This is an optimization exercise on Yosys and OpenROAD, whose aim is small area, a short achievable clock period and few clock cycles, not a production implementation.
RTL that was checked went through simulation tests only; none was proved equivalent to the original.
The series may have gaps, and a smaller design here may also do less where the tests do not look.
The RTL of runs 3 to 7 was laid out without a check of its function.

===== flow/config.mk =====
export PLATFORM = sky130hd
export DESIGN_NAME = Milestone_1
export DESIGN_NICKNAME = Milestone_1
export VERILOG_FILES = /design/flow/design.v
export SDC_FILE = /design/flow/constraint.sdc
export NUM_CORES = 4
export LEC_CHECK = 0
export CAP_MARGIN = 20
export CORE_MARGIN = 2
export CORE_UTILIZATION = 40
export PLACE_DENSITY = 0.6
export SLEW_MARGIN = 20

===== flow/constraint.sdc =====
create_clock -name core_clock -period 12.0 [get_ports {Clock_50}]
set_input_delay 2.4000 -clock core_clock [delete_from_list [all_inputs] [get_ports {Clock_50}]]
set_output_delay 2.4000 -clock core_clock [all_outputs]
set_load 0.01 [all_outputs]

===== flow/design.v =====
`timescale 1ns/100ps
`default_nettype none
module Milestone_1 (
		input logic Clock_50,
		input logic Resetn,
		input logic M1_Start,
		input logic [15:0] SRAM_read_data,
		output logic M1_Finish,
		output logic [15:0] M1_write_data,
		output logic [17:0] M1_address,
		output logic M1_we_n
);
typedef enum logic [4:0] {
	S_IDLE_M1,
	S_WAIT_NEW_PIXEL_ROW,
	S_LEAD_IN_DELAY_1,
	S_LEAD_IN_DELAY_2,
	S_LEAD_IN_DELAY_3,
	S_LEAD_IN_DELAY_4,
	S_LEAD_IN_DELAY_5,
	S_LEAD_IN_DELAY_6,
	S_LEAD_IN_DELAY_7,
	S_LEAD_IN_DELAY_8,
	S_CM_0,
	S_CM_1,
	S_CM_TEST_STATE,
	S_CM_2,
	S_CM_3,
	S_CM_4,
	S_CM_5,
	S_CM_6,
	S_CM_7,
	S_LEAD_OUT_0,
	S_M1_DONE
} M1_SRAM_state_type;
M1_SRAM_state_type M1_SRAM_state;
logic [15:0] u_segment_start;
logic [15:0] v_segment_start;
logic [17:0] rgb_segment_start;
logic [15:0] y_offset_counter;
logic [17:0] rgb_offset_counter;
logic [15:0] new_row_offset_counter;
logic left_lead_in;
logic [15:0] Y_reg;
logic [7:0] U_reg;
logic [7:0] V_reg;
logic [7:0] Y_reg_buf;
logic [31:0] Mult1_op_1, Mult1_op_2, Mult1_result;
logic [63:0] Mult1_result_long;
logic [31:0] Mult2_op_1, Mult2_op_2, Mult2_result;
logic [63:0] Mult2_result_long;
logic [31:0] Mult3_op_1, Mult3_op_2, Mult3_result;
logic [63:0] Mult3_result_long;
logic [17:0] CC_a;
logic [17:0] CC_b;
logic [17:0] CC_c;
logic [17:0] CC_d;
logic [17:0] CC_e;
logic [31:0] CC_even_Y_a;
logic [31:0] CC_even_U_b;
logic [31:0] CC_even_V_c;
logic [31:0] CC_even_U_d;
logic [31:0] CC_even_V_e;
logic [31:0] CC_odd_Y_a;
logic [31:0] CC_odd_U_b;
logic [31:0] CC_odd_V_c;
logic [31:0] CC_odd_U_d;
logic [31:0] CC_odd_V_e;
logic [15:0] int_addr_u1;
logic [15:0] int_addr_u2;
logic [15:0] int_addr_u3;
logic [15:0] int_addr_v1;
logic [15:0] int_addr_v2;
logic [15:0] int_addr_v3;
logic [31:0] int_mult_u1_odd;
logic [31:0] int_mult_u2_odd;
logic [31:0] int_mult_u3_odd;
logic [31:0] int_mult_v1_odd;
logic [31:0] int_mult_v2_odd;
logic [31:0] int_mult_v3_odd;
logic [31:0] int_acc_u_odd;
logic [31:0] int_acc_v_odd;
logic [31:0] CC_acc_R_even;
logic [31:0] CC_acc_G_even;
logic [31:0] CC_acc_B_even;
logic [31:0] CC_acc_R_odd;
logic [31:0] CC_acc_G_odd;
logic [31:0] CC_acc_B_odd;
logic [31:0] reg_16a;
logic [31:0] reg_128c;
logic [31:0] reg_128b;
logic [31:0] reg_128e;
logic [31:0] reg_128d;
logic [7:0] int_shift_reg_u [5:0];
logic [7:0] int_shift_reg_v [5:0];
always_ff @ (posedge Clock_50 or negedge Resetn) begin
	if (Resetn == 1'b0) begin
		M1_SRAM_state <= S_IDLE_M1;			
		M1_we_n <= 1'b1;
		M1_Finish <= 1'b0;
		M1_write_data <= 16'd0;
		M1_address <= 18'd0;
		u_segment_start <= 16'd38400;
		v_segment_start <= 16'd57600;
		rgb_segment_start <= 18'd146944;
		y_offset_counter <= 16'd0;
		rgb_offset_counter <= 18'd0;
		new_row_offset_counter <= 16'd0;
		Y_reg <= 16'd0;
		Y_reg_buf <= 8'd0;
		U_reg <= 8'd0;
		V_reg <= 8'd0;
		left_lead_in <= 1'b1;
		CC_a <= 18'd76284;
		CC_b <= -18'd25624;
		CC_c <= 18'd104595;
		CC_d <= 18'd132251;
		CC_e <= -18'd53281;
		Mult1_op_1 <= 32'd0;
		Mult1_op_2 <= 32'd0;
		Mult2_op_1 <= 32'd0;
		Mult2_op_2 <= 32'd0;
		Mult3_op_1 <= 32'd0;
		Mult3_op_2 <= 32'd0;
		CC_even_Y_a <= 32'd0;
		CC_even_U_b <= 32'd0;
		CC_even_V_c <= 32'd0;
		CC_even_U_d <= 32'd0;
		CC_even_V_e <= 32'd0;
		CC_odd_Y_a <= 32'd0;
		CC_odd_U_b <= 32'd0;
		CC_odd_V_c <= 32'd0;
		CC_odd_U_d <= 32'd0;
		CC_odd_V_e <= 32'd0;
		int_addr_u1 <= 16'd0;
		int_addr_u2 <= 16'd0;
		int_addr_u3 <= 16'd0;
		int_addr_v1 <= 16'd0;
		int_addr_v2 <= 16'd0;
		int_addr_v3 <= 16'd0;
		int_mult_u1_odd <= 32'd0;
		int_mult_u2_odd <= 32'd0;
		int_mult_u3_odd <= 32'd0;
		int_mult_v1_odd <= 32'd0;
		int_mult_v2_odd <= 32'd0;
		int_mult_v3_odd <= 32'd0;
		int_acc_u_odd <= 32'd0;
		int_acc_v_odd <= 32'd0;
		CC_acc_R_even <= 32'd0;
		CC_acc_G_even <= 32'd0;
		CC_acc_B_even <= 32'd0;
		CC_acc_R_odd <= 32'd0;
		CC_acc_G_odd <= 32'd0;
		CC_acc_B_odd <= 32'd0;
		reg_128c <= 32'd13388160;
		reg_16a <= 32'd1220544;
		reg_128b <= 32'd3279872;
		reg_128e <= 32'd6819968;
		reg_128d <= 32'd16928128;
		int_shift_reg_u[5] <= 8'd0;
		int_shift_reg_u[4] <= 8'd0;
		int_shift_reg_u[3] <= 8'd0;
		int_shift_reg_u[2] <= 8'd0;
		int_shift_reg_u[1] <= 8'd0;
		int_shift_reg_u[0] <= 8'd0;
		int_shift_reg_v[5] <= 8'd0;
		int_shift_reg_v[4] <= 8'd0;
		int_shift_reg_v[3] <= 8'd0;
		int_shift_reg_v[2] <= 8'd0;
		int_shift_reg_v[1] <= 8'd0;
		int_shift_reg_v[0] <= 8'd0;
	end else begin
		case (M1_SRAM_state)
			S_IDLE_M1: begin
				if (M1_Start == 1'b0) begin
					M1_SRAM_state <= S_IDLE_M1;
				end else begin
					M1_SRAM_state <= S_WAIT_NEW_PIXEL_ROW;
				end
			end
			S_WAIT_NEW_PIXEL_ROW: begin
				if (y_offset_counter == 16'd38400) begin
					M1_we_n <= 1'b1;
					M1_Finish <= 1'b0;
					M1_write_data <= 16'd0;
					M1_address <= 18'd0;
					u_segment_start <= 16'd38400;
					v_segment_start <= 16'd57600;
					rgb_segment_start <= 18'd146944;
					y_offset_counter <= 16'd0;
					rgb_offset_counter <= 18'd0;
					new_row_offset_counter <= 16'd0;
					Y_reg <= 16'd0;
					Y_reg_buf <= 8'd0;
					U_reg <= 8'd0;
					V_reg <= 8'd0;
					left_lead_in <= 1'b1;
					CC_a <= 18'd76284;
					CC_b <= 18'd25624;
					CC_c <= 18'd104595;
					CC_d <= 18'd132251;
					CC_e <= 18'd53281;
					Mult1_op_1 <= 32'd0;
					Mult1_op_2 <= 32'd0;
					Mult2_op_1 <= 32'd0;
					Mult2_op_2 <= 32'd0;
					Mult3_op_1 <= 32'd0;
					Mult3_op_2 <= 32'd0;
					CC_even_Y_a <= 32'd0;
					CC_even_U_b <= 32'd0;
					CC_even_V_c <= 32'd0;
					CC_even_U_d <= 32'd0;
					CC_even_V_e <= 32'd0;
					CC_odd_Y_a <= 32'd0;
					CC_odd_U_b <= 32'd0;
					CC_odd_V_c <= 32'd0;
					CC_odd_U_d <= 32'd0;
					CC_odd_V_e <= 32'd0;
					int_addr_u1 <= 16'd0;
					int_addr_u2 <= 16'd0;
					int_addr_u3 <= 16'd0;
					int_addr_v1 <= 16'd0;
					int_addr_v2 <= 16'd0;
					int_addr_v3 <= 16'd0;
					int_mult_u1_odd <= 32'd0;
					int_mult_u2_odd <= 32'd0;
					int_mult_u3_odd <= 32'd0;
					int_mult_v1_odd <= 32'd0;
					int_mult_v2_odd <= 32'd0;
					int_mult_v3_odd <= 32'd0;
					int_acc_u_odd <= 32'd0;
					int_acc_v_odd <= 32'd0;
					CC_acc_R_even <= 32'd0;
					CC_acc_G_even <= 32'd0;
					CC_acc_B_even <= 32'd0;
					CC_acc_R_odd <= 32'd0;
					CC_acc_G_odd <= 32'd0;
					CC_acc_B_odd <= 32'd0;
					reg_128c <= 32'd13388160;
					reg_16a <= 32'd1220544;
					reg_128b <= 32'd3279872;
					reg_128e <= 32'd6819968;
					reg_128d <= 32'd16928128;
					int_shift_reg_u[5] <= 8'd0;
					int_shift_reg_u[4] <= 8'd0;
					int_shift_reg_u[3] <= 8'd0;
					int_shift_reg_u[2] <= 8'd0;
					int_shift_reg_u[1] <= 8'd0;
					int_shift_reg_u[0] <= 8'd0;
					int_shift_reg_v[5] <= 8'd0;
					int_shift_reg_v[4] <= 8'd0;
					int_shift_reg_v[3] <= 8'd0;
					int_shift_reg_v[2] <= 8'd0;
					int_shift_reg_v[1] <= 8'd0;
					int_shift_reg_v[0] <= 8'd0;
					M1_SRAM_state <= S_M1_DONE;
				end else begin
					new_row_offset_counter <= 16'd0;
					int_acc_u_odd <= 32'd0;
					int_acc_v_odd <= 32'd0;
					CC_acc_R_even <= 32'd0;
					CC_acc_G_even <= 32'd0;
					CC_acc_B_even <= 32'd0;
					CC_acc_R_odd <= 32'd0;
					CC_acc_G_odd <= 32'd0;
					CC_acc_B_odd <= 32'd0;
					Mult1_op_1 <= 32'd0;
					Mult1_op_2 <= 32'd0;
					Mult2_op_1 <= 32'd0;
					Mult2_op_2 <= 32'd0;
					Mult3_op_1 <= 32'd0;
					Mult3_op_2 <= 32'd0;
					CC_even_Y_a <= 32'd0;
					CC_even_U_b <= 32'd0;
					CC_even_V_c <= 32'd0;
					CC_even_U_d <= 32'd0;
					CC_even_V_e <= 32'd0;
					CC_odd_Y_a <= 32'd0;
					CC_odd_U_b <= 32'd0;
					CC_odd_V_c <= 32'd0;
					CC_odd_U_d <= 32'd0;
					CC_odd_V_e <= 32'd0;
					Y_reg <= 16'd0;
					Y_reg_buf <= 8'd0;
					U_reg <= 8'd0;
					V_reg <= 8'd0;
					M1_write_data <= 16'd0;
					M1_address <= 18'd0;
					M1_SRAM_state <= S_LEAD_IN_DELAY_1;
				end
				M1_we_n <= 1'b1;
			end
			S_LEAD_IN_DELAY_1: begin  
				M1_address <= y_offset_counter;
				M1_SRAM_state <= S_LEAD_IN_DELAY_2;
			end
			S_LEAD_IN_DELAY_2: begin  
				M1_address <= u_segment_start + (y_offset_counter >> 1);
				M1_SRAM_state <= S_LEAD_IN_DELAY_3;
			end
			S_LEAD_IN_DELAY_3: begin  
				M1_address <= v_segment_start + (y_offset_counter >> 1);
				y_offset_counter <= y_offset_counter + 16'd1;
				new_row_offset_counter <= new_row_offset_counter + 16'd1;
				M1_SRAM_state <= S_LEAD_IN_DELAY_4;
			end
			S_LEAD_IN_DELAY_4: begin  
				M1_address <= u_segment_start + (y_offset_counter >> 1) + 18'd1;
				Y_reg <= SRAM_read_data;
				M1_SRAM_state <= S_LEAD_IN_DELAY_5;
			end
			S_LEAD_IN_DELAY_5: begin  
				M1_address <= v_segment_start + (y_offset_counter >> 1) + 18'd1;
				U_reg <= SRAM_read_data[15:8];
				int_shift_reg_u[5] <= SRAM_read_data[15:8];  
				int_shift_reg_u[4] <= SRAM_read_data[15:8];
				int_shift_reg_u[3] <= SRAM_read_data[15:8];
				int_shift_reg_u[2] <= SRAM_read_data[7:0];
				int_shift_reg_u[1] <= SRAM_read_data[15:8];
				int_shift_reg_u[0] <= SRAM_read_data[15:8];  
				M1_SRAM_state <= S_LEAD_IN_DELAY_6;
			end
			S_LEAD_IN_DELAY_6: begin  
				V_reg <= SRAM_read_data[15:8];
				int_shift_reg_v[5] <= SRAM_read_data[15:8];  
				int_shift_reg_v[4] <= SRAM_read_data[15:8];
				int_shift_reg_v[3] <= SRAM_read_data[15:8];
				int_shift_reg_v[2] <= SRAM_read_data[7:0];
				int_shift_reg_v[1] <= SRAM_read_data[15:8];
				int_shift_reg_v[0] <= SRAM_read_data[15:8];  
				M1_SRAM_state <= S_LEAD_IN_DELAY_7;
			end
			S_LEAD_IN_DELAY_7: begin  
				int_shift_reg_u[1] <= SRAM_read_data[15:8];
				int_shift_reg_u[0] <= SRAM_read_data[7:0];  
				M1_SRAM_state <= S_LEAD_IN_DELAY_8;
			end
			S_LEAD_IN_DELAY_8: begin  
				int_shift_reg_v[1] <= SRAM_read_data[15:8];
				int_shift_reg_v[0] <= SRAM_read_data[7:0];  
				left_lead_in <= 1'b1;
				M1_SRAM_state <= S_CM_0;
			end
			S_CM_0: begin  
				M1_address <= y_offset_counter;
				M1_we_n <= 1'b1;
				M1_SRAM_state <= S_CM_1;
			end
			S_CM_1: begin  
				if (new_row_offset_counter >= 16'd157 && new_row_offset_counter <= 16'd160) begin
					if (new_row_offset_counter == 16'd157) begin
						if (y_offset_counter[0] == 1'b1) begin  
							M1_address <= u_segment_start + ((y_offset_counter >> 1) + 18'd1);  
						end else begin  
							M1_address <= u_segment_start + ((y_offset_counter >> 1) + 18'd1);  
						end
					end else begin
						if (y_offset_counter[0] == 1'b1) begin  
							M1_address <= u_segment_start + ((y_offset_counter >> 1));  
						end else begin  
							M1_address <= u_segment_start + ((y_offset_counter >> 1));  
						end
					end
				end else begin
					if (y_offset_counter[0] == 1'b1) begin  
						M1_address <= u_segment_start + ((y_offset_counter >> 1) + 18'd2);  
					end else begin  
						M1_address <= u_segment_start + ((y_offset_counter >> 1) + 18'd1);  
					end
				end
				Mult1_op_1 <= Y_reg[15:8];
				Mult1_op_2 <= CC_a;
				Mult2_op_1 <= V_reg;
				Mult2_op_2 <= CC_c;
				Mult3_op_1 <= U_reg;
				Mult3_op_2 <= $signed(CC_b);
				int_addr_u1 <= int_shift_reg_u[5] + int_shift_reg_u[0];
				int_addr_u2 <= int_shift_reg_u[4] + int_shift_reg_u[1];
				int_addr_u3 <= int_shift_reg_u[3] + int_shift_reg_u[2];
				M1_SRAM_state <= S_CM_2;
			end
			S_CM_2: begin  
				CC_even_Y_a <= Mult1_result;  
				CC_even_V_c <= Mult2_result;
				CC_even_U_b <= Mult3_result;
				if (new_row_offset_counter >= 16'd157 && new_row_offset_counter <= 16'd160) begin
					if (new_row_offset_counter == 16'd157) begin
						if (y_offset_counter[0] == 1'b1) begin  
							M1_address <= v_segment_start + ((y_offset_counter >> 1) + 18'd1);  
						end else begin  
							M1_address <= v_segment_start + ((y_offset_counter >> 1) + 18'd1);  
						end
					end else begin
						if (y_offset_counter[0] == 1'b1) begin  
							M1_address <= v_segment_start + ((y_offset_counter >> 1));  
						end else begin  
							M1_address <= v_segment_start + ((y_offset_counter >> 1));  
						end
					end
				end else begin
					if (y_offset_counter[0] == 1'b1) begin  
						M1_address <= v_segment_start + ((y_offset_counter >> 1) + 18'd2);  
					end else begin  
						M1_address <= v_segment_start + ((y_offset_counter >> 1) + 18'd1);  
					end
				end
				int_addr_v1 <= int_shift_reg_v[5] + int_shift_reg_v[0];
				int_addr_v2 <= int_shift_reg_v[4] + int_shift_reg_v[1];
				int_addr_v3 <= int_shift_reg_v[3] + int_shift_reg_v[2];
				Mult1_op_1 <= 32'd21;
				Mult1_op_2 <= int_addr_u1;
				Mult2_op_1 <= 32'd52;
				Mult2_op_2 <= int_addr_u2;
				Mult3_op_1 <= 32'd159;
				Mult3_op_2 <= int_addr_u3;
				int_acc_u_odd <= 32'd128;
				M1_SRAM_state <= S_CM_3;
			end
			S_CM_3: begin  
				if (y_offset_counter[0] == 1'b1) begin  
					M1_address <= u_segment_start + ((y_offset_counter >> 1));  
				end else begin  
					M1_address <= u_segment_start + ((y_offset_counter >> 1));  
				end
				Y_reg_buf <= Y_reg[7:0];
				Y_reg <= SRAM_read_data;
				Mult1_op_1 <= 32'd21;
				Mult1_op_2 <= int_addr_v1;
				Mult2_op_1 <= 32'd52;
				Mult2_op_2 <= int_addr_v2;
				Mult3_op_1 <= 32'd159;
				Mult3_op_2 <= int_addr_v3;
				int_acc_u_odd <= ((int_acc_u_odd + Mult1_result - Mult2_result + Mult3_result) >> 8);
				int_acc_v_odd <= 32'd128;
				M1_SRAM_state <= S_CM_4;
			end
			S_CM_4: begin  
				if (y_offset_counter[0] == 1'b1) begin  
					M1_address <= v_segment_start + ((y_offset_counter >> 1));  
				end else begin  
					M1_address <= v_segment_start + ((y_offset_counter >> 1));  
				end
				if (new_row_offset_counter >= 16'd157 && new_row_offset_counter <= 16'd160) begin
					if (y_offset_counter[0] == 1'b1) begin
						int_shift_reg_u[5] <= int_shift_reg_u[4];
						int_shift_reg_u[4] <= int_shift_reg_u[3];
						int_shift_reg_u[3] <= int_shift_reg_u[2];
						int_shift_reg_u[2] <= int_shift_reg_u[1];
						int_shift_reg_u[1] <= int_shift_reg_u[0];
						int_shift_reg_u[0] <= SRAM_read_data[7:0];  
					end else begin
						int_shift_reg_u[5] <= int_shift_reg_u[4];
						int_shift_reg_u[4] <= int_shift_reg_u[3];
						int_shift_reg_u[3] <= int_shift_reg_u[2];
						int_shift_reg_u[2] <= int_shift_reg_u[1];
						int_shift_reg_u[1] <= int_shift_reg_u[0];
						int_shift_reg_u[0] <= SRAM_read_data[7:0];  
					end
				end else begin
					if (y_offset_counter[0] == 1'b1) begin
						int_shift_reg_u[5] <= int_shift_reg_u[4];
						int_shift_reg_u[4] <= int_shift_reg_u[3];
						int_shift_reg_u[3] <= int_shift_reg_u[2];
						int_shift_reg_u[2] <= int_shift_reg_u[1];
						int_shift_reg_u[1] <= int_shift_reg_u[0];
						int_shift_reg_u[0] <= SRAM_read_data[15:8];  
					end else begin
						int_shift_reg_u[5] <= int_shift_reg_u[4];
						int_shift_reg_u[4] <= int_shift_reg_u[3];
						int_shift_reg_u[3] <= int_shift_reg_u[2];
						int_shift_reg_u[2] <= int_shift_reg_u[1];
						int_shift_reg_u[1] <= int_shift_reg_u[0];
						int_shift_reg_u[0] <= SRAM_read_data[7:0];  
					end
				end
				Mult1_op_1 <= V_reg;
				Mult1_op_2 <= $signed(CC_e);
				Mult2_op_1 <= U_reg;
				Mult2_op_2 <= CC_d;
				Mult3_op_1 <= int_acc_u_odd;
				Mult3_op_2 <= CC_d;
				int_acc_v_odd <= ((int_acc_v_odd + Mult1_result - Mult2_result + Mult3_result) >> 8);
				CC_acc_R_even <= ($signed(CC_even_Y_a - reg_16a + CC_even_V_c - reg_128c) >>> 16);
				M1_SRAM_state <= S_CM_5;
			end
			S_CM_5: begin  
				CC_even_U_d <= Mult2_result;
				CC_odd_U_d <= Mult3_result;
				if (left_lead_in == 1'b0) begin
					M1_address <= rgb_segment_start + rgb_offset_counter;
					M1_we_n <= 1'b0;
					if (CC_acc_B_odd[31] == 1'b1 || CC_acc_G_odd[31] == 1'b1) begin  
						if (CC_acc_B_odd[31] == 1'b1 && CC_acc_G_odd[31] == 1'b1) begin
							M1_write_data <= {8'd0, 8'd0};
						end
						if (CC_acc_B_odd[31] == 1'b1 && CC_acc_G_odd[31] == 1'b0 && CC_acc_G_odd <= 32'd255) begin
							M1_write_data <= {CC_acc_G_odd[7:0], 8'd0};
						end
						if (CC_acc_B_odd[31] == 1'b1 && CC_acc_G_odd[31] == 1'b0 && CC_acc_G_odd > 32'd255) begin
							M1_write_data <= {8'd255, 8'd0};
						end
						if (CC_acc_B_odd[31] == 1'b0 && CC_acc_G_odd[31] == 1'b1 && CC_acc_B_odd <= 32'd255) begin
							M1_write_data <= {8'd0, CC_acc_B_odd[7:0]};
						end
						if (CC_acc_B_odd[31] == 1'b0 && CC_acc_G_odd[31] == 1'b1 && CC_acc_B_odd > 32'd255) begin
							M1_write_data <= {8'd0, 8'd255};
						end
					end else begin
						if (CC_acc_B_odd > 32'd255 || CC_acc_G_odd > 32'd255) begin  
							if (CC_acc_B_odd > 32'd255 && CC_acc_G_odd > 32'd255) begin
								M1_write_data <= {8'd255, 8'd255};
							end
							if (CC_acc_B_odd > 32'd255 && CC_acc_G_odd <= 32'd255) begin
								M1_write_data <= {CC_acc_G_odd[7:0], 8'd255};
							end
							if (CC_acc_B_odd <= 32'd255 && CC_acc_G_odd > 32'd255) begin
								M1_write_data <= {8'd255, CC_acc_B_odd[7:0]};
							end
						end else begin
							M1_write_data <= {CC_acc_G_odd[7:0], CC_acc_B_odd[7:0]};  
						end
					end
					rgb_offset_counter <= rgb_offset_counter + 18'd1;
				end
				if (new_row_offset_counter >= 16'd157 && new_row_offset_counter <= 16'd160) begin
					if (y_offset_counter[0] == 1'b1) begin
						int_shift_reg_v[5] <= int_shift_reg_v[4];
						int_shift_reg_v[4] <= int_shift_reg_v[3];
						int_shift_reg_v[3] <= int_shift_reg_v[2];
						int_shift_reg_v[2] <= int_shift_reg_v[1];
						int_shift_reg_v[1] <= int_shift_reg_v[0];
						int_shift_reg_v[0] <= SRAM_read_data[7:0];  
					end else begin
						int_shift_reg_v[5] <= int_shift_reg_v[4];
						int_shift_reg_v[4] <= int_shift_reg_v[3];
						int_shift_reg_v[3] <= int_shift_reg_v[2];
						int_shift_reg_v[2] <= int_shift_reg_v[1];
						int_shift_reg_v[1] <= int_shift_reg_v[0];
						int_shift_reg_v[0] <= SRAM_read_data[7:0];  
					end
				end else begin
					if (y_offset_counter[0] == 1'b1) begin
						int_shift_reg_v[5] <= int_shift_reg_v[4];
						int_shift_reg_v[4] <= int_shift_reg_v[3];
						int_shift_reg_v[3] <= int_shift_reg_v[2];
						int_shift_reg_v[2] <= int_shift_reg_v[1];
						int_shift_reg_v[1] <= int_shift_reg_v[0];
						int_shift_reg_v[0] <= SRAM_read_data[15:8];  
					end else begin
						int_shift_reg_v[5] <= int_shift_reg_v[4];
						int_shift_reg_v[4] <= int_shift_reg_v[3];
						int_shift_reg_v[3] <= int_shift_reg_v[2];
						int_shift_reg_v[2] <= int_shift_reg_v[1];
						int_shift_reg_v[1] <= int_shift_reg_v[0];
						int_shift_reg_v[0] <= SRAM_read_data[7:0];  
					end
				end
				Mult1_op_1 <= Y_reg_buf;
				Mult1_op_2 <= CC_a;
				Mult2_op_1 <= int_acc_v_odd;
				Mult2_op_2 <= CC_c;
				Mult3_op_1 <= int_acc_u_odd;
				Mult3_op_2 <= $signed(CC_b);
				CC_acc_G_even <= ($signed(CC_even_Y_a - reg_16a + CC_even_U_b + reg_128b + Mult1_result + reg_128e) >>> 16);
				M1_SRAM_state <= S_CM_6;
			end
			S_CM_6: begin  
				CC_odd_Y_a <= Mult1_result;
				CC_odd_U_b <= Mult3_result;
				M1_address <= rgb_segment_start + rgb_offset_counter;
				M1_we_n <= 1'b0;
				if (CC_acc_G_even[31] == 1'b1 || CC_acc_R_even[31] == 1'b1) begin  
					if (CC_acc_G_even[31] == 1'b1 && CC_acc_R_even[31] == 1'b1) begin
						M1_write_data <= {8'd0, 8'd0};
					end
					if (CC_acc_G_even[31] == 1'b1 && CC_acc_R_even[31] == 1'b0 && CC_acc_R_even <= 32'd255) begin
						M1_write_data <= {CC_acc_R_even[7:0], 8'd0};
					end
					if (CC_acc_G_even[31] == 1'b1 && CC_acc_R_even[31] == 1'b0 && CC_acc_R_even > 32'd255) begin
						M1_write_data <= {8'd255, 8'd0};
					end
					if (CC_acc_G_even[31] == 1'b0 && CC_acc_R_even[31] == 1'b1 && CC_acc_G_even <= 32'd255) begin
						M1_write_data <= {8'd0, CC_acc_G_even[7:0]};
					end
					if (CC_acc_G_even[31] == 1'b0 && CC_acc_R_even[31] == 1'b1 && CC_acc_G_even > 32'd255) begin
						M1_write_data <= {8'd0, 8'd255};
					end
				end else begin
					if (CC_acc_G_even > 32'd255 || CC_acc_R_even > 32'd255) begin  
						if (CC_acc_G_even > 32'd255 && CC_acc_R_even > 32'd255) begin
							M1_write_data <= {8'd255, 8'd255};
						end
						if (CC_acc_G_even > 32'd255 && CC_acc_R_even <= 32'd255) begin
							M1_write_data <= {CC_acc_R_even[7:0], 8'd255};
						end
						if (CC_acc_G_even <= 32'd255 && CC_acc_R_even > 32'd255) begin
							M1_write_data <= {8'd255, CC_acc_G_even[7:0]};
						end
					end else begin
						M1_write_data <= {CC_acc_R_even[7:0], CC_acc_G_even[7:0]};  
					end
				end
				rgb_offset_counter <= rgb_offset_counter + 18'd1;
				if (y_offset_counter[0] == 1'b1) begin  
					U_reg <= SRAM_read_data[7:0];  
				end else begin  
					U_reg <= SRAM_read_data[15:8];  
				end
				Mult1_op_1 <= int_acc_v_odd;
				Mult1_op_2 <= $signed(CC_e);
				CC_acc_R_odd <= ($signed(Mult1_result - reg_16a + Mult2_result - reg_128c) >>> 16);
				CC_acc_B_even <= ($signed(CC_even_Y_a - reg_16a + CC_even_U_d - reg_128d) >>> 16);
				CC_acc_B_odd <= ($signed(Mult1_result - reg_16a + CC_odd_U_d - reg_128d) >>> 16);
				left_lead_in <= 1'b0;  
				M1_SRAM_state <= S_CM_7;
			end
			S_CM_7: begin  
				M1_address <= rgb_segment_start + rgb_offset_counter;
				if (CC_acc_R_odd[31] == 1'b1 || CC_acc_B_even[31] == 1'b1) begin  
					if (CC_acc_R_odd[31] == 1'b1 && CC_acc_B_even[31] == 1'b1) begin
						M1_write_data <= {8'd0, 8'd0};
					end
					if (CC_acc_R_odd[31] == 1'b1 && CC_acc_B_even[31] == 1'b0 && CC_acc_B_even <= 32'd255) begin
						M1_write_data <= {CC_acc_B_even[7:0], 8'd0};
					end
					if (CC_acc_R_odd[31] == 1'b1 && CC_acc_B_even[31] == 1'b0 && CC_acc_B_even > 32'd255) begin
						M1_write_data <= {8'd255, 8'd0};
					end
					if (CC_acc_R_odd[31] == 1'b0 && CC_acc_B_even[31] == 1'b1 && CC_acc_R_odd <= 32'd255) begin
						M1_write_data <= {8'd0, CC_acc_R_odd[7:0]};
					end
					if (CC_acc_R_odd[31] == 1'b0 && CC_acc_B_even[31] == 1'b1 && CC_acc_R_odd > 32'd255) begin
						M1_write_data <= {8'd0, 8'd255};
					end
				end else begin
					if (CC_acc_R_odd > 32'd255 || CC_acc_B_even > 32'd255) begin  
						if (CC_acc_R_odd > 32'd255 && CC_acc_B_even > 32'd255) begin
							M1_write_data <= {8'd255, 8'd255};
						end
						if (CC_acc_R_odd > 32'd255 && CC_acc_B_even <= 32'd255) begin
							M1_write_data <= {CC_acc_B_even[7:0], 8'd255};
						end
						if (CC_acc_R_odd <= 32'd255 && CC_acc_B_even > 32'd255) begin
							M1_write_data <= {8'd255, CC_acc_R_odd[7:0]};
						end
					end else begin
						M1_write_data <= {CC_acc_B_even[7:0], CC_acc_R_odd[7:0]};  
					end
				end
				rgb_offset_counter <= rgb_offset_counter + 18'd1;
				if (y_offset_counter[0] == 1'b1) begin  
					V_reg <= SRAM_read_data[7:0];  
				end else begin  
					V_reg <= SRAM_read_data[15:8];  
				end
				CC_acc_G_odd <= ($signed(CC_odd_Y_a - reg_16a + CC_odd_U_b + reg_128b + Mult1_result + reg_128e) >>> 16);
				y_offset_counter <= y_offset_counter + 16'd1;
				new_row_offset_counter <= new_row_offset_counter + 16'd1;
				if (new_row_offset_counter == 16'd160) begin 
					M1_SRAM_state <= S_LEAD_OUT_0;  
				end else begin
					M1_SRAM_state <= S_CM_0;  
				end
			end
			S_LEAD_OUT_0: begin
				M1_address <= rgb_segment_start + rgb_offset_counter;
				if (CC_acc_B_odd[31] == 1'b1 || CC_acc_G_odd[31] == 1'b1) begin  
					if (CC_acc_B_odd[31] == 1'b1 && CC_acc_G_odd[31] == 1'b1) begin
						M1_write_data <= {8'd0, 8'd0};
					end
					if (CC_acc_B_odd[31] == 1'b1 && CC_acc_G_odd[31] == 1'b0 && CC_acc_G_odd <= 32'd255) begin
						M1_write_data <= {CC_acc_G_odd[7:0], 8'd0};
					end
					if (CC_acc_B_odd[31] == 1'b1 && CC_acc_G_odd[31] == 1'b0 && CC_acc_G_odd > 32'd255) begin
						M1_write_data <= {8'd255, 8'd0};
					end
					if (CC_acc_B_odd[31] == 1'b0 && CC_acc_G_odd[31] == 1'b1 && CC_acc_B_odd <= 32'd255) begin
						M1_write_data <= {8'd0, CC_acc_B_odd[7:0]};
					end
					if (CC_acc_B_odd[31] == 1'b0 && CC_acc_G_odd[31] == 1'b1 && CC_acc_B_odd > 32'd255) begin
						M1_write_data <= {8'd0, 8'd255};
					end
				end else begin
					if (CC_acc_B_odd > 32'd255 || CC_acc_G_odd > 32'd255) begin  
						if (CC_acc_B_odd > 32'd255 && CC_acc_G_odd > 32'd255) begin
							M1_write_data <= {8'd255, 8'd255};
						end
						if (CC_acc_B_odd > 32'd255 && CC_acc_G_odd <= 32'd255) begin
							M1_write_data <= {CC_acc_G_odd[7:0], 8'd255};
						end
						if (CC_acc_B_odd <= 32'd255 && CC_acc_G_odd > 32'd255) begin
							M1_write_data <= {8'd255, CC_acc_B_odd[7:0]};
						end
					end else begin
						M1_write_data <= {CC_acc_G_odd[7:0], CC_acc_B_odd[7:0]};  
					end
				end
				rgb_offset_counter <= rgb_offset_counter + 18'd1;
				y_offset_counter <= y_offset_counter - 16'd1;
				M1_SRAM_state <= S_WAIT_NEW_PIXEL_ROW;
			end
			S_M1_DONE: begin
				M1_we_n <= 1'b1;
				M1_Finish <= 1'b1;
				M1_SRAM_state <= S_IDLE_M1;
			end
		default: M1_SRAM_state <= S_IDLE_M1;
		endcase
	end
end
assign Mult1_result_long = Mult1_op_1 * Mult1_op_2;
assign Mult1_result = Mult1_result_long[31:0];
assign Mult2_result_long = Mult2_op_1 * Mult2_op_2;
assign Mult2_result = Mult2_result_long[31:0];
assign Mult3_result_long = Mult3_op_1 * Mult3_op_2;
assign Mult3_result = Mult3_result_long[31:0];
endmodule

===== flow/run.sh =====
#!/bin/bash
# synth_recipe.tcl (not shown) runs the flow's synth.tcl, then flattens the netlist and writes it again
# the make line also repeats each setting of config.mk as NAME=value (left out here)
make -C /OpenROAD-flow-scripts/flow DESIGN_CONFIG=/design/flow/config.mk WORK_HOME=/design/flow/orfs CLKGATE_MAP_FILE= SYNTH_SCRIPT=/design/flow/synth_recipe.tcl finish

### Routing congestion map, run 1

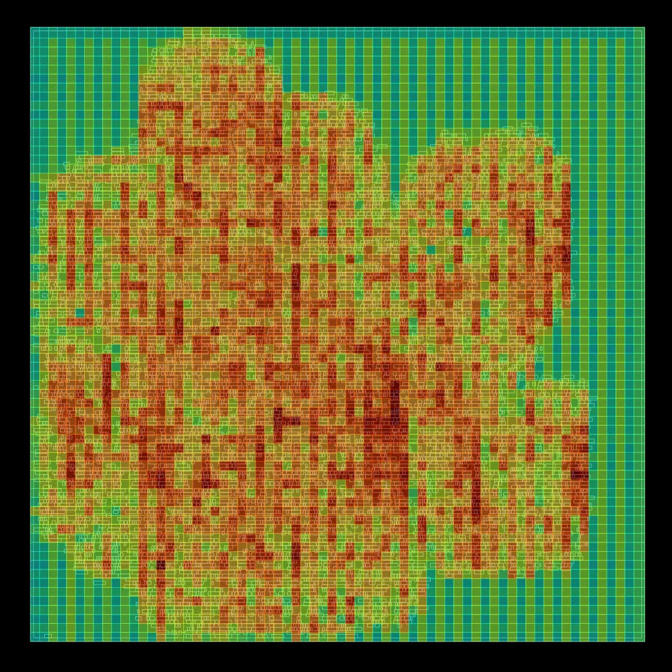
met2 global-route usage: 0.4097
met3 usage: 0.03682
Util after Layout: 0.4353
detailed-route wire length per cell: 23.17 µm
Global Route met1 Usage: 0.3443

### Selected gate families, run 1

The bar under the picture is 100 µm long.
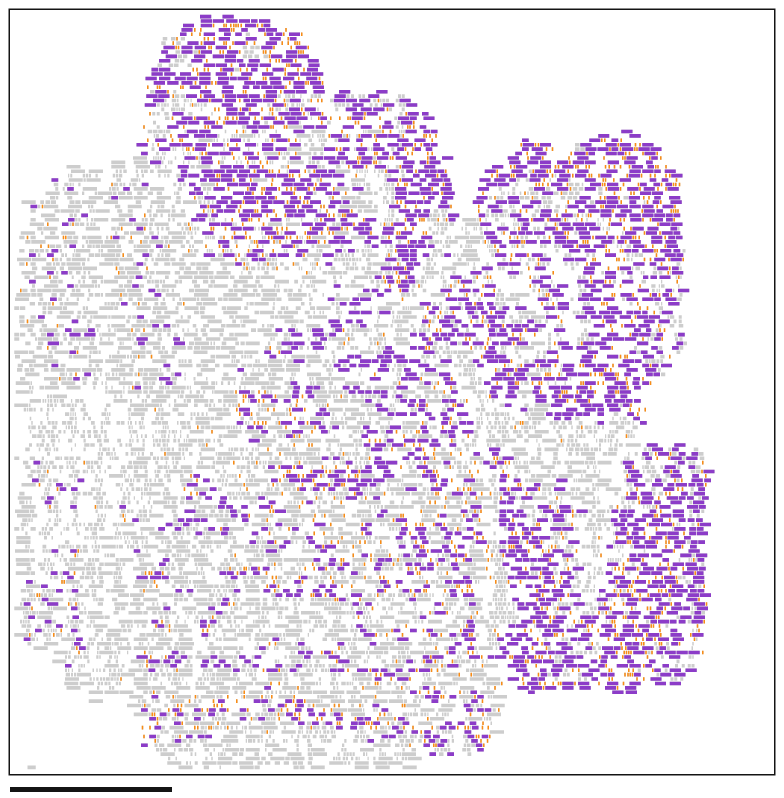
Purple shows fa/ha/maj cells, cells 2066. Orange shows inv cells, cells 1606.
final cell count without fillers: 12068
multi-input gate share of total cell area: 0.6448
most common cell after layout, fill and taps aside: sky130_fd_sc_hd__inv_1

==> reports/qor.txt, run 1 <==
CLOCK NETWORK
---------------------------------------------------------------------------------
Number of buffers added by the clock tree synthesis step                       92
Post-CTS setup repair buffer count                                              0
Clock transition at path regs                                             0.06 ns
Hold-fix buffers at CTS                                                         0
Longest Clk Path Bufs                                                           3
Master cell of the clock root buffer                                 sky130_fd_sc_hd__clkbuf_16
Depth of the CTS H-tree                                                         3
Clk latency of the worst-skew pair                                        0.71 ns
TritonCTS clock tree                                                         done
CTS Sinks                                                                     760
Post-CTS resize count                                                           0

YOSYS
---------------------------------------------------------------------------------
Top area cells in the synthesized netlist                            sky130_fd_sc_hd__fa_1 25%, sky130_fd_sc_hd__dfrtp_1 22%, sky130_fd_sc_hd__ha_1 14%
Proportion of netlist area held by the largest area contributor            0.2504
Flop and latch count out of synthesis                                         760
Post-synthesis cell count                                                    9220
Largest area contributor in the netlist                              sky130_fd_sc_hd__fa_1
Post-synth EDFFs                                                                0
Sequential fraction of the synthesis area                                  0.2185
Synthesized netlist net count                                               11300
Post-Synthesis Cell Area                                                87080 µm²
Share of synthesized flip-flops with an asynchronous set or reset           1.000
Post-Syn Area per Cell                                                  9.444 µm²
Post-synth top flop                                                  sky130_fd_sc_hd__dfrtp_1
Most numerous cell in the Yosys netlist                              sky130_fd_sc_hd__inv_1
Yosys Warn Count                                                                3
Post-synth top cells                                                 1604 x sky130_fd_sc_hd__inv_1, 1089 x sky130_fd_sc_hd__fa_1, 972 x sky130_fd_sc_hd__ha_1, 956 x sky130_fd_sc_hd__nand2_1, 757 x sky130_fd_sc_hd__dfrtp_1
Unique cell type count in the Yosys netlist                                    92

OUTCOME
---------------------------------------------------------------------------------
Status                                                               finished clean

SETUP PATH
---------------------------------------------------------------------------------
Slowest stage delay, CP                                                   0.84 ns
Most frequent cell on the critical path                              sky130_fd_sc_hd__fa_1
Critical path depth in cells                                                   32
Endpoint required time on the critical path                              12.59 ns
Startpoint of the worst register-to-register path                    Mult3_op_2[30]
Cell type of the slowest stage on the worst timing path              sky130_fd_sc_hd__a2111oi_1
Critical path startpoint category                                            flop
Capturing element of the worst setup path                            int_acc_u_odd[19]
Number of buffer and inverter instances along the worst setup path              6
Crit path launch                                                     Mult3_op_2[30]
Critical path arrival                                                    11.88 ns
Critical register-to-register path endpoint                          int_acc_u_odd[19]
CP Max Fanout                                                                  19
Logic depth of the worst register-to-register path                             32
Crit path kind                                                            reg2reg
Endpoint type of the worst setup path                                        flop
Top delay family on crit path                                         adder cells
R2r setup slk                                                             0.71 ns

TIMING
---------------------------------------------------------------------------------
Final Slew Violations                                                           0
Tightest Pin Transition                                                  1.220 ns
Setup-failing EPs final                                                         0
Setup repair after global routing missed its margin                            no
Maximum clock rate                                                    0.08858 GHz
Share of the clock period used by the worst path after layout              0.9408
Headroom to the max-slew limit                                             0.1869
Time the final worst path needs with I/O delays and setup                11.29 ns
Count of endpoints failing hold in the final timing report                      0
Post-Route Skew                                                        0.02149 ns
Final total negative setup slack                                             0 ns

PLACED DESIGN
---------------------------------------------------------------------------------
Post-DP Area                                                            91110 µm²
Final weighted congestion in routability-driven placement                  0.9665
Sum of net half-perimeters after detailed placement                     223300 µm
Quantity of I/O buffers inserted on ports                                      54

CELLS AND AREA
---------------------------------------------------------------------------------
Largest registers                                                    int_shift_reg_u: 48 flops, int_shift_reg_v: 48 flops
Most used cells in the layout excluding fill and tap cells           1604 x sky130_fd_sc_hd__inv_1, 1089 x sky130_fd_sc_hd__fa_1, 972 x sky130_fd_sc_hd__ha_1, 952 x sky130_fd_sc_hd__nand2_1, 757 x sky130_fd_sc_hd__dfrtp_1
Fraction of final layout cells with drive strength greater than 1         0.04244
Synthesis-to-finish area growth                                            8.346%
Final net count                                                             11215
Fill cells                                                                  20869

FLOORPLANNING
---------------------------------------------------------------------------------
DIE WIDTH                                                                470.6 µm
Starting utilization of the core area                                      0.4018
Die ar.                                                                221400 µm²
I/O pin count                                                                  55
Die H                                                                    470.6 µm

GLOBAL ROUTE
---------------------------------------------------------------------------------
Number of antenna violations at the first check in global routing              11
GR Overflow Total                                                               0
Pin count of the biggest net entering global routing                          154
All-layer global routing usage                                             0.2533
Vias in the first global route                                              69332
First-pass GRT wire length                                              430600 µm

ROUTING
---------------------------------------------------------------------------------
Number of iterations in the first detailed-routing pass                        10
Antenna Nets Post-Route                                                         0
First DRT Iteration DRCs                                                     5925
Routed vias/inst                                                            5.517
Number of remaining DRC errors                                                  0

HOLD PATH
---------------------------------------------------------------------------------
Classification of the worst-slack hold path                               reg2reg
Hold path depth                                                                 2

RUN
---------------------------------------------------------------------------------
Max-capacitance violation count                                                 0

Testbench counts for the RTL of run 1, summed over its fixed seeds: cycles 1,238,412.
### Placement by cell class, run 1

The bar under the picture is 100 µm long. Fill, decap, tap and diode cells in grey.
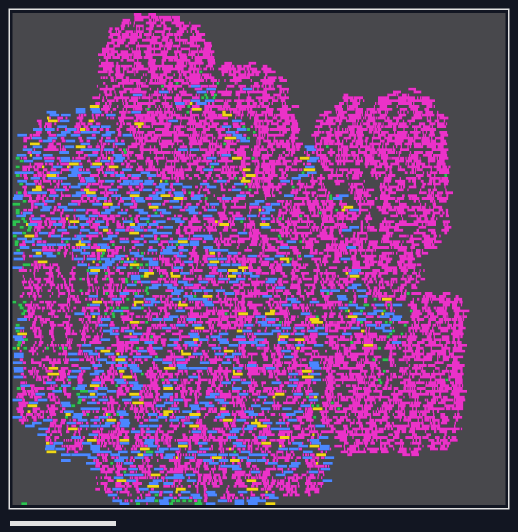
Yellow shows clock drivers and dummy loads, cells 171, share of their area 3.5%. Green shows remaining buffers and delay cells, cells 201, share of their area 1.9%. Blue shows sequential cells, cells 760, share of their area 21%. Magenta shows remaining logic cells, cells 8080, share of their area 74%.
cell area after layout: 94340 µm²
sequential share of cell area: 0.2016
Core Box Area: 216700 µm²
Core Rows: 171

### M3 wires, run 1

The bar under the picture is 100 µm long.
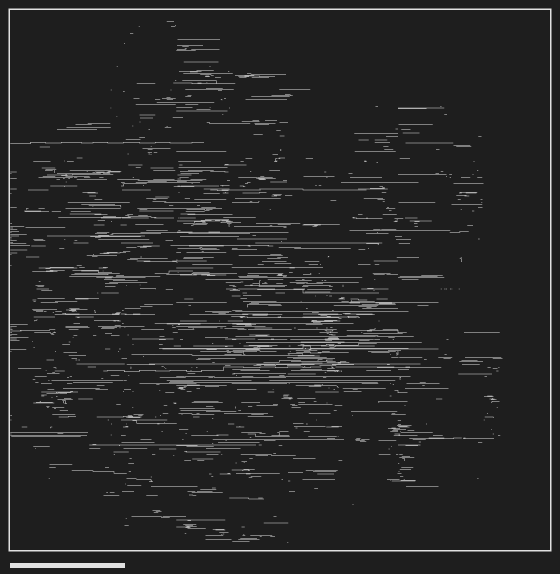
The layer holds 6.8% of the routed length. 761 nets have wire on it. The wires run mostly horizontal. The longest straight run is 240 µm. The layer carries 19100 µm of wire.
total wire length after detailed routing: 279600 µm
number of vias in the routed layout: 66581

[run 1: cell families (layout without fill, tap and decap cells)]
logic type,after synthesis,in the layout,synth area share
simple gates,2158,2158,0.1187
fa+ha+maj,2066,2066,0.3906
buf+inv,1986,1978,0.08568
compound gates,1711,1711,0.1313
flops,760,760,0.2185
xor+xnor,513,513,0.05206
mux,26,26,0.003118
other cells,0,2,0
[run 1: worst min-delay path by stage]
stage | startpoint | end | slack [ns]
6_report | CC_acc_R_even[4] | CC_acc_R_even[4] | 0.47
5_1_grt | CC_acc_B_odd[12] | CC_acc_B_odd[12] | 0.51
4_1_cts | CC_acc_R_even[4] | CC_acc_R_even[4] | 0.48
3_5_place_dp | CC_odd_U_d[0] | CC_odd_U_d[0] | 0.47
3_3_place_gp | CC_odd_Y_a[4] | CC_odd_Y_a[4] | 0.46
2_1_floorplan | CC_odd_U_d[0] | CC_odd_U_d[0] | 0.44
[run 1: through the flow]
step           worst slack [ns]  hold slack, ns  utilization  std cells
2_1_floorplan             2.241          0.4429            -       9220
6_report                 0.7106          0.4746       0.4353      12068
3_3_place_gp             0.9748          0.4595       0.4202      11890
3_5_place_dp             0.8995          0.4660       0.4204      11893
5_1_grt                 0.09267          0.5083       0.4353      12066
4_1_cts                  0.8242          0.4796       0.4351      12064
[run 1: layout make-up]
class | instances | area (µm²) | area share
multi-input combinational | 6474 | 60830 | 0.6448
sequential | 760 | 19020 | 0.2016
inverter | 1606 | 6028 | 0.06390
tap | 2854 | 3571 | 0.03785
clock buffer | 126 | 2631 | 0.02789
timing repair buffer | 201 | 1694 | 0.01796
clock inverter | 45 | 559.3 | 0.005928
antenna | 2 | 5.005 | 0.00005305
[run 1: metal layers]
metal,vias to the layer above,share of wire,wire (µm),GRT usage
li1,29895,-,-,-
met1,33770,0.43,119300,0.3443
met2,2419,0.46,129900,0.4097
met3,491,0.068,19100,0.03682
met4,6,0.040,11210,0.09321
met5,-,0.00015,41,0
[run 1: worst reg2reg max path: cells and delay by family (launching register included)]
family | cells | cell delay (ns)
buffers and inverters | 6 | 0.95
and+or+nand+nor | 3 | 0.54
AOI/OAI and AO/OA | 9 | 3.55
adders and majority gates | 12 | 5.18
xor gates and xnor gates | 2 | 0.51
DFF | 1 | 0.41
==> run 2: a larger rewrite; changed files in full <==
==> flow/design.v <==
`timescale 1ns/100ps
`default_nettype none
module Milestone_1 (
		input logic Clock_50,
		input logic Resetn,
		input logic M1_Start,
		input logic [15:0] SRAM_read_data,
		output logic M1_Finish,
		output logic [15:0] M1_write_data,
		output logic [17:0] M1_address,
		output logic M1_we_n
);
localparam logic [17:0] U_BASE   = 18'd38400;
localparam logic [17:0] V_BASE   = 18'd57600;
localparam logic [17:0] RGB_BASE = 18'd146944;
logic        running;
logic [1:0]  fin_cnt;      
logic        fin_wait;
logic [2:0]  ph;           
logic [7:0]  kk;           
logic [15:0] ypt;          
logic [14:0] uvp;          
logic [17:0] wpt;          
logic ph0, ph1, ph2, ph3, ph4;
assign ph0 = (ph == 3'd0);
assign ph1 = (ph == 3'd1);
assign ph2 = (ph == 3'd2);
assign ph3 = (ph == 3'd3);
assign ph4 = (ph == 3'd4);
logic lead0, lead1, pair;    
assign lead0 = (kk == 8'd0);
assign lead1 = (kk == 8'd1);
assign pair  = ~lead0 & ~lead1;
logic last_slot;             
assign last_slot = (kk == 8'd161);
logic uv_rd_slot;
assign uv_rd_slot = (kk <= 8'd155);
logic y_rd_slot;
assign y_rd_slot = (kk <= 8'd159);
logic clamp;
assign clamp = (kk >= 8'd158);
logic is_write;
assign is_write = running & pair & (ph0 | ph1 | ph2);
logic rd_u, rd_v;    
always_comb begin
	rd_u = 1'b0;
	rd_v = 1'b0;
	if (lead0) begin
		rd_u = ph0 | ph2;
		rd_v = ph1 | ph3;
	end else if (lead1) begin
		rd_v = ph0;
		rd_u = ph3;
	end else if (ph3 & uv_rd_slot) begin
		rd_v = ~kk[0];
		rd_u = kk[0];
	end
end
logic uv_inc;
assign uv_inc = running & (lead0 ? rd_v : rd_u);
logic [17:0] uv_addr;
assign uv_addr = (rd_v ? V_BASE : U_BASE) + {3'd0, uvp};
logic row_end, frame_end;
assign row_end   = last_slot & ph2;
assign frame_end = row_end & (ypt == 16'd38400);
always_ff @(posedge Clock_50 or negedge Resetn) begin
	if (!Resetn) begin
		running   <= 1'b0;
		fin_wait  <= 1'b0;
		fin_cnt   <= 2'd0;
		M1_Finish <= 1'b0;
		M1_we_n   <= 1'b1;
		ph        <= 3'd0;
		kk        <= 8'd0;
		ypt       <= 16'd0;
		uvp       <= 15'd0;
		wpt       <= RGB_BASE;
	end else begin
		M1_we_n <= ~is_write;
		if (running) begin
			if (frame_end) begin
				running  <= 1'b0;
				fin_wait <= 1'b1;
			end
			if (row_end) begin
				ph <= 3'd0;
				kk <= 8'd0;
			end else if (ph4) begin
				ph <= 3'd0;
				kk <= kk + 8'd1;
			end else begin
				ph <= ph + 3'd1;
			end
			if (ph4 & y_rd_slot) ypt <= ypt + 16'd1;
			if (uv_inc) uvp <= uvp + 15'd1;
			if (is_write) wpt <= wpt + 18'd1;
		end else if (fin_wait) begin
			fin_cnt <= fin_cnt + 2'd1;
			if (fin_cnt == 2'd1) begin
				M1_Finish <= 1'b1;
				fin_wait  <= 1'b0;
			end
		end else if (M1_Start & ~M1_Finish) begin
			running <= 1'b1;
		end
	end
end
always_ff @(posedge Clock_50) begin
	if (is_write)
		M1_address <= wpt;
	else if (rd_u | rd_v)
		M1_address <= uv_addr;
	else
		M1_address <= {2'd0, ypt};
end
logic [7:0]  wu0, wu1, wu2, wu3, wu4, wu5;    
logic [7:0]  wv0, wv1, wv2, wv3, wv4, wv5;    
logic [15:0] pend;                             
logic [15:0] y_reg;
logic [8:0]  su, sv;                           
logic        nu, nv;                           
logic [7:0]  b0_reg;
wire [7:0] dh = SRAM_read_data[15:8];
wire [7:0] dl = SRAM_read_data[7:0];
logic [7:0] u_in, v_in;
always_comb begin
	if (clamp) begin
		u_in = wu5;
		v_in = wv5;
	end else if (~kk[0]) begin    
		u_in = dh;
		v_in = pend[15:8];
	end else begin
		u_in = pend[15:8];
		v_in = pend[7:0];
	end
end
always_ff @(posedge Clock_50) begin
	if (ph2) y_reg <= SRAM_read_data;
	if (lead0 & ph3) begin
		wu0 <= dh; wu1 <= dh; wu2 <= dh; wu3 <= dl;
	end else if (lead1 & ph0) begin
		wu4 <= dh; wu5 <= dl;
	end else if (pair & ph1) begin
		wu0 <= wu1; wu1 <= wu2; wu2 <= wu3; wu3 <= wu4; wu4 <= wu5; wu5 <= u_in;
	end
	if (lead0 & ph4) begin
		wv0 <= dh; wv1 <= dh; wv2 <= dh; wv3 <= dl;
	end else if (lead1 & ph1) begin
		wv4 <= dh; wv5 <= dl;
	end else if (pair & ph1) begin
		wv0 <= wv1; wv1 <= wv2; wv2 <= wv3; wv3 <= wv4; wv4 <= wv5; wv5 <= v_in;
	end
	if (lead1 & ph3)
		pend <= SRAM_read_data;
	else if (pair & ph1)
		pend <= kk[0] ? SRAM_read_data : {dl, pend[7:0]};
end
logic [7:0] f0, f1, f2, f3, f4, f5;
assign f0 = ph4 ? wv0 : wu0;
assign f1 = ph4 ? wv1 : wu1;
assign f2 = ph4 ? wv2 : wu2;
assign f3 = ph4 ? wv3 : wu3;
assign f4 = ph4 ? wv4 : wu4;
assign f5 = ph4 ? wv5 : wu5;
logic signed [18:0] ftot;
assign ftot = 19'sd128
            + 19'sd21  * $signed({11'd0, f0} + {11'd0, f5})
            - 19'sd52  * $signed({11'd0, f1} + {11'd0, f4})
            + 19'sd159 * $signed({11'd0, f2} + {11'd0, f3});
always_ff @(posedge Clock_50) begin
	if (ph3) begin
		su <= ftot[16:8];
		nu <= ftot[18];
	end
	if (ph4) begin
		sv <= ftot[16:8];
		nv <= ftot[18];
	end
end
logic        odd;
logic [7:0]  py;
logic [8:0]  pu, pv;
logic        pnu, pnv;
assign odd = ~ph0;
assign py  = odd ? y_reg[7:0] : y_reg[15:8];
assign pu  = odd ? su : {1'b0, wu2};
assign pv  = odd ? sv : {1'b0, wv2};
assign pnu = odd & nu;
assign pnv = odd & nv;
logic signed [27:0] r_sum, g_sum, b_sum;
assign r_sum = $signed({20'd0, py}) * 28'sd76284 + $signed({19'd0, pv}) * 28'sd104595 - 28'sd14608704;
assign g_sum = $signed({20'd0, py}) * 28'sd76284 - $signed({19'd0, pu}) * 28'sd25624
             - $signed({19'd0, pv}) * 28'sd53281 + 28'sd8879296;
assign b_sum = $signed({20'd0, py}) * 28'sd76284 + $signed({19'd0, pu}) * 28'sd132251 - 28'sd18148672;
function automatic [7:0] clip(input logic signed [27:0] s, input logic neg);
	if (neg | s[27])
		clip = 8'd0;
	else if (|s[26:24])
		clip = 8'd255;
	else
		clip = s[23:16];
endfunction
logic [7:0] r_px, g_px, b_px;
assign r_px = clip(r_sum, pnv);
assign g_px = clip(g_sum, pnu | pnv);
assign b_px = clip(b_sum, pnu);
always_ff @(posedge Clock_50) begin
	b0_reg <= b_px;
	if (ph0)
		M1_write_data <= {r_px, g_px};
	else if (ph1)
		M1_write_data <= {b0_reg, r_px};
	else
		M1_write_data <= {g_px, b_px};
end
endmodule
### Clock wires, drivers and flops, run 2

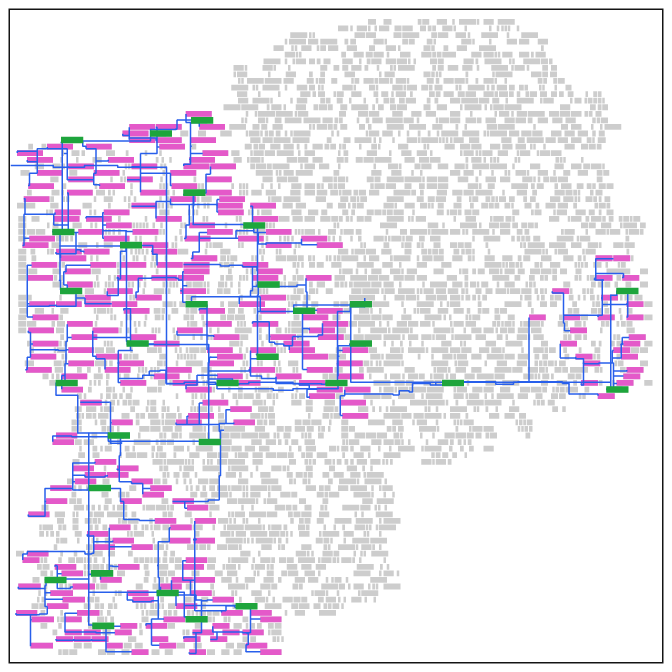
Magenta shows flip-flops, count 256. Blue shows clock wires, length 3790 µm. Green shows clock-net drivers, count 30.
There are 31 routed clock nets.
Post-Route Skew: 0.05039 ns
clk latency of the worst-skew pair: 0.60 ns

==> reports/qor.txt, run 2 <==
CELLS AND AREA
--------------------------------------------------------------------------------
Final antenna diode count                                                      0   -2
Most common cell after layout, fill and taps aside                  sky130_fd_sc_hd__ha_1
Most used cells in the layout excluding fill and tap cells          558 x sky130_fd_sc_hd__ha_1, 522 x sky130_fd_sc_hd__inv_1, 420 x sky130_fd_sc_hd__nand2_1, 176 x sky130_fd_sc_hd__fa_1, 148 x sky130_fd_sc_hd__edfxtp_1
Fraction of final layout cells with drive strength greater than 1        0.04175   -0.0006977
Largest registers                                                   M1_address: 18 flops, wpt: 18 flops
Final net count                                                             3844   -66%
Synthesis-to-finish area growth                                           9.257%
Fill cells                                                                  6883   -67%
Final cell count without fillers                                            4054   -66%
Total area of multi-input combinational cells                          19210 µm²   -68%

YOSYS
--------------------------------------------------------------------------------
Synthesized netlist net count                                               3788   -66%
Sequential fraction of the synthesis area                                 0.2452   +0.02671
Post-synth EDFFs                                                             148   +148
Flop and latch count out of synthesis                                        256   -66%
Top area cells in the synthesized netlist                           sky130_fd_sc_hd__ha_1 25%, sky130_fd_sc_hd__edfxtp_1 16%, sky130_fd_sc_hd__fa_1 12%
Yosys Warn Count                                                               1   -2
Largest area contributor in the netlist                             sky130_fd_sc_hd__ha_1
Post-synth top flop                                                 sky130_fd_sc_hd__edfxtp_1
Post-Syn Area per Cell                                                 9.334 µm²   -1.2%
Post-synthesis cell count                                                   3035   -67%
Post-Synthesis Cell Area                                               28330 µm²   -67%
Unique cell type count in the Yosys netlist                                   80   -13%
Share of synthesized flip-flops with an asynchronous set or reset         0.2578   -0.7422
Most numerous cell in the Yosys netlist                             sky130_fd_sc_hd__ha_1
Proportion of netlist area held by the largest area contributor           0.2464   -0.003922

PLACED DESIGN
--------------------------------------------------------------------------------
Worst setup slack before clock tree synthesis                           1.839 ns   +0.9396 ns
Total instance count after detailed placement                               3999   -66%
Final weighted congestion in routability-driven placement                 0.8584   -11%
Quantity of I/O buffers inserted on ports                                     54   unchanged
Sum of net half-perimeters after detailed placement                     55580 µm   -75%

TIMING
--------------------------------------------------------------------------------
Count of endpoints failing hold in the final timing report                     0   unchanged
Final Slew Violations                                                          0   unchanged
Maximum clock rate                                                   0.09783 GHz   +10%
Share of the clock period used by the worst path after layout             0.8518   -0.08896
Tightest Pin Transition                                                 1.061 ns   -0.1590 ns
Final setup margin                                                      1.778 ns   +1.067 ns
Setup repair after global routing missed its margin                           no
Setup-failing EPs final                                                        0   unchanged
Time the final worst path needs with I/O delays and setup               10.22 ns   -1.067 ns
Headroom to the max-slew limit                                            0.2929   +0.1060
Final total negative setup slack                                            0 ns   unchanged

CLOCK NETWORK
--------------------------------------------------------------------------------
CTS Sinks                                                                    256   -66%
TritonCTS clock tree                                                        done
Number of buffers added by the clock tree synthesis step                      30   -67%
Post-CTS setup repair buffer count                                             0   unchanged
Clock transition at path regs                                            0.07 ns   about the same
Longest Clk Path Bufs                                                          3   unchanged
Master cell of the clock root buffer                                sky130_fd_sc_hd__clkbuf_16
Hold-fix buffers at CTS                                                        0   unchanged
Depth of the CTS H-tree                                                        1   -2

GLOBAL ROUTE
--------------------------------------------------------------------------------
First-pass GRT wire length                                             108100 µm   -75%
Pin count of the biggest net entering global routing                          67   -56%
GR Overflow Total                                                              0   unchanged
Vias in the first global route                                             20052   -71%
All-layer global routing usage                                            0.1860   -0.06734
Number of antenna violations at the first check in global routing              0   -11

FLOORPLANNING
--------------------------------------------------------------------------------
Core Rows                                                                     97   -43%
Core Box Area                                                          70030 µm²   -68%
Die H                                                                   270.1 µm   -43%
I/O pin count                                                                 55   unchanged
DIE WIDTH                                                               270.1 µm   -43%
Die ar.                                                                72970 µm²   -67%
Starting utilization of the core area                                     0.4045   +0.002786

SETUP PATH
--------------------------------------------------------------------------------
Endpoint required time on the critical path                             12.42 ns   -0.17 ns
CP Max Fanout                                                                 18   -1
Slowest stage delay, CP                                                  0.64 ns   -0.20 ns
R2r setup slk                                                            1.78 ns   +1.07 ns
Critical path arrival                                                   10.64 ns   -1.24 ns
Critical path startpoint category                                           flop
Endpoint type of the worst setup path                                       flop
Crit path kind                                                           reg2reg
Cell type of the slowest stage on the worst timing path             sky130_fd_sc_hd__nor2b_4
Most frequent cell on the critical path                             sky130_fd_sc_hd__ha_1

RUN
--------------------------------------------------------------------------------
Max-capacitance violation count                                                0   unchanged

ROUTING
--------------------------------------------------------------------------------
Antenna Nets Post-Route                                                        0   unchanged
Detailed-route wire length per cell                                     16.59 µm   -28%
First DRT Iteration DRCs                                                     982   -83%
Routed vias/inst                                                           4.964   -10%
Number of iterations in the first detailed-routing pass                        5   -5

HOLD PATH
--------------------------------------------------------------------------------
Classification of the worst-slack hold path                              reg2reg

OUTCOME
--------------------------------------------------------------------------------
Status                                                              finished clean

Testbench counts for the RTL of run 2, summed over its fixed seeds: cycles 775,692.
### M3 wires, run 2

The bar under the picture is 100 µm long.
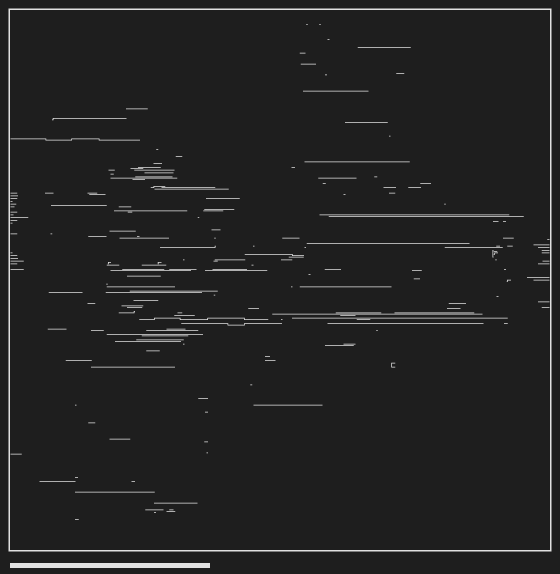
The longest straight run is 108 µm. 127 nets have wire on it. The layer carries 2570 µm of wire. The wires run mostly horizontal.
total wire length after detailed routing: 67270 µm
met3 usage: 0.02400
number of vias in the routed layout: 20123

[run 2: cell count changes in the layout (fill, tap and decap cells not counted), moves of 148 or more]
cell | previous run | this run
sky130_fd_sc_hd__and2_1 | 488 | 15
sky130_fd_sc_hd__ha_1 | 972 | 558
sky130_fd_sc_hd__xnor2_1 | 309 | 141
sky130_fd_sc_hd__a22o_1 | 175 | 1
sky130_fd_sc_hd__o21ai_0 | 533 | 76
sky130_fd_sc_hd__dfrtp_1 | 757 | 59
sky130_fd_sc_hd__inv_1 | 1604 | 522
sky130_fd_sc_hd__nand2_1 | 952 | 420
sky130_fd_sc_hd__fa_1 | 1089 | 176
sky130_fd_sc_hd__edfxtp_1 | 0 | 148
[run 2: metal layers]
layer,share of wire,up-vias,global-route usage
li1,-,10232,-
met1,0.46,9508,0.2489
met2,0.47,301,0.3163
met3,0.038,82,0.02400
met4,0.029,0,0.04825
met5,0,-,0
[run 2: worst paths after layout]
kind | start | end | cells after the start
worst max register to register | ph[0] | M1_write_data[3] | 36
worst max-delay path | ph[0] | M1_write_data[3] | 36
min in group asynchronous | Resetn | wpt[15] | 2
worst min register to register | fin_cnt[0] | fin_cnt[0] | 1
worst min-delay path | fin_cnt[0] | fin_cnt[0] | 1
max in group asynchronous | Resetn | ph[2] | 2
[run 2: area by class of cell]
class,count,share of cell area
Multi-Input combinational cell,2203,0.6207
Sequential cell,256,0.2244
Clock buffer,50,0.02902
Tap cell,940,0.03800
Clock inverter,5,0.001900
Timing Repair Buffer,74,0.02215
Inverter,526,0.06379
[run 2: cell families after synthesis]
family	count (synthesis)	share of synthesized area
AND/OR/NAND/NOR	757	0.1177
adder cells (fa/ha/maj)	734	0.3708
buffers and inverters	576	0.07672
AO/OA/AOI/OAI	440	0.1012
flip-flops	256	0.2452
XOR/XNOR	203	0.06276
multiplexers	69	0.02562
[run 2: metrics by stage]
stage               hold WS [ns]  instance area [µm²]    util
floorplan                 0.4480                28330       -
global placement          0.4664                30000  0.4283
detailed placement        0.4710                30000  0.4283
CTS                       0.4831                30950  0.4420
global route              0.5043                30950  0.4420
finish                    0.4766                30950  0.4420
[run 2: critical path: cells and delay by family (launching register included)]
kind | cells | cell delay (ns)
and+or+nand+nor | 5 | 1.42
buffers and inverters | 6 | 0.52
DFF | 1 | 0.40
AOI/OAI and AO/OA | 12 | 3.00
adders and majority gates | 10 | 3.57
xor gates and xnor gates | 2 | 0.63
muxes | 1 | 0.47
## Run 3: large edit since run 2, in outline
flow/design.v: 217 -> 1284 lines; modules unchanged: 0
  Milestone_1: edited, 215 -> 1282 lines
==> flow/flow/run.sh (new file) <==
#!/bin/bash
# Standard layout, but with timing repair aiming for extra setup slack
# (the clock period and constraints stay the design's).
set -euo pipefail
MARGIN=${MARGIN:-8}
bash standard.sh SETUP_SLACK_MARGIN=$MARGIN finish > standard_flow.log 2>&1
==> flow/standard.sh (new file) <==
#!/bin/bash
# synth_recipe.tcl (not shown) runs the flow's synth.tcl, then flattens the netlist and writes it again
# the make line also repeats each setting of config.mk as NAME=value (left out here)
make -C /OpenROAD-flow-scripts/flow DESIGN_CONFIG=/design/flow/config.mk WORK_HOME=/design/flow/orfs CLKGATE_MAP_FILE= SYNTH_SCRIPT=/design/flow/synth_recipe.tcl "${@:-finish}"
removed: flow/run.sh
### M3 wires, run 3

The bar under the picture is 50 µm long.
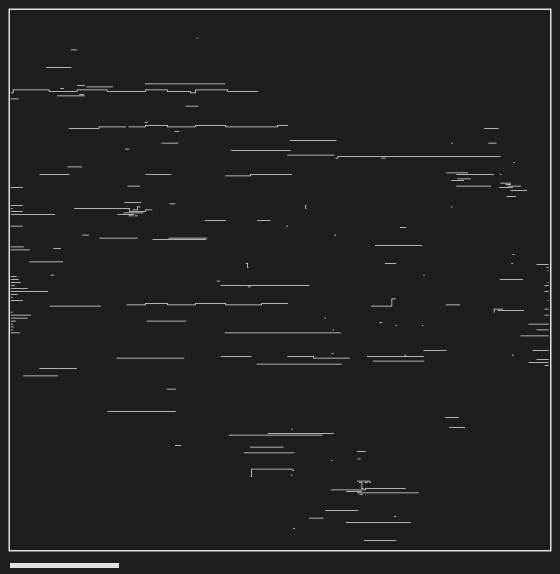
120 nets have wire on it. The layer carries 1840 µm of wire. The longest straight run is 74.5 µm. The wires run mostly horizontal.
total wire length after detailed routing: 56710 µm
met3 usage: 0.02682
number of vias in the routed layout: 15493

==> reports/qor.txt, run 3 <==
OUTCOME
--------------------------------------------------------------------------------
Status                                                              finished clean

TIMING
--------------------------------------------------------------------------------
Post-Route Skew                                                       0.02611 ns   -0.02429 ns
Final Slew Violations                                                          0   unchanged
Setup-failing EPs final                                                        0   unchanged
Tightest Pin Transition                                                 1.026 ns   -0.03436 ns
Share of the clock period used by the worst path after layout             0.3950   -0.4568
Headroom to the max-slew limit                                            0.3113   +0.01832
Maximum clock rate                                                    0.2110 GHz   +120%
Time the final worst path needs with I/O delays and setup               4.740 ns   -5.482 ns
Setup repair after global routing missed its margin                          yes
Count of endpoints failing hold in the final timing report                     0   unchanged

SETUP PATH
--------------------------------------------------------------------------------
Crit path kind                                                           reg2reg
CP Max Fanout                                                                  3   -15
Critical path arrival                                                    5.23 ns   -5.41 ns
Crit path launch                                                           hy[4]
Endpoint required time on the critical path                             12.49 ns   +0.07 ns
Startpoint of the worst register-to-register path                          hy[4]
Capturing element of the worst setup path                           M1_write_data[9]
Critical path startpoint category                                           flop
Critical register-to-register path endpoint                         M1_write_data[9]
R2r setup slk                                                            7.26 ns   +5.48 ns
Endpoint type of the worst setup path                                       flop
Logic depth of the worst register-to-register path                            18   -50%

YOSYS
--------------------------------------------------------------------------------
Post-Syn Area per Cell                                                 11.14 µm²   +19%
Proportion of netlist area held by the largest area contributor           0.2240   -0.02246
Multiplexer area fraction after synthesis                                0.04552   +0.01991
Simple logic cell fraction of the synthesized area                       0.07031   -0.04739
Post-synthesis cell count                                                   2135   -30%
Post-Synth Adder-Cell Area                                                0.3303   -0.04052
Post-synthesis compound-gate area fraction                               0.08978   -0.01144
Flop and latch count out of synthesis                                        333   +30%
Largest area contributor in the netlist                             sky130_fd_sc_hd__fa_1
Post-Synthesis Cell Area                                               23770 µm²   -16%
Top area cells in the synthesized netlist                           sky130_fd_sc_hd__fa_1 22%, sky130_fd_sc_hd__edfxtp_1 18%, sky130_fd_sc_hd__dfxtp_1 11%
Xor/xnor share of the synthesized area                                   0.03426   -0.02850
Post-synth EDFFs                                                             146   -1.4%
Synthesized netlist net count                                               2622   -31%
Share of synthesized flip-flops with an asynchronous set or reset         0.1682   -0.08964
Largest family of logic cells by synthesized area                    adder cells
Sequential fraction of the synthesis area                                 0.3540   +0.1089
Unique cell type count in the Yosys netlist                                   78   -2.5%

CLOCK NETWORK
--------------------------------------------------------------------------------
TritonCTS clock tree                                                        done
Master cell of the clock root buffer                                sky130_fd_sc_hd__clkbuf_16
Longest Clk Path Bufs                                                          3   unchanged
Hold-fix buffers at CTS                                                        0   unchanged
Clock transition at path regs                                            0.06 ns   about the same
Number of buffers added by the clock tree synthesis step                      38   +27%
Depth of the CTS H-tree                                                        2   +1
CTS Sinks                                                                    333   +30%
Clk latency of the worst-skew pair                                       0.57 ns   -0.03 ns

FLOORPLANNING
--------------------------------------------------------------------------------
Die ar.                                                                61400 µm²   -16%
Starting utilization of the core area                                     0.4036   -0.0009643
DIE WIDTH                                                               247.8 µm   -8.3%
Die H                                                                   247.8 µm   -8.3%
I/O pin count                                                                 55   unchanged
Core Rows                                                                     89   -8.2%
Core Box Area                                                          58910 µm²   -16%

CELLS AND AREA
--------------------------------------------------------------------------------
Total area of multi-input combinational cells                          14120 µm²   -27%
Synthesis-to-finish area growth                                           16.55%
Final net count                                                             2764   -28%
Fraction of final layout cells with drive strength greater than 1         0.1599   +0.1182
Most common cell after layout, fill and taps aside                  sky130_fd_sc_hd__inv_1
Most used cells in the layout excluding fill and tap cells          436 x sky130_fd_sc_hd__inv_1, 257 x sky130_fd_sc_hd__fa_1, 193 x sky130_fd_sc_hd__ha_1, 146 x sky130_fd_sc_hd__edfxtp_1, 108 x sky130_fd_sc_hd__nand2_1
Largest registers                                                   M1_address: 18 flops, wpt: 18 flops

PLACED DESIGN
--------------------------------------------------------------------------------
Quantity of I/O buffers inserted on ports                                     54   unchanged
Sum of net half-perimeters after detailed placement                     43640 µm   -21%
Final weighted congestion in routability-driven placement                 0.8791   +2.4%

ROUTING
--------------------------------------------------------------------------------
Antenna Nets Post-Route                                                        0   unchanged
Number of iterations in the first detailed-routing pass                        5   unchanged
First DRT Iteration DRCs                                                     663   -32%
Detailed-route wire length per cell                                     18.41 µm   +11%
Routed vias/inst                                                           5.030   +1.3%

HOLD PATH
--------------------------------------------------------------------------------
Classification of the worst-slack hold path                              reg2reg
HP Start                                                                     lnu

GLOBAL ROUTE
--------------------------------------------------------------------------------
Pin count of the biggest net entering global routing                          57   -15%
First-pass GRT wire length                                              90560 µm   -16%
All-layer global routing usage                                            0.1906   +0.004665
Vias in the first global route                                             16487   -18%
GR Overflow Total                                                              0   unchanged
Number of antenna violations at the first check in global routing              2   +2

RUN
--------------------------------------------------------------------------------
Max-capacitance violation count                                                0   unchanged

### Selected gate families, run 3

The bar under the picture is 50 µm long.
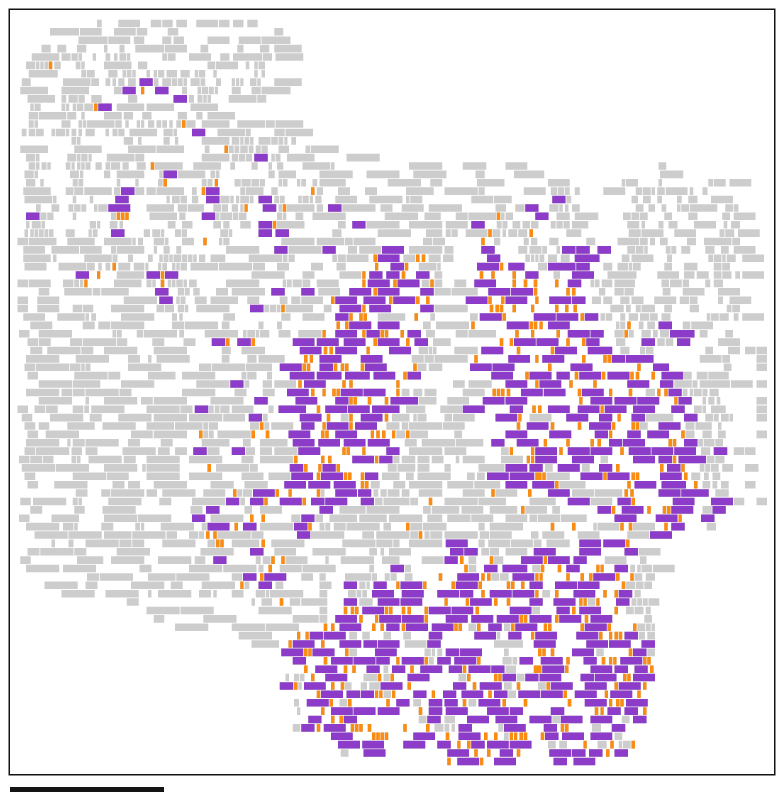
Purple shows fa/ha/maj cells, cells 468. Orange shows inv cells, cells 442.
multi-input gate share of total cell area: 0.5095
final cell count without fillers: 3080

## run 3: metal layers
layer  track usage  part of all wire
met5             0                 0
met4       0.04509             0.022
met3       0.02682             0.032
met2        0.3321              0.50
met1        0.2504              0.45
## run 3: metrics by stage
stage               utilization  instance area [µm²]  hold slack (ns)  setup slack, ns
floorplan                     -                23940           0.3096            7.396
global placement         0.4303                25350           0.3400            6.962
detailed placement       0.4304                25350           0.3175            6.922
CTS                      0.4624                27240           0.3313            7.149
global route             0.4704                27710           0.3324            7.021
finish                   0.4704                27710           0.3297            7.260
## run 3: what timing repair did
| item | 4_1_cts | 5_1_grt |
|---|---|---|
| setup buffers | 50 | 26 |
| endpoints found under the setup margin | 55 | 58 |
| pin swaps | 42 | 30 |
| gates cloned | 1 | 0 |
| resized for setup | 71 | 69 |
## run 3: critical path, cell delays in order (launching register included)
cell,delay [ns]
sky130_fd_sc_hd__dfxtp_4,0.36
sky130_fd_sc_hd__fa_1,0.58
sky130_fd_sc_hd__fa_1,0.43
sky130_fd_sc_hd__ha_1,0.31
sky130_fd_sc_hd__inv_2,0.04
sky130_fd_sc_hd__fa_1,0.47
sky130_fd_sc_hd__inv_1,0.05
sky130_fd_sc_hd__fa_1,0.46
sky130_fd_sc_hd__buf_4,0.15
sky130_fd_sc_hd__fa_2,0.34
sky130_fd_sc_hd__a211oi_2,0.20
sky130_fd_sc_hd__o21ai_0,0.16
sky130_fd_sc_hd__a21oi_2,0.23
sky130_fd_sc_hd__nor3_2,0.08
sky130_fd_sc_hd__a311oi_4,0.29
sky130_fd_sc_hd__buf_4,0.18
sky130_fd_sc_hd__o21ai_2,0.06
sky130_fd_sc_hd__o21a_1,0.17
sky130_fd_sc_hd__a21oi_1,0.11
## run 3: cell type report
class	count	share of cell area
multi-input combinational	1326	0.5095
sequential	333	0.3066
inverter	442	0.06010
timing repair buffer	136	0.04412
clock buffer	45	0.03676
tap	773	0.03490
clock inverter	25	0.008083
## run 3: cell families (layout without fill, tap and decap cells)
| logic type | count (synthesis) | count (layout) |
|---|---|---|
| AO/OA/AOI/OAI | 324 | 325 |
| XOR/XNOR | 93 | 93 |
| adder cells (fa/ha/maj) | 468 | 468 |
| buffers and inverters | 477 | 648 |
| flip-flops | 333 | 333 |
| multiplexers | 98 | 98 |
| AND/OR/NAND/NOR | 342 | 342 |
## run 3: worst min-delay path by stage
| stage | to | slack [ns] | cells past startpoint |
|---|---|---|---|
| detailed placement | hnu | 0.32 | 0 |
| floorplan | hnu | 0.31 | 0 |
| global route | hnu | 0.33 | 0 |
| finish | hnu | 0.33 | 0 |
| CTS | hnu | 0.33 | 0 |
| global placement | hnv | 0.34 | 0 |
## Run 4: large edit since run 3, in outline
flow/design.v: 1284 -> 1276 lines; modules unchanged: 0
  Milestone_1: edited, 1282 -> 1274 lines
==> flow/run.sh (new file) <==
#!/bin/bash
# synth_recipe.tcl (not shown) runs the flow's synth.tcl, then flattens the netlist and writes it again
# the make line also repeats each setting of config.mk as NAME=value (left out here)
make -C /OpenROAD-flow-scripts/flow DESIGN_CONFIG=/design/flow/config.mk WORK_HOME=/design/flow/orfs CLKGATE_MAP_FILE= SYNTH_SCRIPT=/design/flow/synth_recipe.tcl finish
removed: flow/flow/run.sh
removed: flow/standard.sh
### Placement by cell class, run 4

The bar under the picture is 100 µm long. Fill, decap, tap and diode cells in grey.
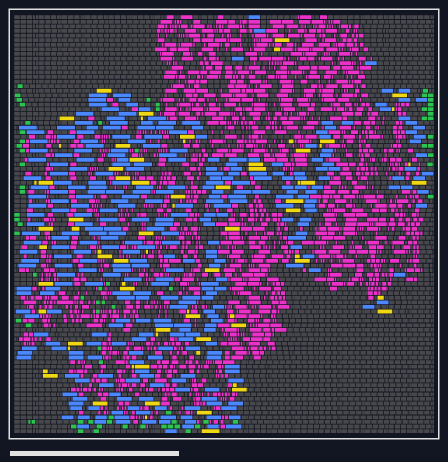
Magenta shows remaining logic cells, cells 1941, share of their area 60%. Blue shows sequential cells, cells 336, share of their area 32%. Yellow shows clock drivers and dummy loads, cells 73, share of their area 5.0%. Green shows remaining buffers and delay cells, cells 71, share of their area 2.5%.
Core Box Area: 61480 µm²
Core Rows: 91
cell area after layout: 27580 µm²

==> reports/qor.txt, run 4 <==
OUTCOME
--------------------------------------------------------------------------------
Status                                                              finished clean

GLOBAL ROUTE
--------------------------------------------------------------------------------
GR Overflow Total                                                              0   unchanged
Number of antenna violations at the first check in global routing              0   -2
Vias in the first global route                                             17054   +3.4%
All-layer global routing usage                                            0.1887   -0.001953
First-pass GRT wire length                                              93610 µm   +3.4%
Pin count of the biggest net entering global routing                          67   +18%

YOSYS
--------------------------------------------------------------------------------
Multiplexer area fraction after synthesis                                0.05045   +0.004927
Unique cell type count in the Yosys netlist                                   87   +12%
Flop and latch count out of synthesis                                        336   +0.90%
Post-synthesis cell count                                                   2325   +8.9%
Synthesized netlist net count                                               2818   +7.5%
Sequential fraction of the synthesis area                                 0.3435   -0.01055
Post-Syn Area per Cell                                                 10.68 µm²   -4.1%
Post-Synth Adder-Cell Area                                                0.3190   -0.01126
Largest area contributor in the netlist                             sky130_fd_sc_hd__fa_1
Most numerous cell in the Yosys netlist                             sky130_fd_sc_hd__inv_1
Yosys Warn Count                                                               4
Proportion of netlist area held by the largest area contributor           0.2137   -0.01029
Post-synthesis compound-gate area fraction                               0.07716   -0.01262
Xor/xnor share of the synthesized area                                   0.03493   +0.0006663
Post-synth top cells                                                451 x sky130_fd_sc_hd__inv_1, 265 x sky130_fd_sc_hd__fa_1, 249 x sky130_fd_sc_hd__nand2_1, 209 x sky130_fd_sc_hd__ha_1, 146 x sky130_fd_sc_hd__edfxtp_1
Post-Synthesis Cell Area                                               24830 µm²   +4.4%
Share of synthesized flip-flops with an asynchronous set or reset         0.1964   +0.02826
Post-synth EDFFs                                                             146   unchanged
Largest family of logic cells by synthesized area                    adder cells
Simple logic cell fraction of the synthesized area                       0.09712   +0.02681
Post-synth top flop                                                 sky130_fd_sc_hd__edfxtp_1
Top area cells in the synthesized netlist                           sky130_fd_sc_hd__fa_1 21%, sky130_fd_sc_hd__edfxtp_1 18%, sky130_fd_sc_hd__ha_1 11%

SETUP PATH
--------------------------------------------------------------------------------
Critical path arrival                                                    5.64 ns   +0.41 ns
CP Max Fanout                                                                 13   +10
Crit path kind                                                           reg2reg
Endpoint type of the worst setup path                                       flop
Endpoint required time on the critical path                             12.47 ns   -0.02 ns
Logic depth of the worst register-to-register path                            17   -1
Critical path startpoint category                                           flop

TIMING
--------------------------------------------------------------------------------
Setup-failing EPs final                                                        0   unchanged
Final total negative setup slack                                            0 ns
Share of the clock period used by the worst path after layout             0.4311   +0.03604
Count of endpoints failing hold in the final timing report                     0   unchanged
Tightest Pin Transition                                                 1.079 ns   +0.05265 ns
Final Slew Violations                                                          0   unchanged
Time the final worst path needs with I/O delays and setup               5.173 ns   +0.4324 ns
Hold Worst Slack                                                       0.3463 ns   +0.01663 ns
Headroom to the max-slew limit                                            0.2808   -0.03051
Setup repair after global routing missed its margin                           no
Maximum clock rate                                                    0.1933 GHz   -8.4%

CLOCK NETWORK
--------------------------------------------------------------------------------
Master cell of the clock root buffer                                sky130_fd_sc_hd__clkbuf_16
Post-CTS setup repair buffer count                                             0   -100%
Hold-fix buffers at CTS                                                        0   unchanged
Depth of the CTS H-tree                                                        2   unchanged
Longest Clk Path Bufs                                                          3   unchanged
CTS Sinks                                                                    336   +0.90%
TritonCTS clock tree                                                        done
Post-CTS resize count                                                          0   -100%
Number of buffers added by the clock tree synthesis step                      40   +5.3%
Clock transition at path regs                                            0.06 ns   about the same

PLACED DESIGN
--------------------------------------------------------------------------------
Sum of net half-perimeters after detailed placement                     45730 µm   +4.8%
Final weighted congestion in routability-driven placement                 0.9120   +3.7%
Total instance count after detailed placement                               3138
Quantity of I/O buffers inserted on ports                                     54   unchanged

ROUTING
--------------------------------------------------------------------------------
Number of vias in the routed layout                                        16161   +4.3%
Routed vias/inst                                                           5.033   about the same
Number of remaining DRC errors                                                 0
Total wire length after detailed routing                                58320 µm   +2.8%
Antenna Nets Post-Route                                                        0   unchanged
Number of iterations in the first detailed-routing pass                        6   +1
Detailed-route wire length per cell                                     18.16 µm   -1.4%
First DRT Iteration DRCs                                                    1021   +54%

CELLS AND AREA
--------------------------------------------------------------------------------
Sequential cell area                                                    8531 µm²
Total area of multi-input combinational cells                          14370 µm²   +1.8%
Largest registers                                                   M1_address: 18 flops, wpt: 18 flops
Final antenna diode count                                                      0
Most common cell after layout, fill and taps aside                  sky130_fd_sc_hd__inv_1
Fraction of final layout cells with drive strength greater than 1        0.08220   -0.07775
Fill cells                                                                  5748
Synthesis-to-finish area growth                                           11.10%
Final net count                                                             2883   +4.3%
Final cell count without fillers                                            3211   +4.3%
Most used cells in the layout excluding fill and tap cells          451 x sky130_fd_sc_hd__inv_1, 265 x sky130_fd_sc_hd__fa_1, 249 x sky130_fd_sc_hd__nand2_1, 209 x sky130_fd_sc_hd__ha_1, 146 x sky130_fd_sc_hd__edfxtp_1

HOLD PATH
--------------------------------------------------------------------------------
Hold path depth                                                                0   unchanged
Classification of the worst-slack hold path                              reg2reg

FLOORPLANNING
--------------------------------------------------------------------------------
Starting utilization of the core area                                     0.4038   about the same
Die H                                                                   253.1 µm   +2.2%
Die ar.                                                                64070 µm²   +4.3%
I/O pin count                                                                 55   unchanged
DIE WIDTH                                                               253.1 µm   +2.2%

RUN
--------------------------------------------------------------------------------
Max-capacitance violation count                                                0   unchanged

### Clock wires, drivers and flops, run 4

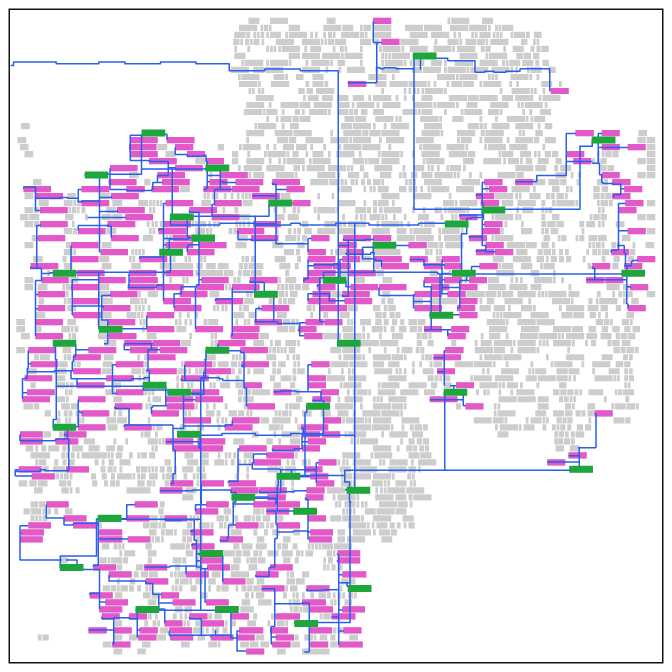
Green shows clock-net drivers, count 40. Blue shows clock wires, length 4680 µm. Magenta shows flip-flops, count 336.
There are 41 routed clock nets.
Post-Route Skew: 0.02746 ns
clk latency of the worst-skew pair: 0.57 ns

[run 4: cell count changes in the layout (fill, tap and decap cells not counted), sizes merged, moves of 12 or more]
cell   previous run  this run
o21ai            85        73
o21a             31        10
mux2i            17        34
buf              83        18
nor2b            12        25
nand2           112       250
nor2             69        92
[run 4: area by class of cell]
class / count / area share
repair buffers: 71 / 0.02404
clock inverters: 25 / 0.009073
well taps: 790 / 0.03584
clock buffers: 48 / 0.03951
multi-input cells: 1490 / 0.5209
inverters: 451 / 0.06138
flip-flops and latches: 336 / 0.3093
[run 4: metal layers]
metal,vias to the layer above,GRT usage,share of wire
met3,69,0.02632,0.044
met4,0,0.04751,0.022
met2,360,0.3119,0.48
met5,-,0,0
met1,8009,0.2613,0.46
li1,7723,-,-
[run 4: worst max-delay path, stage by stage, from the launching register on]
cell and delay, ns:
sky130_fd_sc_hd__dfxtp_1 0.47, sky130_fd_sc_hd__inv_1 0.25, sky130_fd_sc_hd__fa_1 0.56, sky130_fd_sc_hd__inv_1 0.05
sky130_fd_sc_hd__fa_1 0.49, sky130_fd_sc_hd__inv_1 0.05, sky130_fd_sc_hd__fa_1 0.47, sky130_fd_sc_hd__inv_1 0.05
sky130_fd_sc_hd__fa_1 0.50, sky130_fd_sc_hd__inv_1 0.06, sky130_fd_sc_hd__fa_1 0.42, sky130_fd_sc_hd__nor2b_1 0.21
sky130_fd_sc_hd__o2111ai_1 0.26, sky130_fd_sc_hd__nand4b_1 0.16, sky130_fd_sc_hd__a21boi_0 0.18, sky130_fd_sc_hd__and3_1 0.48
sky130_fd_sc_hd__nor3_1 0.13, sky130_fd_sc_hd__a221oi_1 0.29
[run 4: cell families (layout without fill, tap and decap cells)]
| family | after synthesis | count (layout) |
|---|---|---|
| and+or+nand+nor | 517 | 517 |
| buffers and inverters | 499 | 595 |
| adders and majority gates | 474 | 474 |
| DFF | 336 | 336 |
| AOI/OAI and AO/OA | 285 | 285 |
| muxes | 115 | 115 |
| xor gates and xnor gates | 99 | 99 |
[run 4: final timing paths]
kind                        start                 to  slack (ns)
hold reg to reg               lnv                hnv        0.35
min in group asynchronous  Resetn             ypt[7]        2.05
hold / removal                lnv                hnv        0.35
max in group asynchronous  Resetn            wpt[16]        9.38
setup / recovery            hy[6]  M1_write_data[14]        6.83
setup reg to reg            hy[6]  M1_write_data[14]        6.83
[run 4: through the flow]
| stage | setup WS, ns | cell area (µm²) | utilization |
|---|---|---|---|
| CTS | 6.835 | 27580 | 0.4486 |
| finish | 6.827 | 27580 | 0.4486 |
| global route | 6.525 | 27580 | 0.4486 |
| global placement | 6.981 | 26240 | 0.4268 |
| floorplan | 7.410 | 24830 | - |
| detailed placement | 6.850 | 26240 | 0.4268 |
==> run 5: changes to the inputs <==
--- a/flow/config.mk
+++ b/flow/config.mk
@@ -8,5 +8,5 @@
 export CAP_MARGIN = 20
 export CORE_MARGIN = 2
-export CORE_UTILIZATION = 40
-export PLACE_DENSITY = 0.6
+export CORE_UTILIZATION = 65
+export PLACE_DENSITY = 0.75
 export SLEW_MARGIN = 20
### Clock wires, drivers and flops, run 5

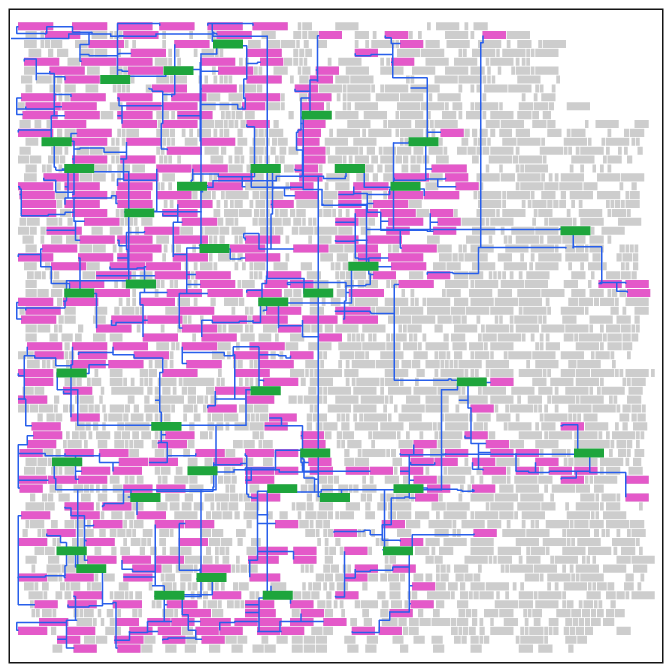
Green shows clock-net drivers, count 37. Blue shows clock wires, length 4280 µm. Magenta shows flip-flops, count 336.
There are 38 routed clock nets.
clk latency of the worst-skew pair: 0.54 ns
Post-Route Skew: 0.02186 ns

==> reports/qor.txt, run 5 <==
CELLS AND AREA
---------------------------------------------------------------------------------
Most used cells in the layout excluding fill and tap cells           451 x sky130_fd_sc_hd__inv_1, 265 x sky130_fd_sc_hd__fa_1, 249 x sky130_fd_sc_hd__nand2_1, 209 x sky130_fd_sc_hd__ha_1, 146 x sky130_fd_sc_hd__edfxtp_1
Final net count                                                              2878   -0.17%
Fill cells                                                                   2806   -51%
Largest registers                                                    M1_address: 18 flops, wpt: 18 flops
Most common cell after layout, fill and taps aside                   sky130_fd_sc_hd__inv_1
Synthesis-to-finish area growth                                            9.264%

SETUP PATH
---------------------------------------------------------------------------------
Logic depth of the worst register-to-register path                             17   unchanged
Cells along the critical path                                        inv_1 > fa_1 > inv_1 > fa_1 > inv_1 > fa_1 > inv_1 > fa_1 > inv_1 > fa_1 > nor2b_1 > o2111ai_1 > nand4b_1 > a21boi_0 > and3_1 > nor3_1 > a221oi_1
Endpoint required time on the critical path                              12.42 ns   -0.05 ns
Cell type of the slowest stage on the worst timing path              sky130_fd_sc_hd__fa_1
Crit path kind                                                            reg2reg
R2r setup slk                                                             6.80 ns   -0.03 ns
CP Max Fanout                                                                  13   unchanged
Critical register-to-register path endpoint                          M1_write_data[14]
Startpoint of the worst register-to-register path                           hy[6]
Top delay family on crit path                                         adder cells
Endpoint type of the worst setup path                                        flop
Number of buffer and inverter instances along the worst setup path              5   unchanged

YOSYS
---------------------------------------------------------------------------------
Most numerous cell in the Yosys netlist                              sky130_fd_sc_hd__inv_1
Post-synth top cells                                                 451 x sky130_fd_sc_hd__inv_1, 265 x sky130_fd_sc_hd__fa_1, 249 x sky130_fd_sc_hd__nand2_1, 209 x sky130_fd_sc_hd__ha_1, 146 x sky130_fd_sc_hd__edfxtp_1
Post-synthesis cell count                                                    2325   unchanged
Unique cell type count in the Yosys netlist                                    87   unchanged
Post-Synthesis Cell Area                                                24830 µm²   unchanged
Largest area contributor in the netlist                              sky130_fd_sc_hd__fa_1
Sequential fraction of the synthesis area                                  0.3435   unchanged
Proportion of netlist area held by the largest area contributor            0.2137   unchanged
Flop and latch count out of synthesis                                         336   unchanged

FLOORPLANNING
---------------------------------------------------------------------------------
Die ar.                                                                 39770 µm²   -38%
Die H                                                                    199.4 µm   -21%
DIE WIDTH                                                                199.4 µm   -21%
Starting utilization of the core area                                      0.6591   +0.2553
Core Box Area                                                           37670 µm²   -39%

HOLD PATH
---------------------------------------------------------------------------------
Classification of the worst-slack hold path                               reg2reg
HP Start                                                                      lnu

CLOCK NETWORK
---------------------------------------------------------------------------------
Depth of the CTS H-tree                                                         2   unchanged
CTS Sinks                                                                     336   unchanged
Post-CTS resize count                                                           0   unchanged
Master cell of the clock root buffer                                 sky130_fd_sc_hd__clkbuf_16
Post-CTS setup repair buffer count                                              0   unchanged
Number of buffers added by the clock tree synthesis step                       37   -7.5%
TritonCTS clock tree                                                         done
Hold-fix buffers at CTS                                                         0   unchanged

TIMING
---------------------------------------------------------------------------------
Time the final worst path needs with I/O delays and setup                5.205 ns   +0.03198 ns
Tightest Pin Transition                                                  1.131 ns   +0.05250 ns
Maximum clock rate                                                     0.1921 GHz   -0.61%
Setup-failing EPs final                                                         0   unchanged
Count of endpoints failing hold in the final timing report                      0   unchanged

GLOBAL ROUTE
---------------------------------------------------------------------------------
First-pass GRT wire length                                               91190 µm   -2.6%
All-layer global routing usage                                             0.2997   +0.1110
Number of antenna violations at the first check in global routing               2   +2

ROUTING
---------------------------------------------------------------------------------
Routed vias/inst                                                            5.671   +13%
Total wire length after detailed routing                                 56330 µm   -3.4%
Antenna Nets Post-Route                                                         0   unchanged
First DRT Iteration DRCs                                                     1108   +8.5%

RUN
---------------------------------------------------------------------------------
Max-capacitance violation count                                                 0   unchanged

PLACED DESIGN
---------------------------------------------------------------------------------
Final weighted congestion in routability-driven placement                  0.9220   +1.1%

OUTCOME
---------------------------------------------------------------------------------
Status                                                               finished clean

### Selected gate families, run 5

The bar under the picture is 50 µm long.
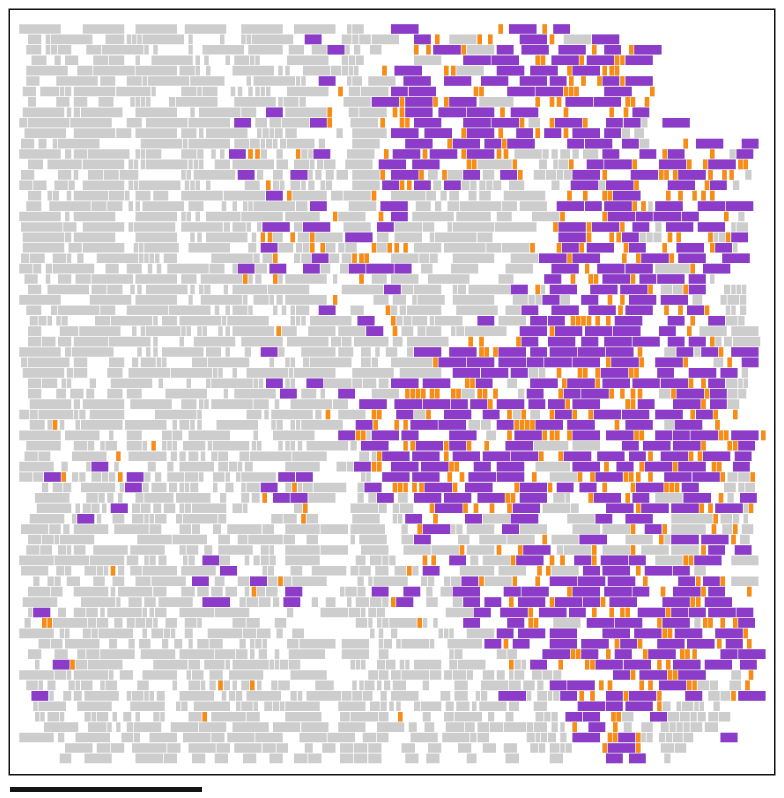
Orange shows inv cells, cells 451. Purple shows fa/ha/maj cells, cells 474.
final cell count without fillers: 2924
multi-input gate share of total cell area: 0.5296

-- run 5: cell counts after synthesis --
Identical to the previous run, type by type.
-- run 5: worst reg2reg max path, cell delays in order, from the launching register on --
cell and delay [ns]:
sky130_fd_sc_hd__dfxtp_1 0.45, sky130_fd_sc_hd__inv_1 0.23, sky130_fd_sc_hd__fa_1 0.56, sky130_fd_sc_hd__inv_1 0.06, sky130_fd_sc_hd__fa_1 0.50, sky130_fd_sc_hd__inv_1 0.05
sky130_fd_sc_hd__fa_1 0.48, sky130_fd_sc_hd__inv_1 0.05, sky130_fd_sc_hd__fa_1 0.50, sky130_fd_sc_hd__inv_1 0.06, sky130_fd_sc_hd__fa_1 0.43, sky130_fd_sc_hd__nor2b_1 0.19
sky130_fd_sc_hd__o2111ai_1 0.25, sky130_fd_sc_hd__nand4b_1 0.17, sky130_fd_sc_hd__a21boi_0 0.19, sky130_fd_sc_hd__and3_1 0.50, sky130_fd_sc_hd__nor3_1 0.12, sky130_fd_sc_hd__a221oi_1 0.31
-- run 5: worst max path at each step --
stage,endpoint,depth (start not counted),slack (ns),from
final,M1_write_data[14],17,6.80,hy[6]
after global placement,M1_write_data[13],17,7.01,hy[6]
after CTS,M1_write_data[14],17,6.82,hy[6]
after global routing,M1_write_data[14],17,6.35,hy[6]
after floorplan,M1_write_data[7],18,7.41,hy[6]
after detailed placement,M1_write_data[14],17,6.84,hy[6]
-- run 5: area by class of cell --
cell class                 count  area [µm²]  share of cell area
timing repair buffer          69       648.1             0.02389
inverter                     451        1693             0.06241
multi-input combinational   1490       14370              0.5296
tap                          511       639.4             0.02357
clock inverter                 9       87.58            0.003229
sequential                   336        8531              0.3145
clock buffer                  58        1160             0.04276
-- run 5: stage by stage --
stage | instance area (µm²) | util | setup slack (ns)
after floorplan | 24830 | - | 7.410
after global placement | 25880 | 0.6870 | 7.006
after detailed placement | 25880 | 0.6870 | 6.837
after CTS | 27120 | 0.7201 | 6.824
after global routing | 27120 | 0.7201 | 6.346
final | 27120 | 0.7201 | 6.795
-- run 5: cell families (layout without fill, tap and decap cells) --
logic type      after synthesis  count (layout)  share of synthesized area
simple gates                517             517                    0.09712
flops                       336             336                     0.3435
buf+inv                     499             587                    0.07782
mux                         115             115                    0.05045
compound gates              285             285                    0.07717
xor+xnor                     99              99                    0.03493
fa+ha+maj                   474             474                     0.3190
-- run 5: per-layer routing --
| metal | GRT usage | wire length [µm] |
|---|---|---|
| met5 | 0 | 13 |
| met4 | 0.08176 | 1498 |
| met3 | 0.05232 | 3659 |
| met2 | 0.4926 | 26820 |
| met1 | 0.4145 | 24350 |
==> run 6: changes to the inputs <==
==> flow/flow/run.sh (new file) <==
#!/bin/bash
# Standard layout, but with timing repair aiming for extra setup slack
# (the clock period and constraints stay the design's).
set -euo pipefail
MARGIN=${MARGIN:-8}
bash standard.sh SETUP_SLACK_MARGIN=$MARGIN finish > standard_flow.log 2>&1
==> flow/standard.sh (new file) <==
#!/bin/bash
# synth_recipe.tcl (not shown) runs the flow's synth.tcl, then flattens the netlist and writes it again
# the make line also repeats each setting of config.mk as NAME=value (left out here)
make -C /OpenROAD-flow-scripts/flow DESIGN_CONFIG=/design/flow/config.mk WORK_HOME=/design/flow/orfs CLKGATE_MAP_FILE= SYNTH_SCRIPT=/design/flow/synth_recipe.tcl "${@:-finish}"
--- a/flow/config.mk
+++ b/flow/config.mk
@@ -8,5 +8,5 @@
 export CAP_MARGIN = 20
 export CORE_MARGIN = 2
-export CORE_UTILIZATION = 65
-export PLACE_DENSITY = 0.75
+export CORE_UTILIZATION = 40
+export PLACE_DENSITY = 0.6
 export SLEW_MARGIN = 20
removed: flow/run.sh
### Routing congestion map, run 6

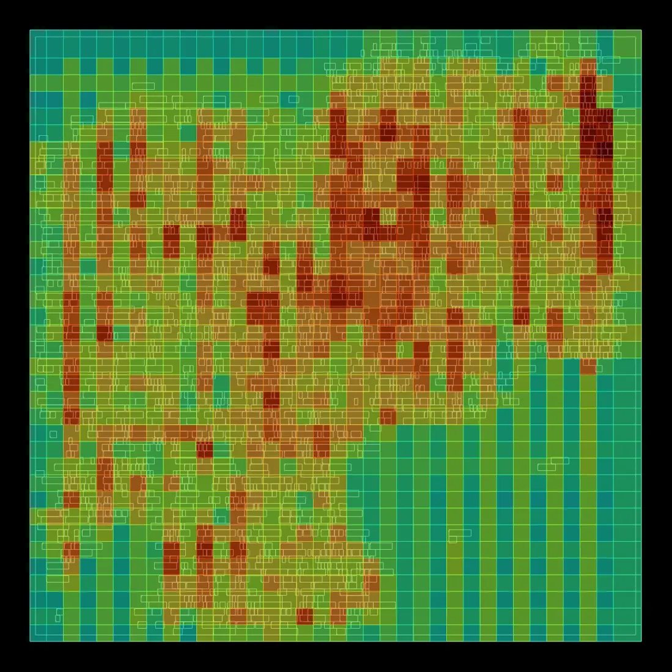
detailed-route wire length per cell: 18.16 µm
Util after Layout: 0.4665
met3 usage: 0.02590
Top Usage Layer GRT: met2
met2 global-route usage: 0.3318

==> reports/qor.txt, run 6 <==
SETUP PATH
---------------------------------------------------------------------------------
Critical register-to-register path endpoint                                 lv[4]
Startpoint of the worst register-to-register path                          p05[4]
Crit path launch                                                           p05[4]
Endpoint type of the worst setup path                                        flop
Number of buffer and inverter instances along the worst setup path              3   -2
Cells along the critical path                                        fa_1 > fa_2 > fa_2 > inv_2 > fa_1 > fa_1 > inv_2 > ha_4 > and3_4 > a211oi_4 > a21boi_2 > buf_4 > xor2_4 > mux2_4
Logic depth of the worst register-to-register path                             14   -3
CP Max Fanout                                                                   4   -9
Critical path startpoint category                                            flop
Endpoint required time on the critical path                              12.31 ns   -0.11 ns
Critical path arrival                                                     4.78 ns
Cell type of the slowest stage on the worst timing path              sky130_fd_sc_hd__fa_1
Top delay family on crit path                                         adder cells
Crit path kind                                                            reg2reg
R2r setup slk                                                             7.53 ns   +0.73 ns

CLOCK NETWORK
---------------------------------------------------------------------------------
TritonCTS clock tree                                                         done
Number of buffers added by the clock tree synthesis step                       41   +11%
Master cell of the clock root buffer                                 sky130_fd_sc_hd__clkbuf_16
Hold-fix buffers at CTS                                                         0   unchanged
CTS Sinks                                                                     336   unchanged
Depth of the CTS H-tree                                                         2   unchanged

TIMING
---------------------------------------------------------------------------------
Count of endpoints failing hold in the final timing report                      0   unchanged
Headroom to the max-slew limit                                             0.3306
Maximum clock rate                                                     0.2235 GHz   +16%
Setup-failing EPs final                                                         0   unchanged
Tightest Pin Transition                                                  1.002 ns   -0.1297 ns
Share of the clock period used by the worst path after layout              0.3729
Setup repair after global routing missed its margin                           yes
Time the final worst path needs with I/O delays and setup                4.475 ns   -0.7303 ns

YOSYS
---------------------------------------------------------------------------------
Post-synth top cells                                                 451 x sky130_fd_sc_hd__inv_1, 265 x sky130_fd_sc_hd__fa_1, 249 x sky130_fd_sc_hd__nand2_1, 209 x sky130_fd_sc_hd__ha_1, 146 x sky130_fd_sc_hd__edfxtp_1
Proportion of netlist area held by the largest area contributor            0.2137   unchanged
Post-synth top flop                                                  sky130_fd_sc_hd__edfxtp_1
Most numerous cell in the Yosys netlist                              sky130_fd_sc_hd__inv_1
Post-synthesis compound-gate area fraction                                0.07716   unchanged
Sequential fraction of the synthesis area                                  0.3435   unchanged
Simple logic cell fraction of the synthesized area                        0.09712   unchanged
Xor/xnor share of the synthesized area                                    0.03493   unchanged
Flop and latch count out of synthesis                                         336   unchanged
Multiplexer area fraction after synthesis                                 0.05045   unchanged
Unique cell type count in the Yosys netlist                                    87   unchanged
Largest family of logic cells by synthesized area                     adder cells
Post-Synthesis Cell Area                                                24830 µm²   unchanged
Largest area contributor in the netlist                              sky130_fd_sc_hd__fa_1
Post-Synth Adder-Cell Area                                                 0.3190   unchanged
Post-synthesis cell count                                                    2325   unchanged

GLOBAL ROUTE
---------------------------------------------------------------------------------
Vias in the first global route                                              17517
All-layer global routing usage                                             0.1901   -0.1096
Number of antenna violations at the first check in global routing               2   unchanged
First-pass GRT wire length                                               95000 µm   +4.2%
GR Overflow Total                                                               0

CELLS AND AREA
---------------------------------------------------------------------------------
Final net count                                                              2933   +1.9%
Largest registers                                                    M1_address: 18 flops, wpt: 18 flops
Cell area after layout                                                  28680 µm²   +5.7%
Synthesis-to-finish area growth                                            15.54%
Final cell count without fillers                                             3262   +12%
Sequential cell area                                                     8602 µm²   +0.84%
Fill cells                                                                   5622   +100%
Most used cells in the layout excluding fill and tap cells           438 x sky130_fd_sc_hd__inv_1, 260 x sky130_fd_sc_hd__fa_1, 247 x sky130_fd_sc_hd__nand2_1, 198 x sky130_fd_sc_hd__ha_1, 146 x sky130_fd_sc_hd__edfxtp_1
Total area of multi-input combinational cells                           14960 µm²   +4.2%
Most common cell after layout, fill and taps aside                   sky130_fd_sc_hd__inv_1

OUTCOME
---------------------------------------------------------------------------------
Status                                                               finished clean

ROUTING
---------------------------------------------------------------------------------
Total wire length after detailed routing                                 59220 µm   +5.1%
Routed vias/inst                                                            5.057   -11%
First DRT Iteration DRCs                                                      895   -19%
Antenna Nets Post-Route                                                         0   unchanged
Number of remaining DRC errors                                                  0

FLOORPLANNING
---------------------------------------------------------------------------------
Die H                                                                    253.1 µm   +27%
Core Rows                                                                      91
DIE WIDTH                                                                253.1 µm   +27%
Die ar.                                                                 64070 µm²   +61%
Core Box Area                                                           61480 µm²   +63%
Starting utilization of the core area                                      0.4038   -0.2553

HOLD PATH
---------------------------------------------------------------------------------
HP Start                                                                      lnu
Classification of the worst-slack hold path                               reg2reg

PLACED DESIGN
---------------------------------------------------------------------------------
Final weighted congestion in routability-driven placement                  0.8658   -6.1%
Post-DP Area                                                            26340 µm²   +1.8%
Quantity of I/O buffers inserted on ports                                      54

RUN
---------------------------------------------------------------------------------
Max-capacitance violation count                                                 0   unchanged

### Clock wires, drivers and flops, run 6

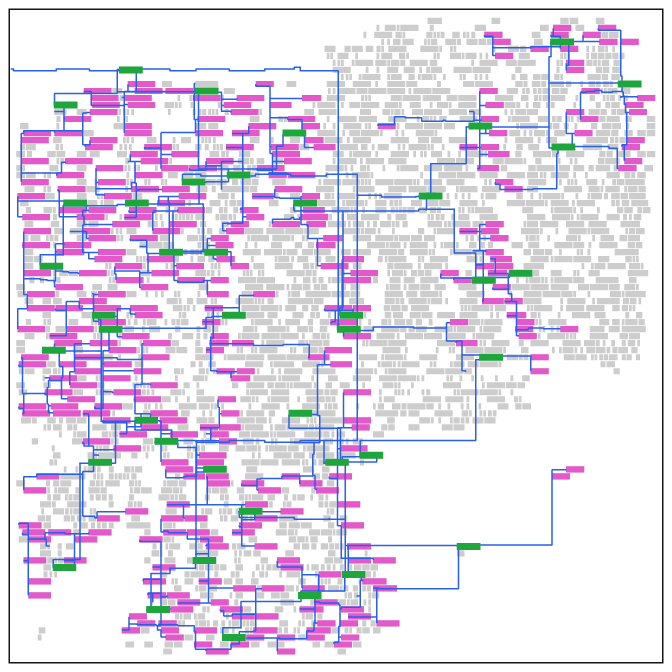
Blue shows clock wires, length 5150 µm. Magenta shows flip-flops, count 336. Green shows clock-net drivers, count 41.
There are 42 routed clock nets.
clk latency of the worst-skew pair: 0.56 ns
Post-Route Skew: 0.01395 ns

==> run 6: what timing repair did <==
action                     4_1_cts  5_1_grt
pin swaps                       33       32
setup endpoints to repair       51       57
cloned                           1        0
gates resized for setup         91       43
setup buffers                   44        8
==> run 6: worst register-to-register path: stages, from the launching register on <==
cell,delay (ns)
sky130_fd_sc_hd__dfxtp_4,0.35
sky130_fd_sc_hd__fa_1,0.57
sky130_fd_sc_hd__fa_2,0.45
sky130_fd_sc_hd__fa_2,0.34
sky130_fd_sc_hd__inv_2,0.06
sky130_fd_sc_hd__fa_1,0.42
sky130_fd_sc_hd__fa_1,0.50
sky130_fd_sc_hd__inv_2,0.05
sky130_fd_sc_hd__ha_4,0.25
sky130_fd_sc_hd__and3_4,0.16
sky130_fd_sc_hd__a211oi_4,0.33
sky130_fd_sc_hd__a21boi_2,0.13
sky130_fd_sc_hd__buf_4,0.17
sky130_fd_sc_hd__xor2_4,0.16
sky130_fd_sc_hd__mux2_4,0.27
==> run 6: cells by family (layout without fill, tap and decap cells) <==
| kind of cell | after synthesis | in the layout |
|---|---|---|
| flip-flops | 336 | 336 |
| adder cells (fa/ha/maj) | 474 | 474 |
| XOR/XNOR | 99 | 99 |
| AO/OA/AOI/OAI | 285 | 285 |
| AND/OR/NAND/NOR | 517 | 518 |
| buffers and inverters | 499 | 645 |
| multiplexers | 115 | 115 |
==> run 6: worst max-delay path by stage <==
stage / cells after the start / endpoint
global route: 13 / lv[7]
CTS: 14 / lv[7]
finish: 14 / lv[4]
detailed placement: 15 / lv[5]
global placement: 16 / M1_write_data[6]
floorplan: 14 / lv[5]
==> run 6: final cells by class <==
class / instances / share of cell area
Multi-Input combinational cell: 1491 / 0.5217
Inverter: 451 / 0.05932
Clock inverter: 13 / 0.003839
Tap cell: 790 / 0.03446
Clock buffer: 62 / 0.04349
Sequential cell: 336 / 0.2999
Timing Repair Buffer: 119 / 0.03734
==> run 6: through the flow <==
stage          hold WS (ns)  setup WS [ns]
6_report             0.3788          7.525
5_1_grt              0.3806          7.413
4_1_cts              0.3863          7.505
3_5_place_dp         0.3823          7.325
3_3_place_gp         0.3738          7.415
2_1_floorplan        0.3096          7.764
==> run 6: routing by layer <==
layer  global-route usage  part of all wire  up-vias
met5                    0                 0        -
met4              0.05917             0.030        0
met3              0.02590             0.039      108
met2               0.3318              0.50      358
met1               0.2444              0.43     8198
li1                     -                 -     7831
--- run 7: outline of the changes from run 6 ---
flow/design.v: 1276 -> 1308 lines; modules unchanged: 0
  Milestone_1: edited, 1274 -> 1306 lines
### M3 wires, run 7

The bar under the picture is 100 µm long.
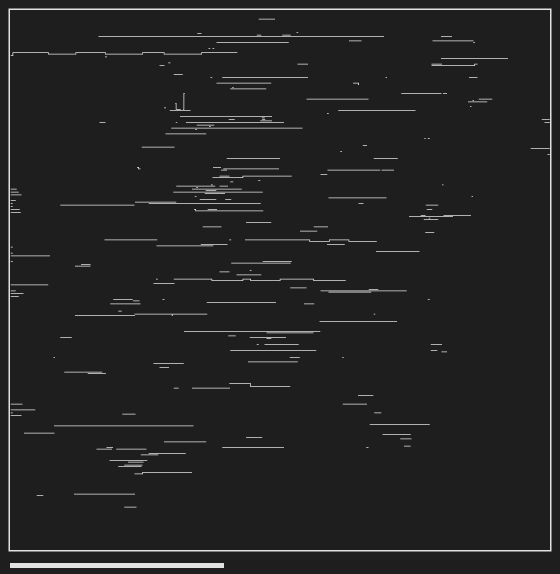
The layer holds 4.4% of the routed length. 140 nets have wire on it. The layer carries 2650 µm of wire. The wires run mostly horizontal.
met3 usage: 0.02961
total wire length after detailed routing: 60760 µm
number of vias in the routed layout: 16459

==> reports/qor.txt, run 7 <==
YOSYS
--------------------------------------------------------------------------------
Unique cell type count in the Yosys netlist                                   86   -1.1%
Share of synthesized flip-flops with an asynchronous set or reset         0.1672
Post-Synth Adder-Cell Area                                                0.3217   +0.002713
Post-synthesis compound-gate area fraction                               0.09041   +0.01325
Flop and latch count out of synthesis                                        335   -0.30%
Sequential fraction of the synthesis area                                 0.3414   -0.002083
Most numerous cell in the Yosys netlist                             sky130_fd_sc_hd__inv_1
Post-synth top cells                                                453 x sky130_fd_sc_hd__inv_1, 265 x sky130_fd_sc_hd__fa_1, 213 x sky130_fd_sc_hd__ha_1, 146 x sky130_fd_sc_hd__edfxtp_1, 133 x sky130_fd_sc_hd__dfxtp_1
Multiplexer area fraction after synthesis                                0.04460   -0.005851
Post-synthesis cell count                                                   2272   -2.3%
Xor/xnor share of the synthesized area                                   0.03430   -0.0006313
Proportion of netlist area held by the largest area contributor           0.2142   +0.0004641
Largest family of logic cells by synthesized area                    adder cells
Post-Synthesis Cell Area                                               24770 µm²   -0.22%
Simple logic cell fraction of the synthesized area                       0.09041   -0.006709
Largest area contributor in the netlist                             sky130_fd_sc_hd__fa_1
Post-synth top flop                                                 sky130_fd_sc_hd__edfxtp_1
Top area cells in the synthesized netlist                           sky130_fd_sc_hd__fa_1 21%, sky130_fd_sc_hd__edfxtp_1 18%, sky130_fd_sc_hd__ha_1 11%

TIMING
--------------------------------------------------------------------------------
Final setup margin                                                      7.524 ns   -0.001700 ns
Count of endpoints failing hold in the final timing report                     0   unchanged
Post-Route Skew                                                       0.03415 ns   +0.02020 ns
Setup repair after global routing missed its margin                          yes
Tightest Pin Transition                                                 1.038 ns   +0.03652 ns
Time the final worst path needs with I/O delays and setup               4.476 ns   +0.001700 ns
Headroom to the max-slew limit                                            0.3054   -0.02518
Maximum clock rate                                                    0.2234 GHz   about the same
Share of the clock period used by the worst path after layout             0.3730   about the same
Setup-failing EPs final                                                        0   unchanged

CELLS AND AREA
--------------------------------------------------------------------------------
Synthesis-to-finish area growth                                           19.00%
Final antenna diode count                                                      0
Fill cells                                                                  5458   -2.9%
Final net count                                                             2917   -0.55%
Most common cell after layout, fill and taps aside                  sky130_fd_sc_hd__inv_1
Most used cells in the layout excluding fill and tap cells          437 x sky130_fd_sc_hd__inv_1, 247 x sky130_fd_sc_hd__fa_1, 196 x sky130_fd_sc_hd__ha_1, 146 x sky130_fd_sc_hd__edfxtp_1, 107 x sky130_fd_sc_hd__nor2_1
Final cell count without fillers                                            3242   -0.61%
Largest registers                                                   M1_address: 18 flops, wpt: 18 flops

CLOCK NETWORK
--------------------------------------------------------------------------------
Clk latency of the worst-skew pair                                       0.57 ns   about the same
Longest Clk Path Bufs                                                          3
Hold-fix buffers at CTS                                                        0   unchanged
TritonCTS clock tree                                                        done
CTS Sinks                                                                    335   -0.30%
Depth of the CTS H-tree                                                        2   unchanged
Number of buffers added by the clock tree synthesis step                      40   -2.4%
Master cell of the clock root buffer                                sky130_fd_sc_hd__clkbuf_16

FLOORPLANNING
--------------------------------------------------------------------------------
Core Rows                                                                     91   unchanged
Core Box Area                                                          61480 µm²   unchanged
DIE WIDTH                                                               252.9 µm   -0.11%
Die ar.                                                                63940 µm²   -0.21%
Die H                                                                   252.9 µm   -0.11%
Starting utilization of the core area                                     0.4029   -0.0008750

ROUTING
--------------------------------------------------------------------------------
Antenna Nets Post-Route                                                        0   unchanged
First DRT Iteration DRCs                                                     996   +11%
Routed vias/inst                                                           5.077   +0.40%
Detailed-route wire length per cell                                     18.74 µm   +3.2%
Number of remaining DRC errors                                                 0   unchanged

PLACED DESIGN
--------------------------------------------------------------------------------
Quantity of I/O buffers inserted on ports                                     54   unchanged
Worst setup slack before clock tree synthesis                           7.207 ns   -0.1177 ns
Final weighted congestion in routability-driven placement                 0.8966   +3.6%
Total instance count after detailed placement                               3077

RUN
--------------------------------------------------------------------------------
Max-capacitance violation count                                                0   unchanged

HOLD PATH
--------------------------------------------------------------------------------
Classification of the worst-slack hold path                              reg2reg

SETUP PATH
--------------------------------------------------------------------------------
Endpoint type of the worst setup path                                       flop
Critical path arrival                                                    4.78 ns   about the same
R2r setup slk                                                            7.52 ns   about the same
CP Max Fanout                                                                  5   +1
Critical path startpoint category                                           flop
Crit path kind                                                           reg2reg
Endpoint required time on the critical path                             12.30 ns   about the same

OUTCOME
--------------------------------------------------------------------------------
Status                                                              finished clean

GLOBAL ROUTE
--------------------------------------------------------------------------------
First-pass GRT wire length                                              97120 µm   +2.2%
GR Overflow Total                                                              0   unchanged
All-layer global routing usage                                            0.1950   +0.004856
Number of antenna violations at the first check in global routing              0   -2

### Placement by cell class, run 7

The bar under the picture is 100 µm long. Fill, decap, tap and diode cells in grey.
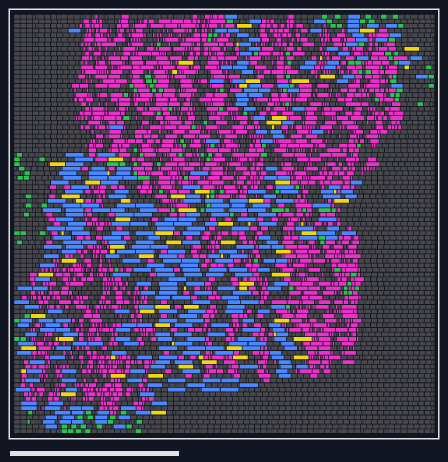
Magenta shows remaining logic cells, cells 1895, share of their area 60%. Blue shows sequential cells, cells 335, share of their area 30%. Yellow shows clock drivers and dummy loads, cells 74, share of their area 5.1%. Green shows remaining buffers and delay cells, cells 148, share of their area 4.7%.
Util after Layout: 0.4794
sequential share of cell area: 0.2902

-- run 7: changes by cell type after synthesis, sizes merged, moves of 9 or more --
cell / before / now
nand2: 250 / 99
nor2: 92 / 115
a21oi: 75 / 92
mux2i: 34 / 17
nand3: 33 / 45
o21a: 10 / 22
o211ai: 20 / 9
dfrtp: 59 / 49
a211oi: 11 / 20
dfxtp: 124 / 133
o21ai: 73 / 64
-- run 7: cell type report --
class	instances	area, µm²	area share
sequential	335	8553	0.2902
inverter	454	1724	0.05849
timing repair buffer	148	1348	0.04571
multi-input combinational	1441	15410	0.5229
clock buffer	54	1170	0.03969
clock inverter	20	280.3	0.009508
tap	790	988.4	0.03353
-- run 7: worst max-delay path, cell delays in order (launching register included) --
cell and delay (ns):
sky130_fd_sc_hd__dfxtp_4 0.35, sky130_fd_sc_hd__fa_1 0.49, sky130_fd_sc_hd__fa_2 0.37, sky130_fd_sc_hd__inv_2 0.06
sky130_fd_sc_hd__fa_1 0.42, sky130_fd_sc_hd__fa_1 0.49, sky130_fd_sc_hd__fa_1 0.53, sky130_fd_sc_hd__inv_2 0.05
sky130_fd_sc_hd__ha_4 0.17, sky130_fd_sc_hd__a211o_1 0.26, sky130_fd_sc_hd__a211oi_2 0.21, sky130_fd_sc_hd__o211ai_1 0.15
sky130_fd_sc_hd__a21oi_2 0.16, sky130_fd_sc_hd__buf_6 0.15, sky130_fd_sc_hd__xnor2_4 0.08, sky130_fd_sc_hd__mux2_2 0.25
-- run 7: path summary, 6_finish.rpt --
check / start / end / cells past startpoint
max in group asynchronous: Resetn / li[1] / 2
min: lnu / hnu / 0
max: p05[8] / lv[6] / 15
min reg2reg: lnu / hnu / 0
min in group asynchronous: Resetn / wpt[14] / 2
max reg2reg: p05[8] / lv[6] / 15
-- run 7: logic make-up after synthesis --
family                   count (synthesis)
AO/OA/AOI/OAI                          338
XOR/XNOR                                97
adder cells (fa/ha/maj)                478
buffers and inverters                  497
flip-flops                             335
multiplexers                           100
AND/OR/NAND/NOR                        427
-- run 7: per-layer routing --
layer	wire length (µm)	up-vias	GRT usage
met2	28620	332	0.3184
met3	2652	102	0.02961
li1	-	7885	-
met1	27640	8140	0.2681
met4	1837	0	0.05900
met5	0	-	0
-- run 7: timing repair --
action                                  4_1_cts  5_1_grt
cloned                                        2        0
pin swaps                                    64       45
resized for setup                           143       77
endpoints found under the setup margin       53       59
setup buffers                                59       29
-- run 7: metrics by stage --
step                cell area (µm²)  utilization  hold slack (ns)
floorplan                     25010            -           0.3096
global placement              26340       0.4285           0.3132
detailed placement            26340       0.4285           0.3179
CTS                           28890       0.4699           0.3295
global route                  29480       0.4794           0.3422
finish                        29480       0.4794           0.3262

==> notes/layouts.md <==
Pictures saved along the way, in no particular order.

Clock wires, drivers and flops.
image #1
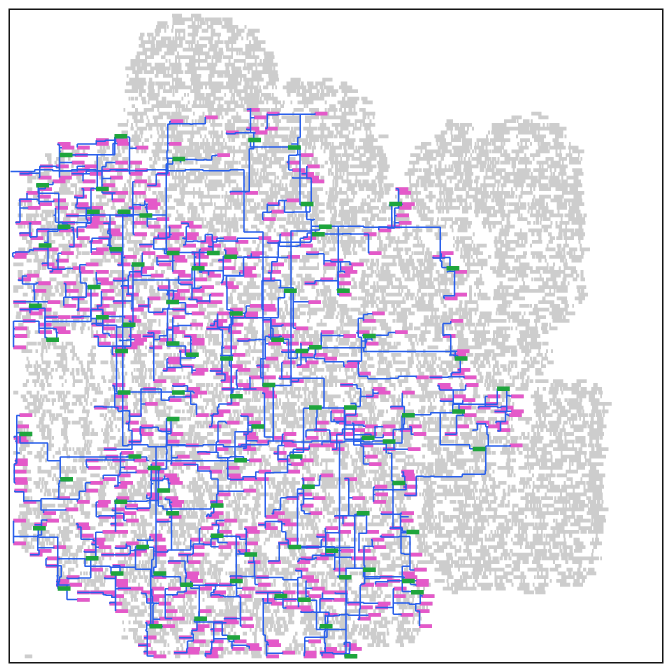
image #2
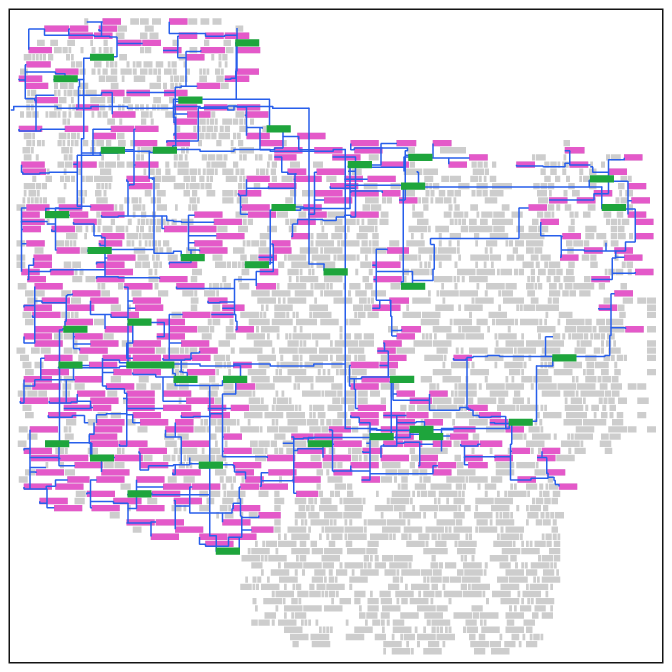
image #3
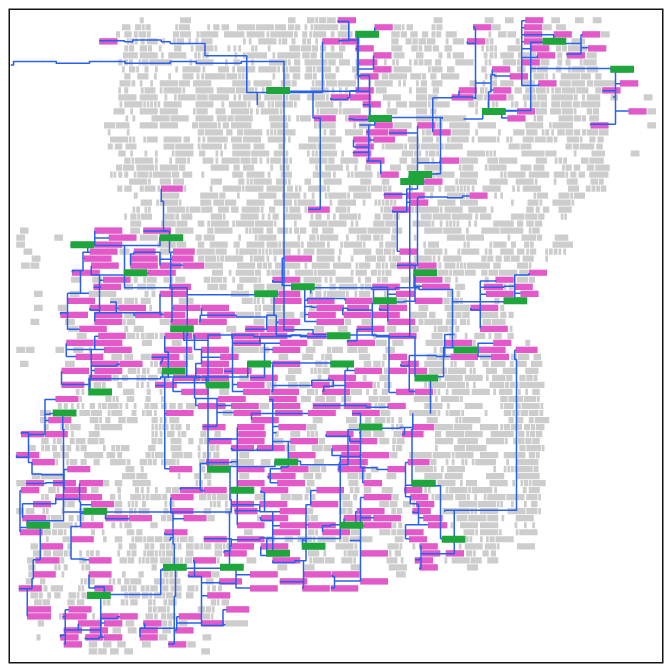
Run 1 is image #1.
Run 7 is image #3.
Run 3 is image #2.
The one with the most sequential cells is image #1.


==> notes/layouts.md <==
Pictures saved along the way, in no particular order.

Placement by cell class.
shot_01.png
The bar under the picture is 50 µm long. Fill, decap, tap and diode cells in grey.
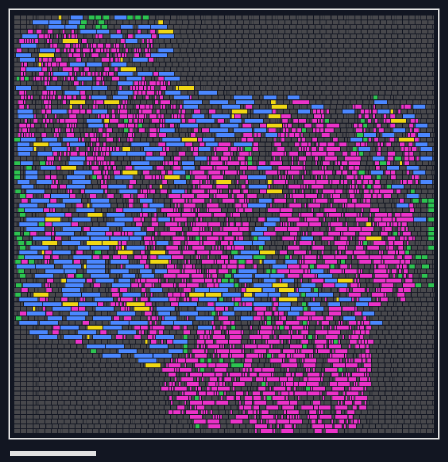
shot_02.png
The bar under the picture is 100 µm long. Fill, decap, tap and diode cells in grey.
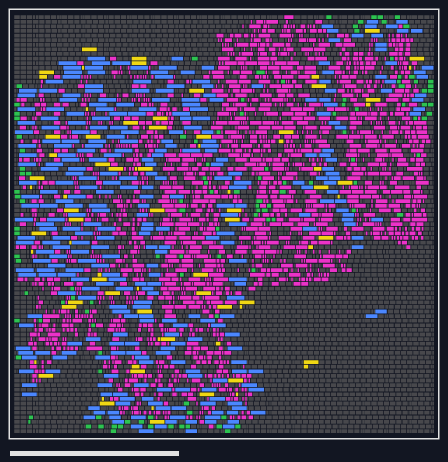
shot_03.png
The bar under the picture is 50 µm long. Fill, decap, tap and diode cells in grey.
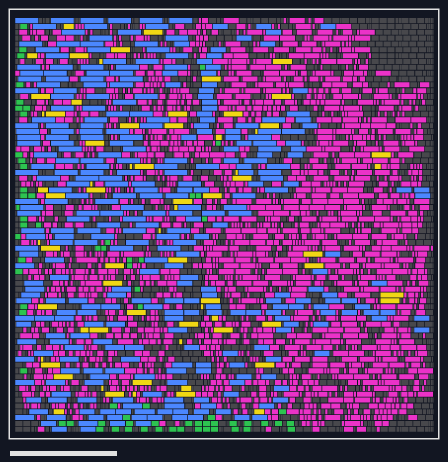
shot_04.png
The bar under the picture is 100 µm long. Fill, decap, tap and diode cells in grey.
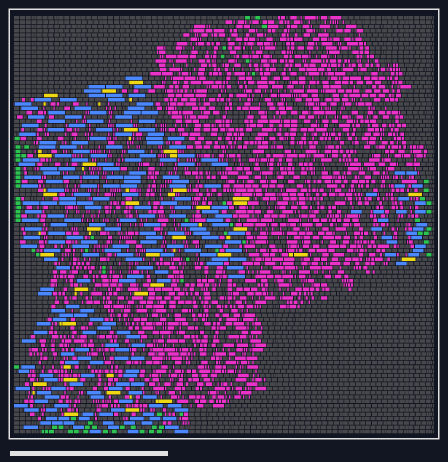
shot_03.png is run 5.
shot_01.png is run 3.
shot_02.png is run 6.
shot_04.png is run 2.

-- afterwards: timing with drivers on the ports --
The flow's constraints put no driver on any port. The routed layouts listed below were extracted and timed again, unchanged, in two steps.
Step 1 assumes that a clkbuf_16 drives the clock port and a buf_2 every other input.
Step 2 moves the port delays by t, midway between the first and last clock arrival at a register: inputs arrive t later, outputs are due t later. That takes back most of the time a late clock gives input paths.
Three values: ideal ports, drivers, drivers and shift; two values: the first two.
run | t (ns) | setup slack, ns | worst setup path after step 2
run 1 | 0.788 | 0.711 / 0.711 / 0.711 | register to register
run 2 | 0.639 | 1.778 / 1.778 / 1.778 | register to register
run 3 | 0.609 | 7.260 / 7.260 / 7.260 | register to register
run 4 | 0.620 | 6.827 / 6.827 / 6.827 | register to register
run 5 | 0.578 | 6.795 / 6.795 / 6.795 | register to register
run 6 | 0.615 | 7.525 / 7.525 / 7.525 | register to register
run 7 | 0.616 | 7.524 / 7.524 / 7.524 | register to register
After both steps every run listed still meets setup and hold.
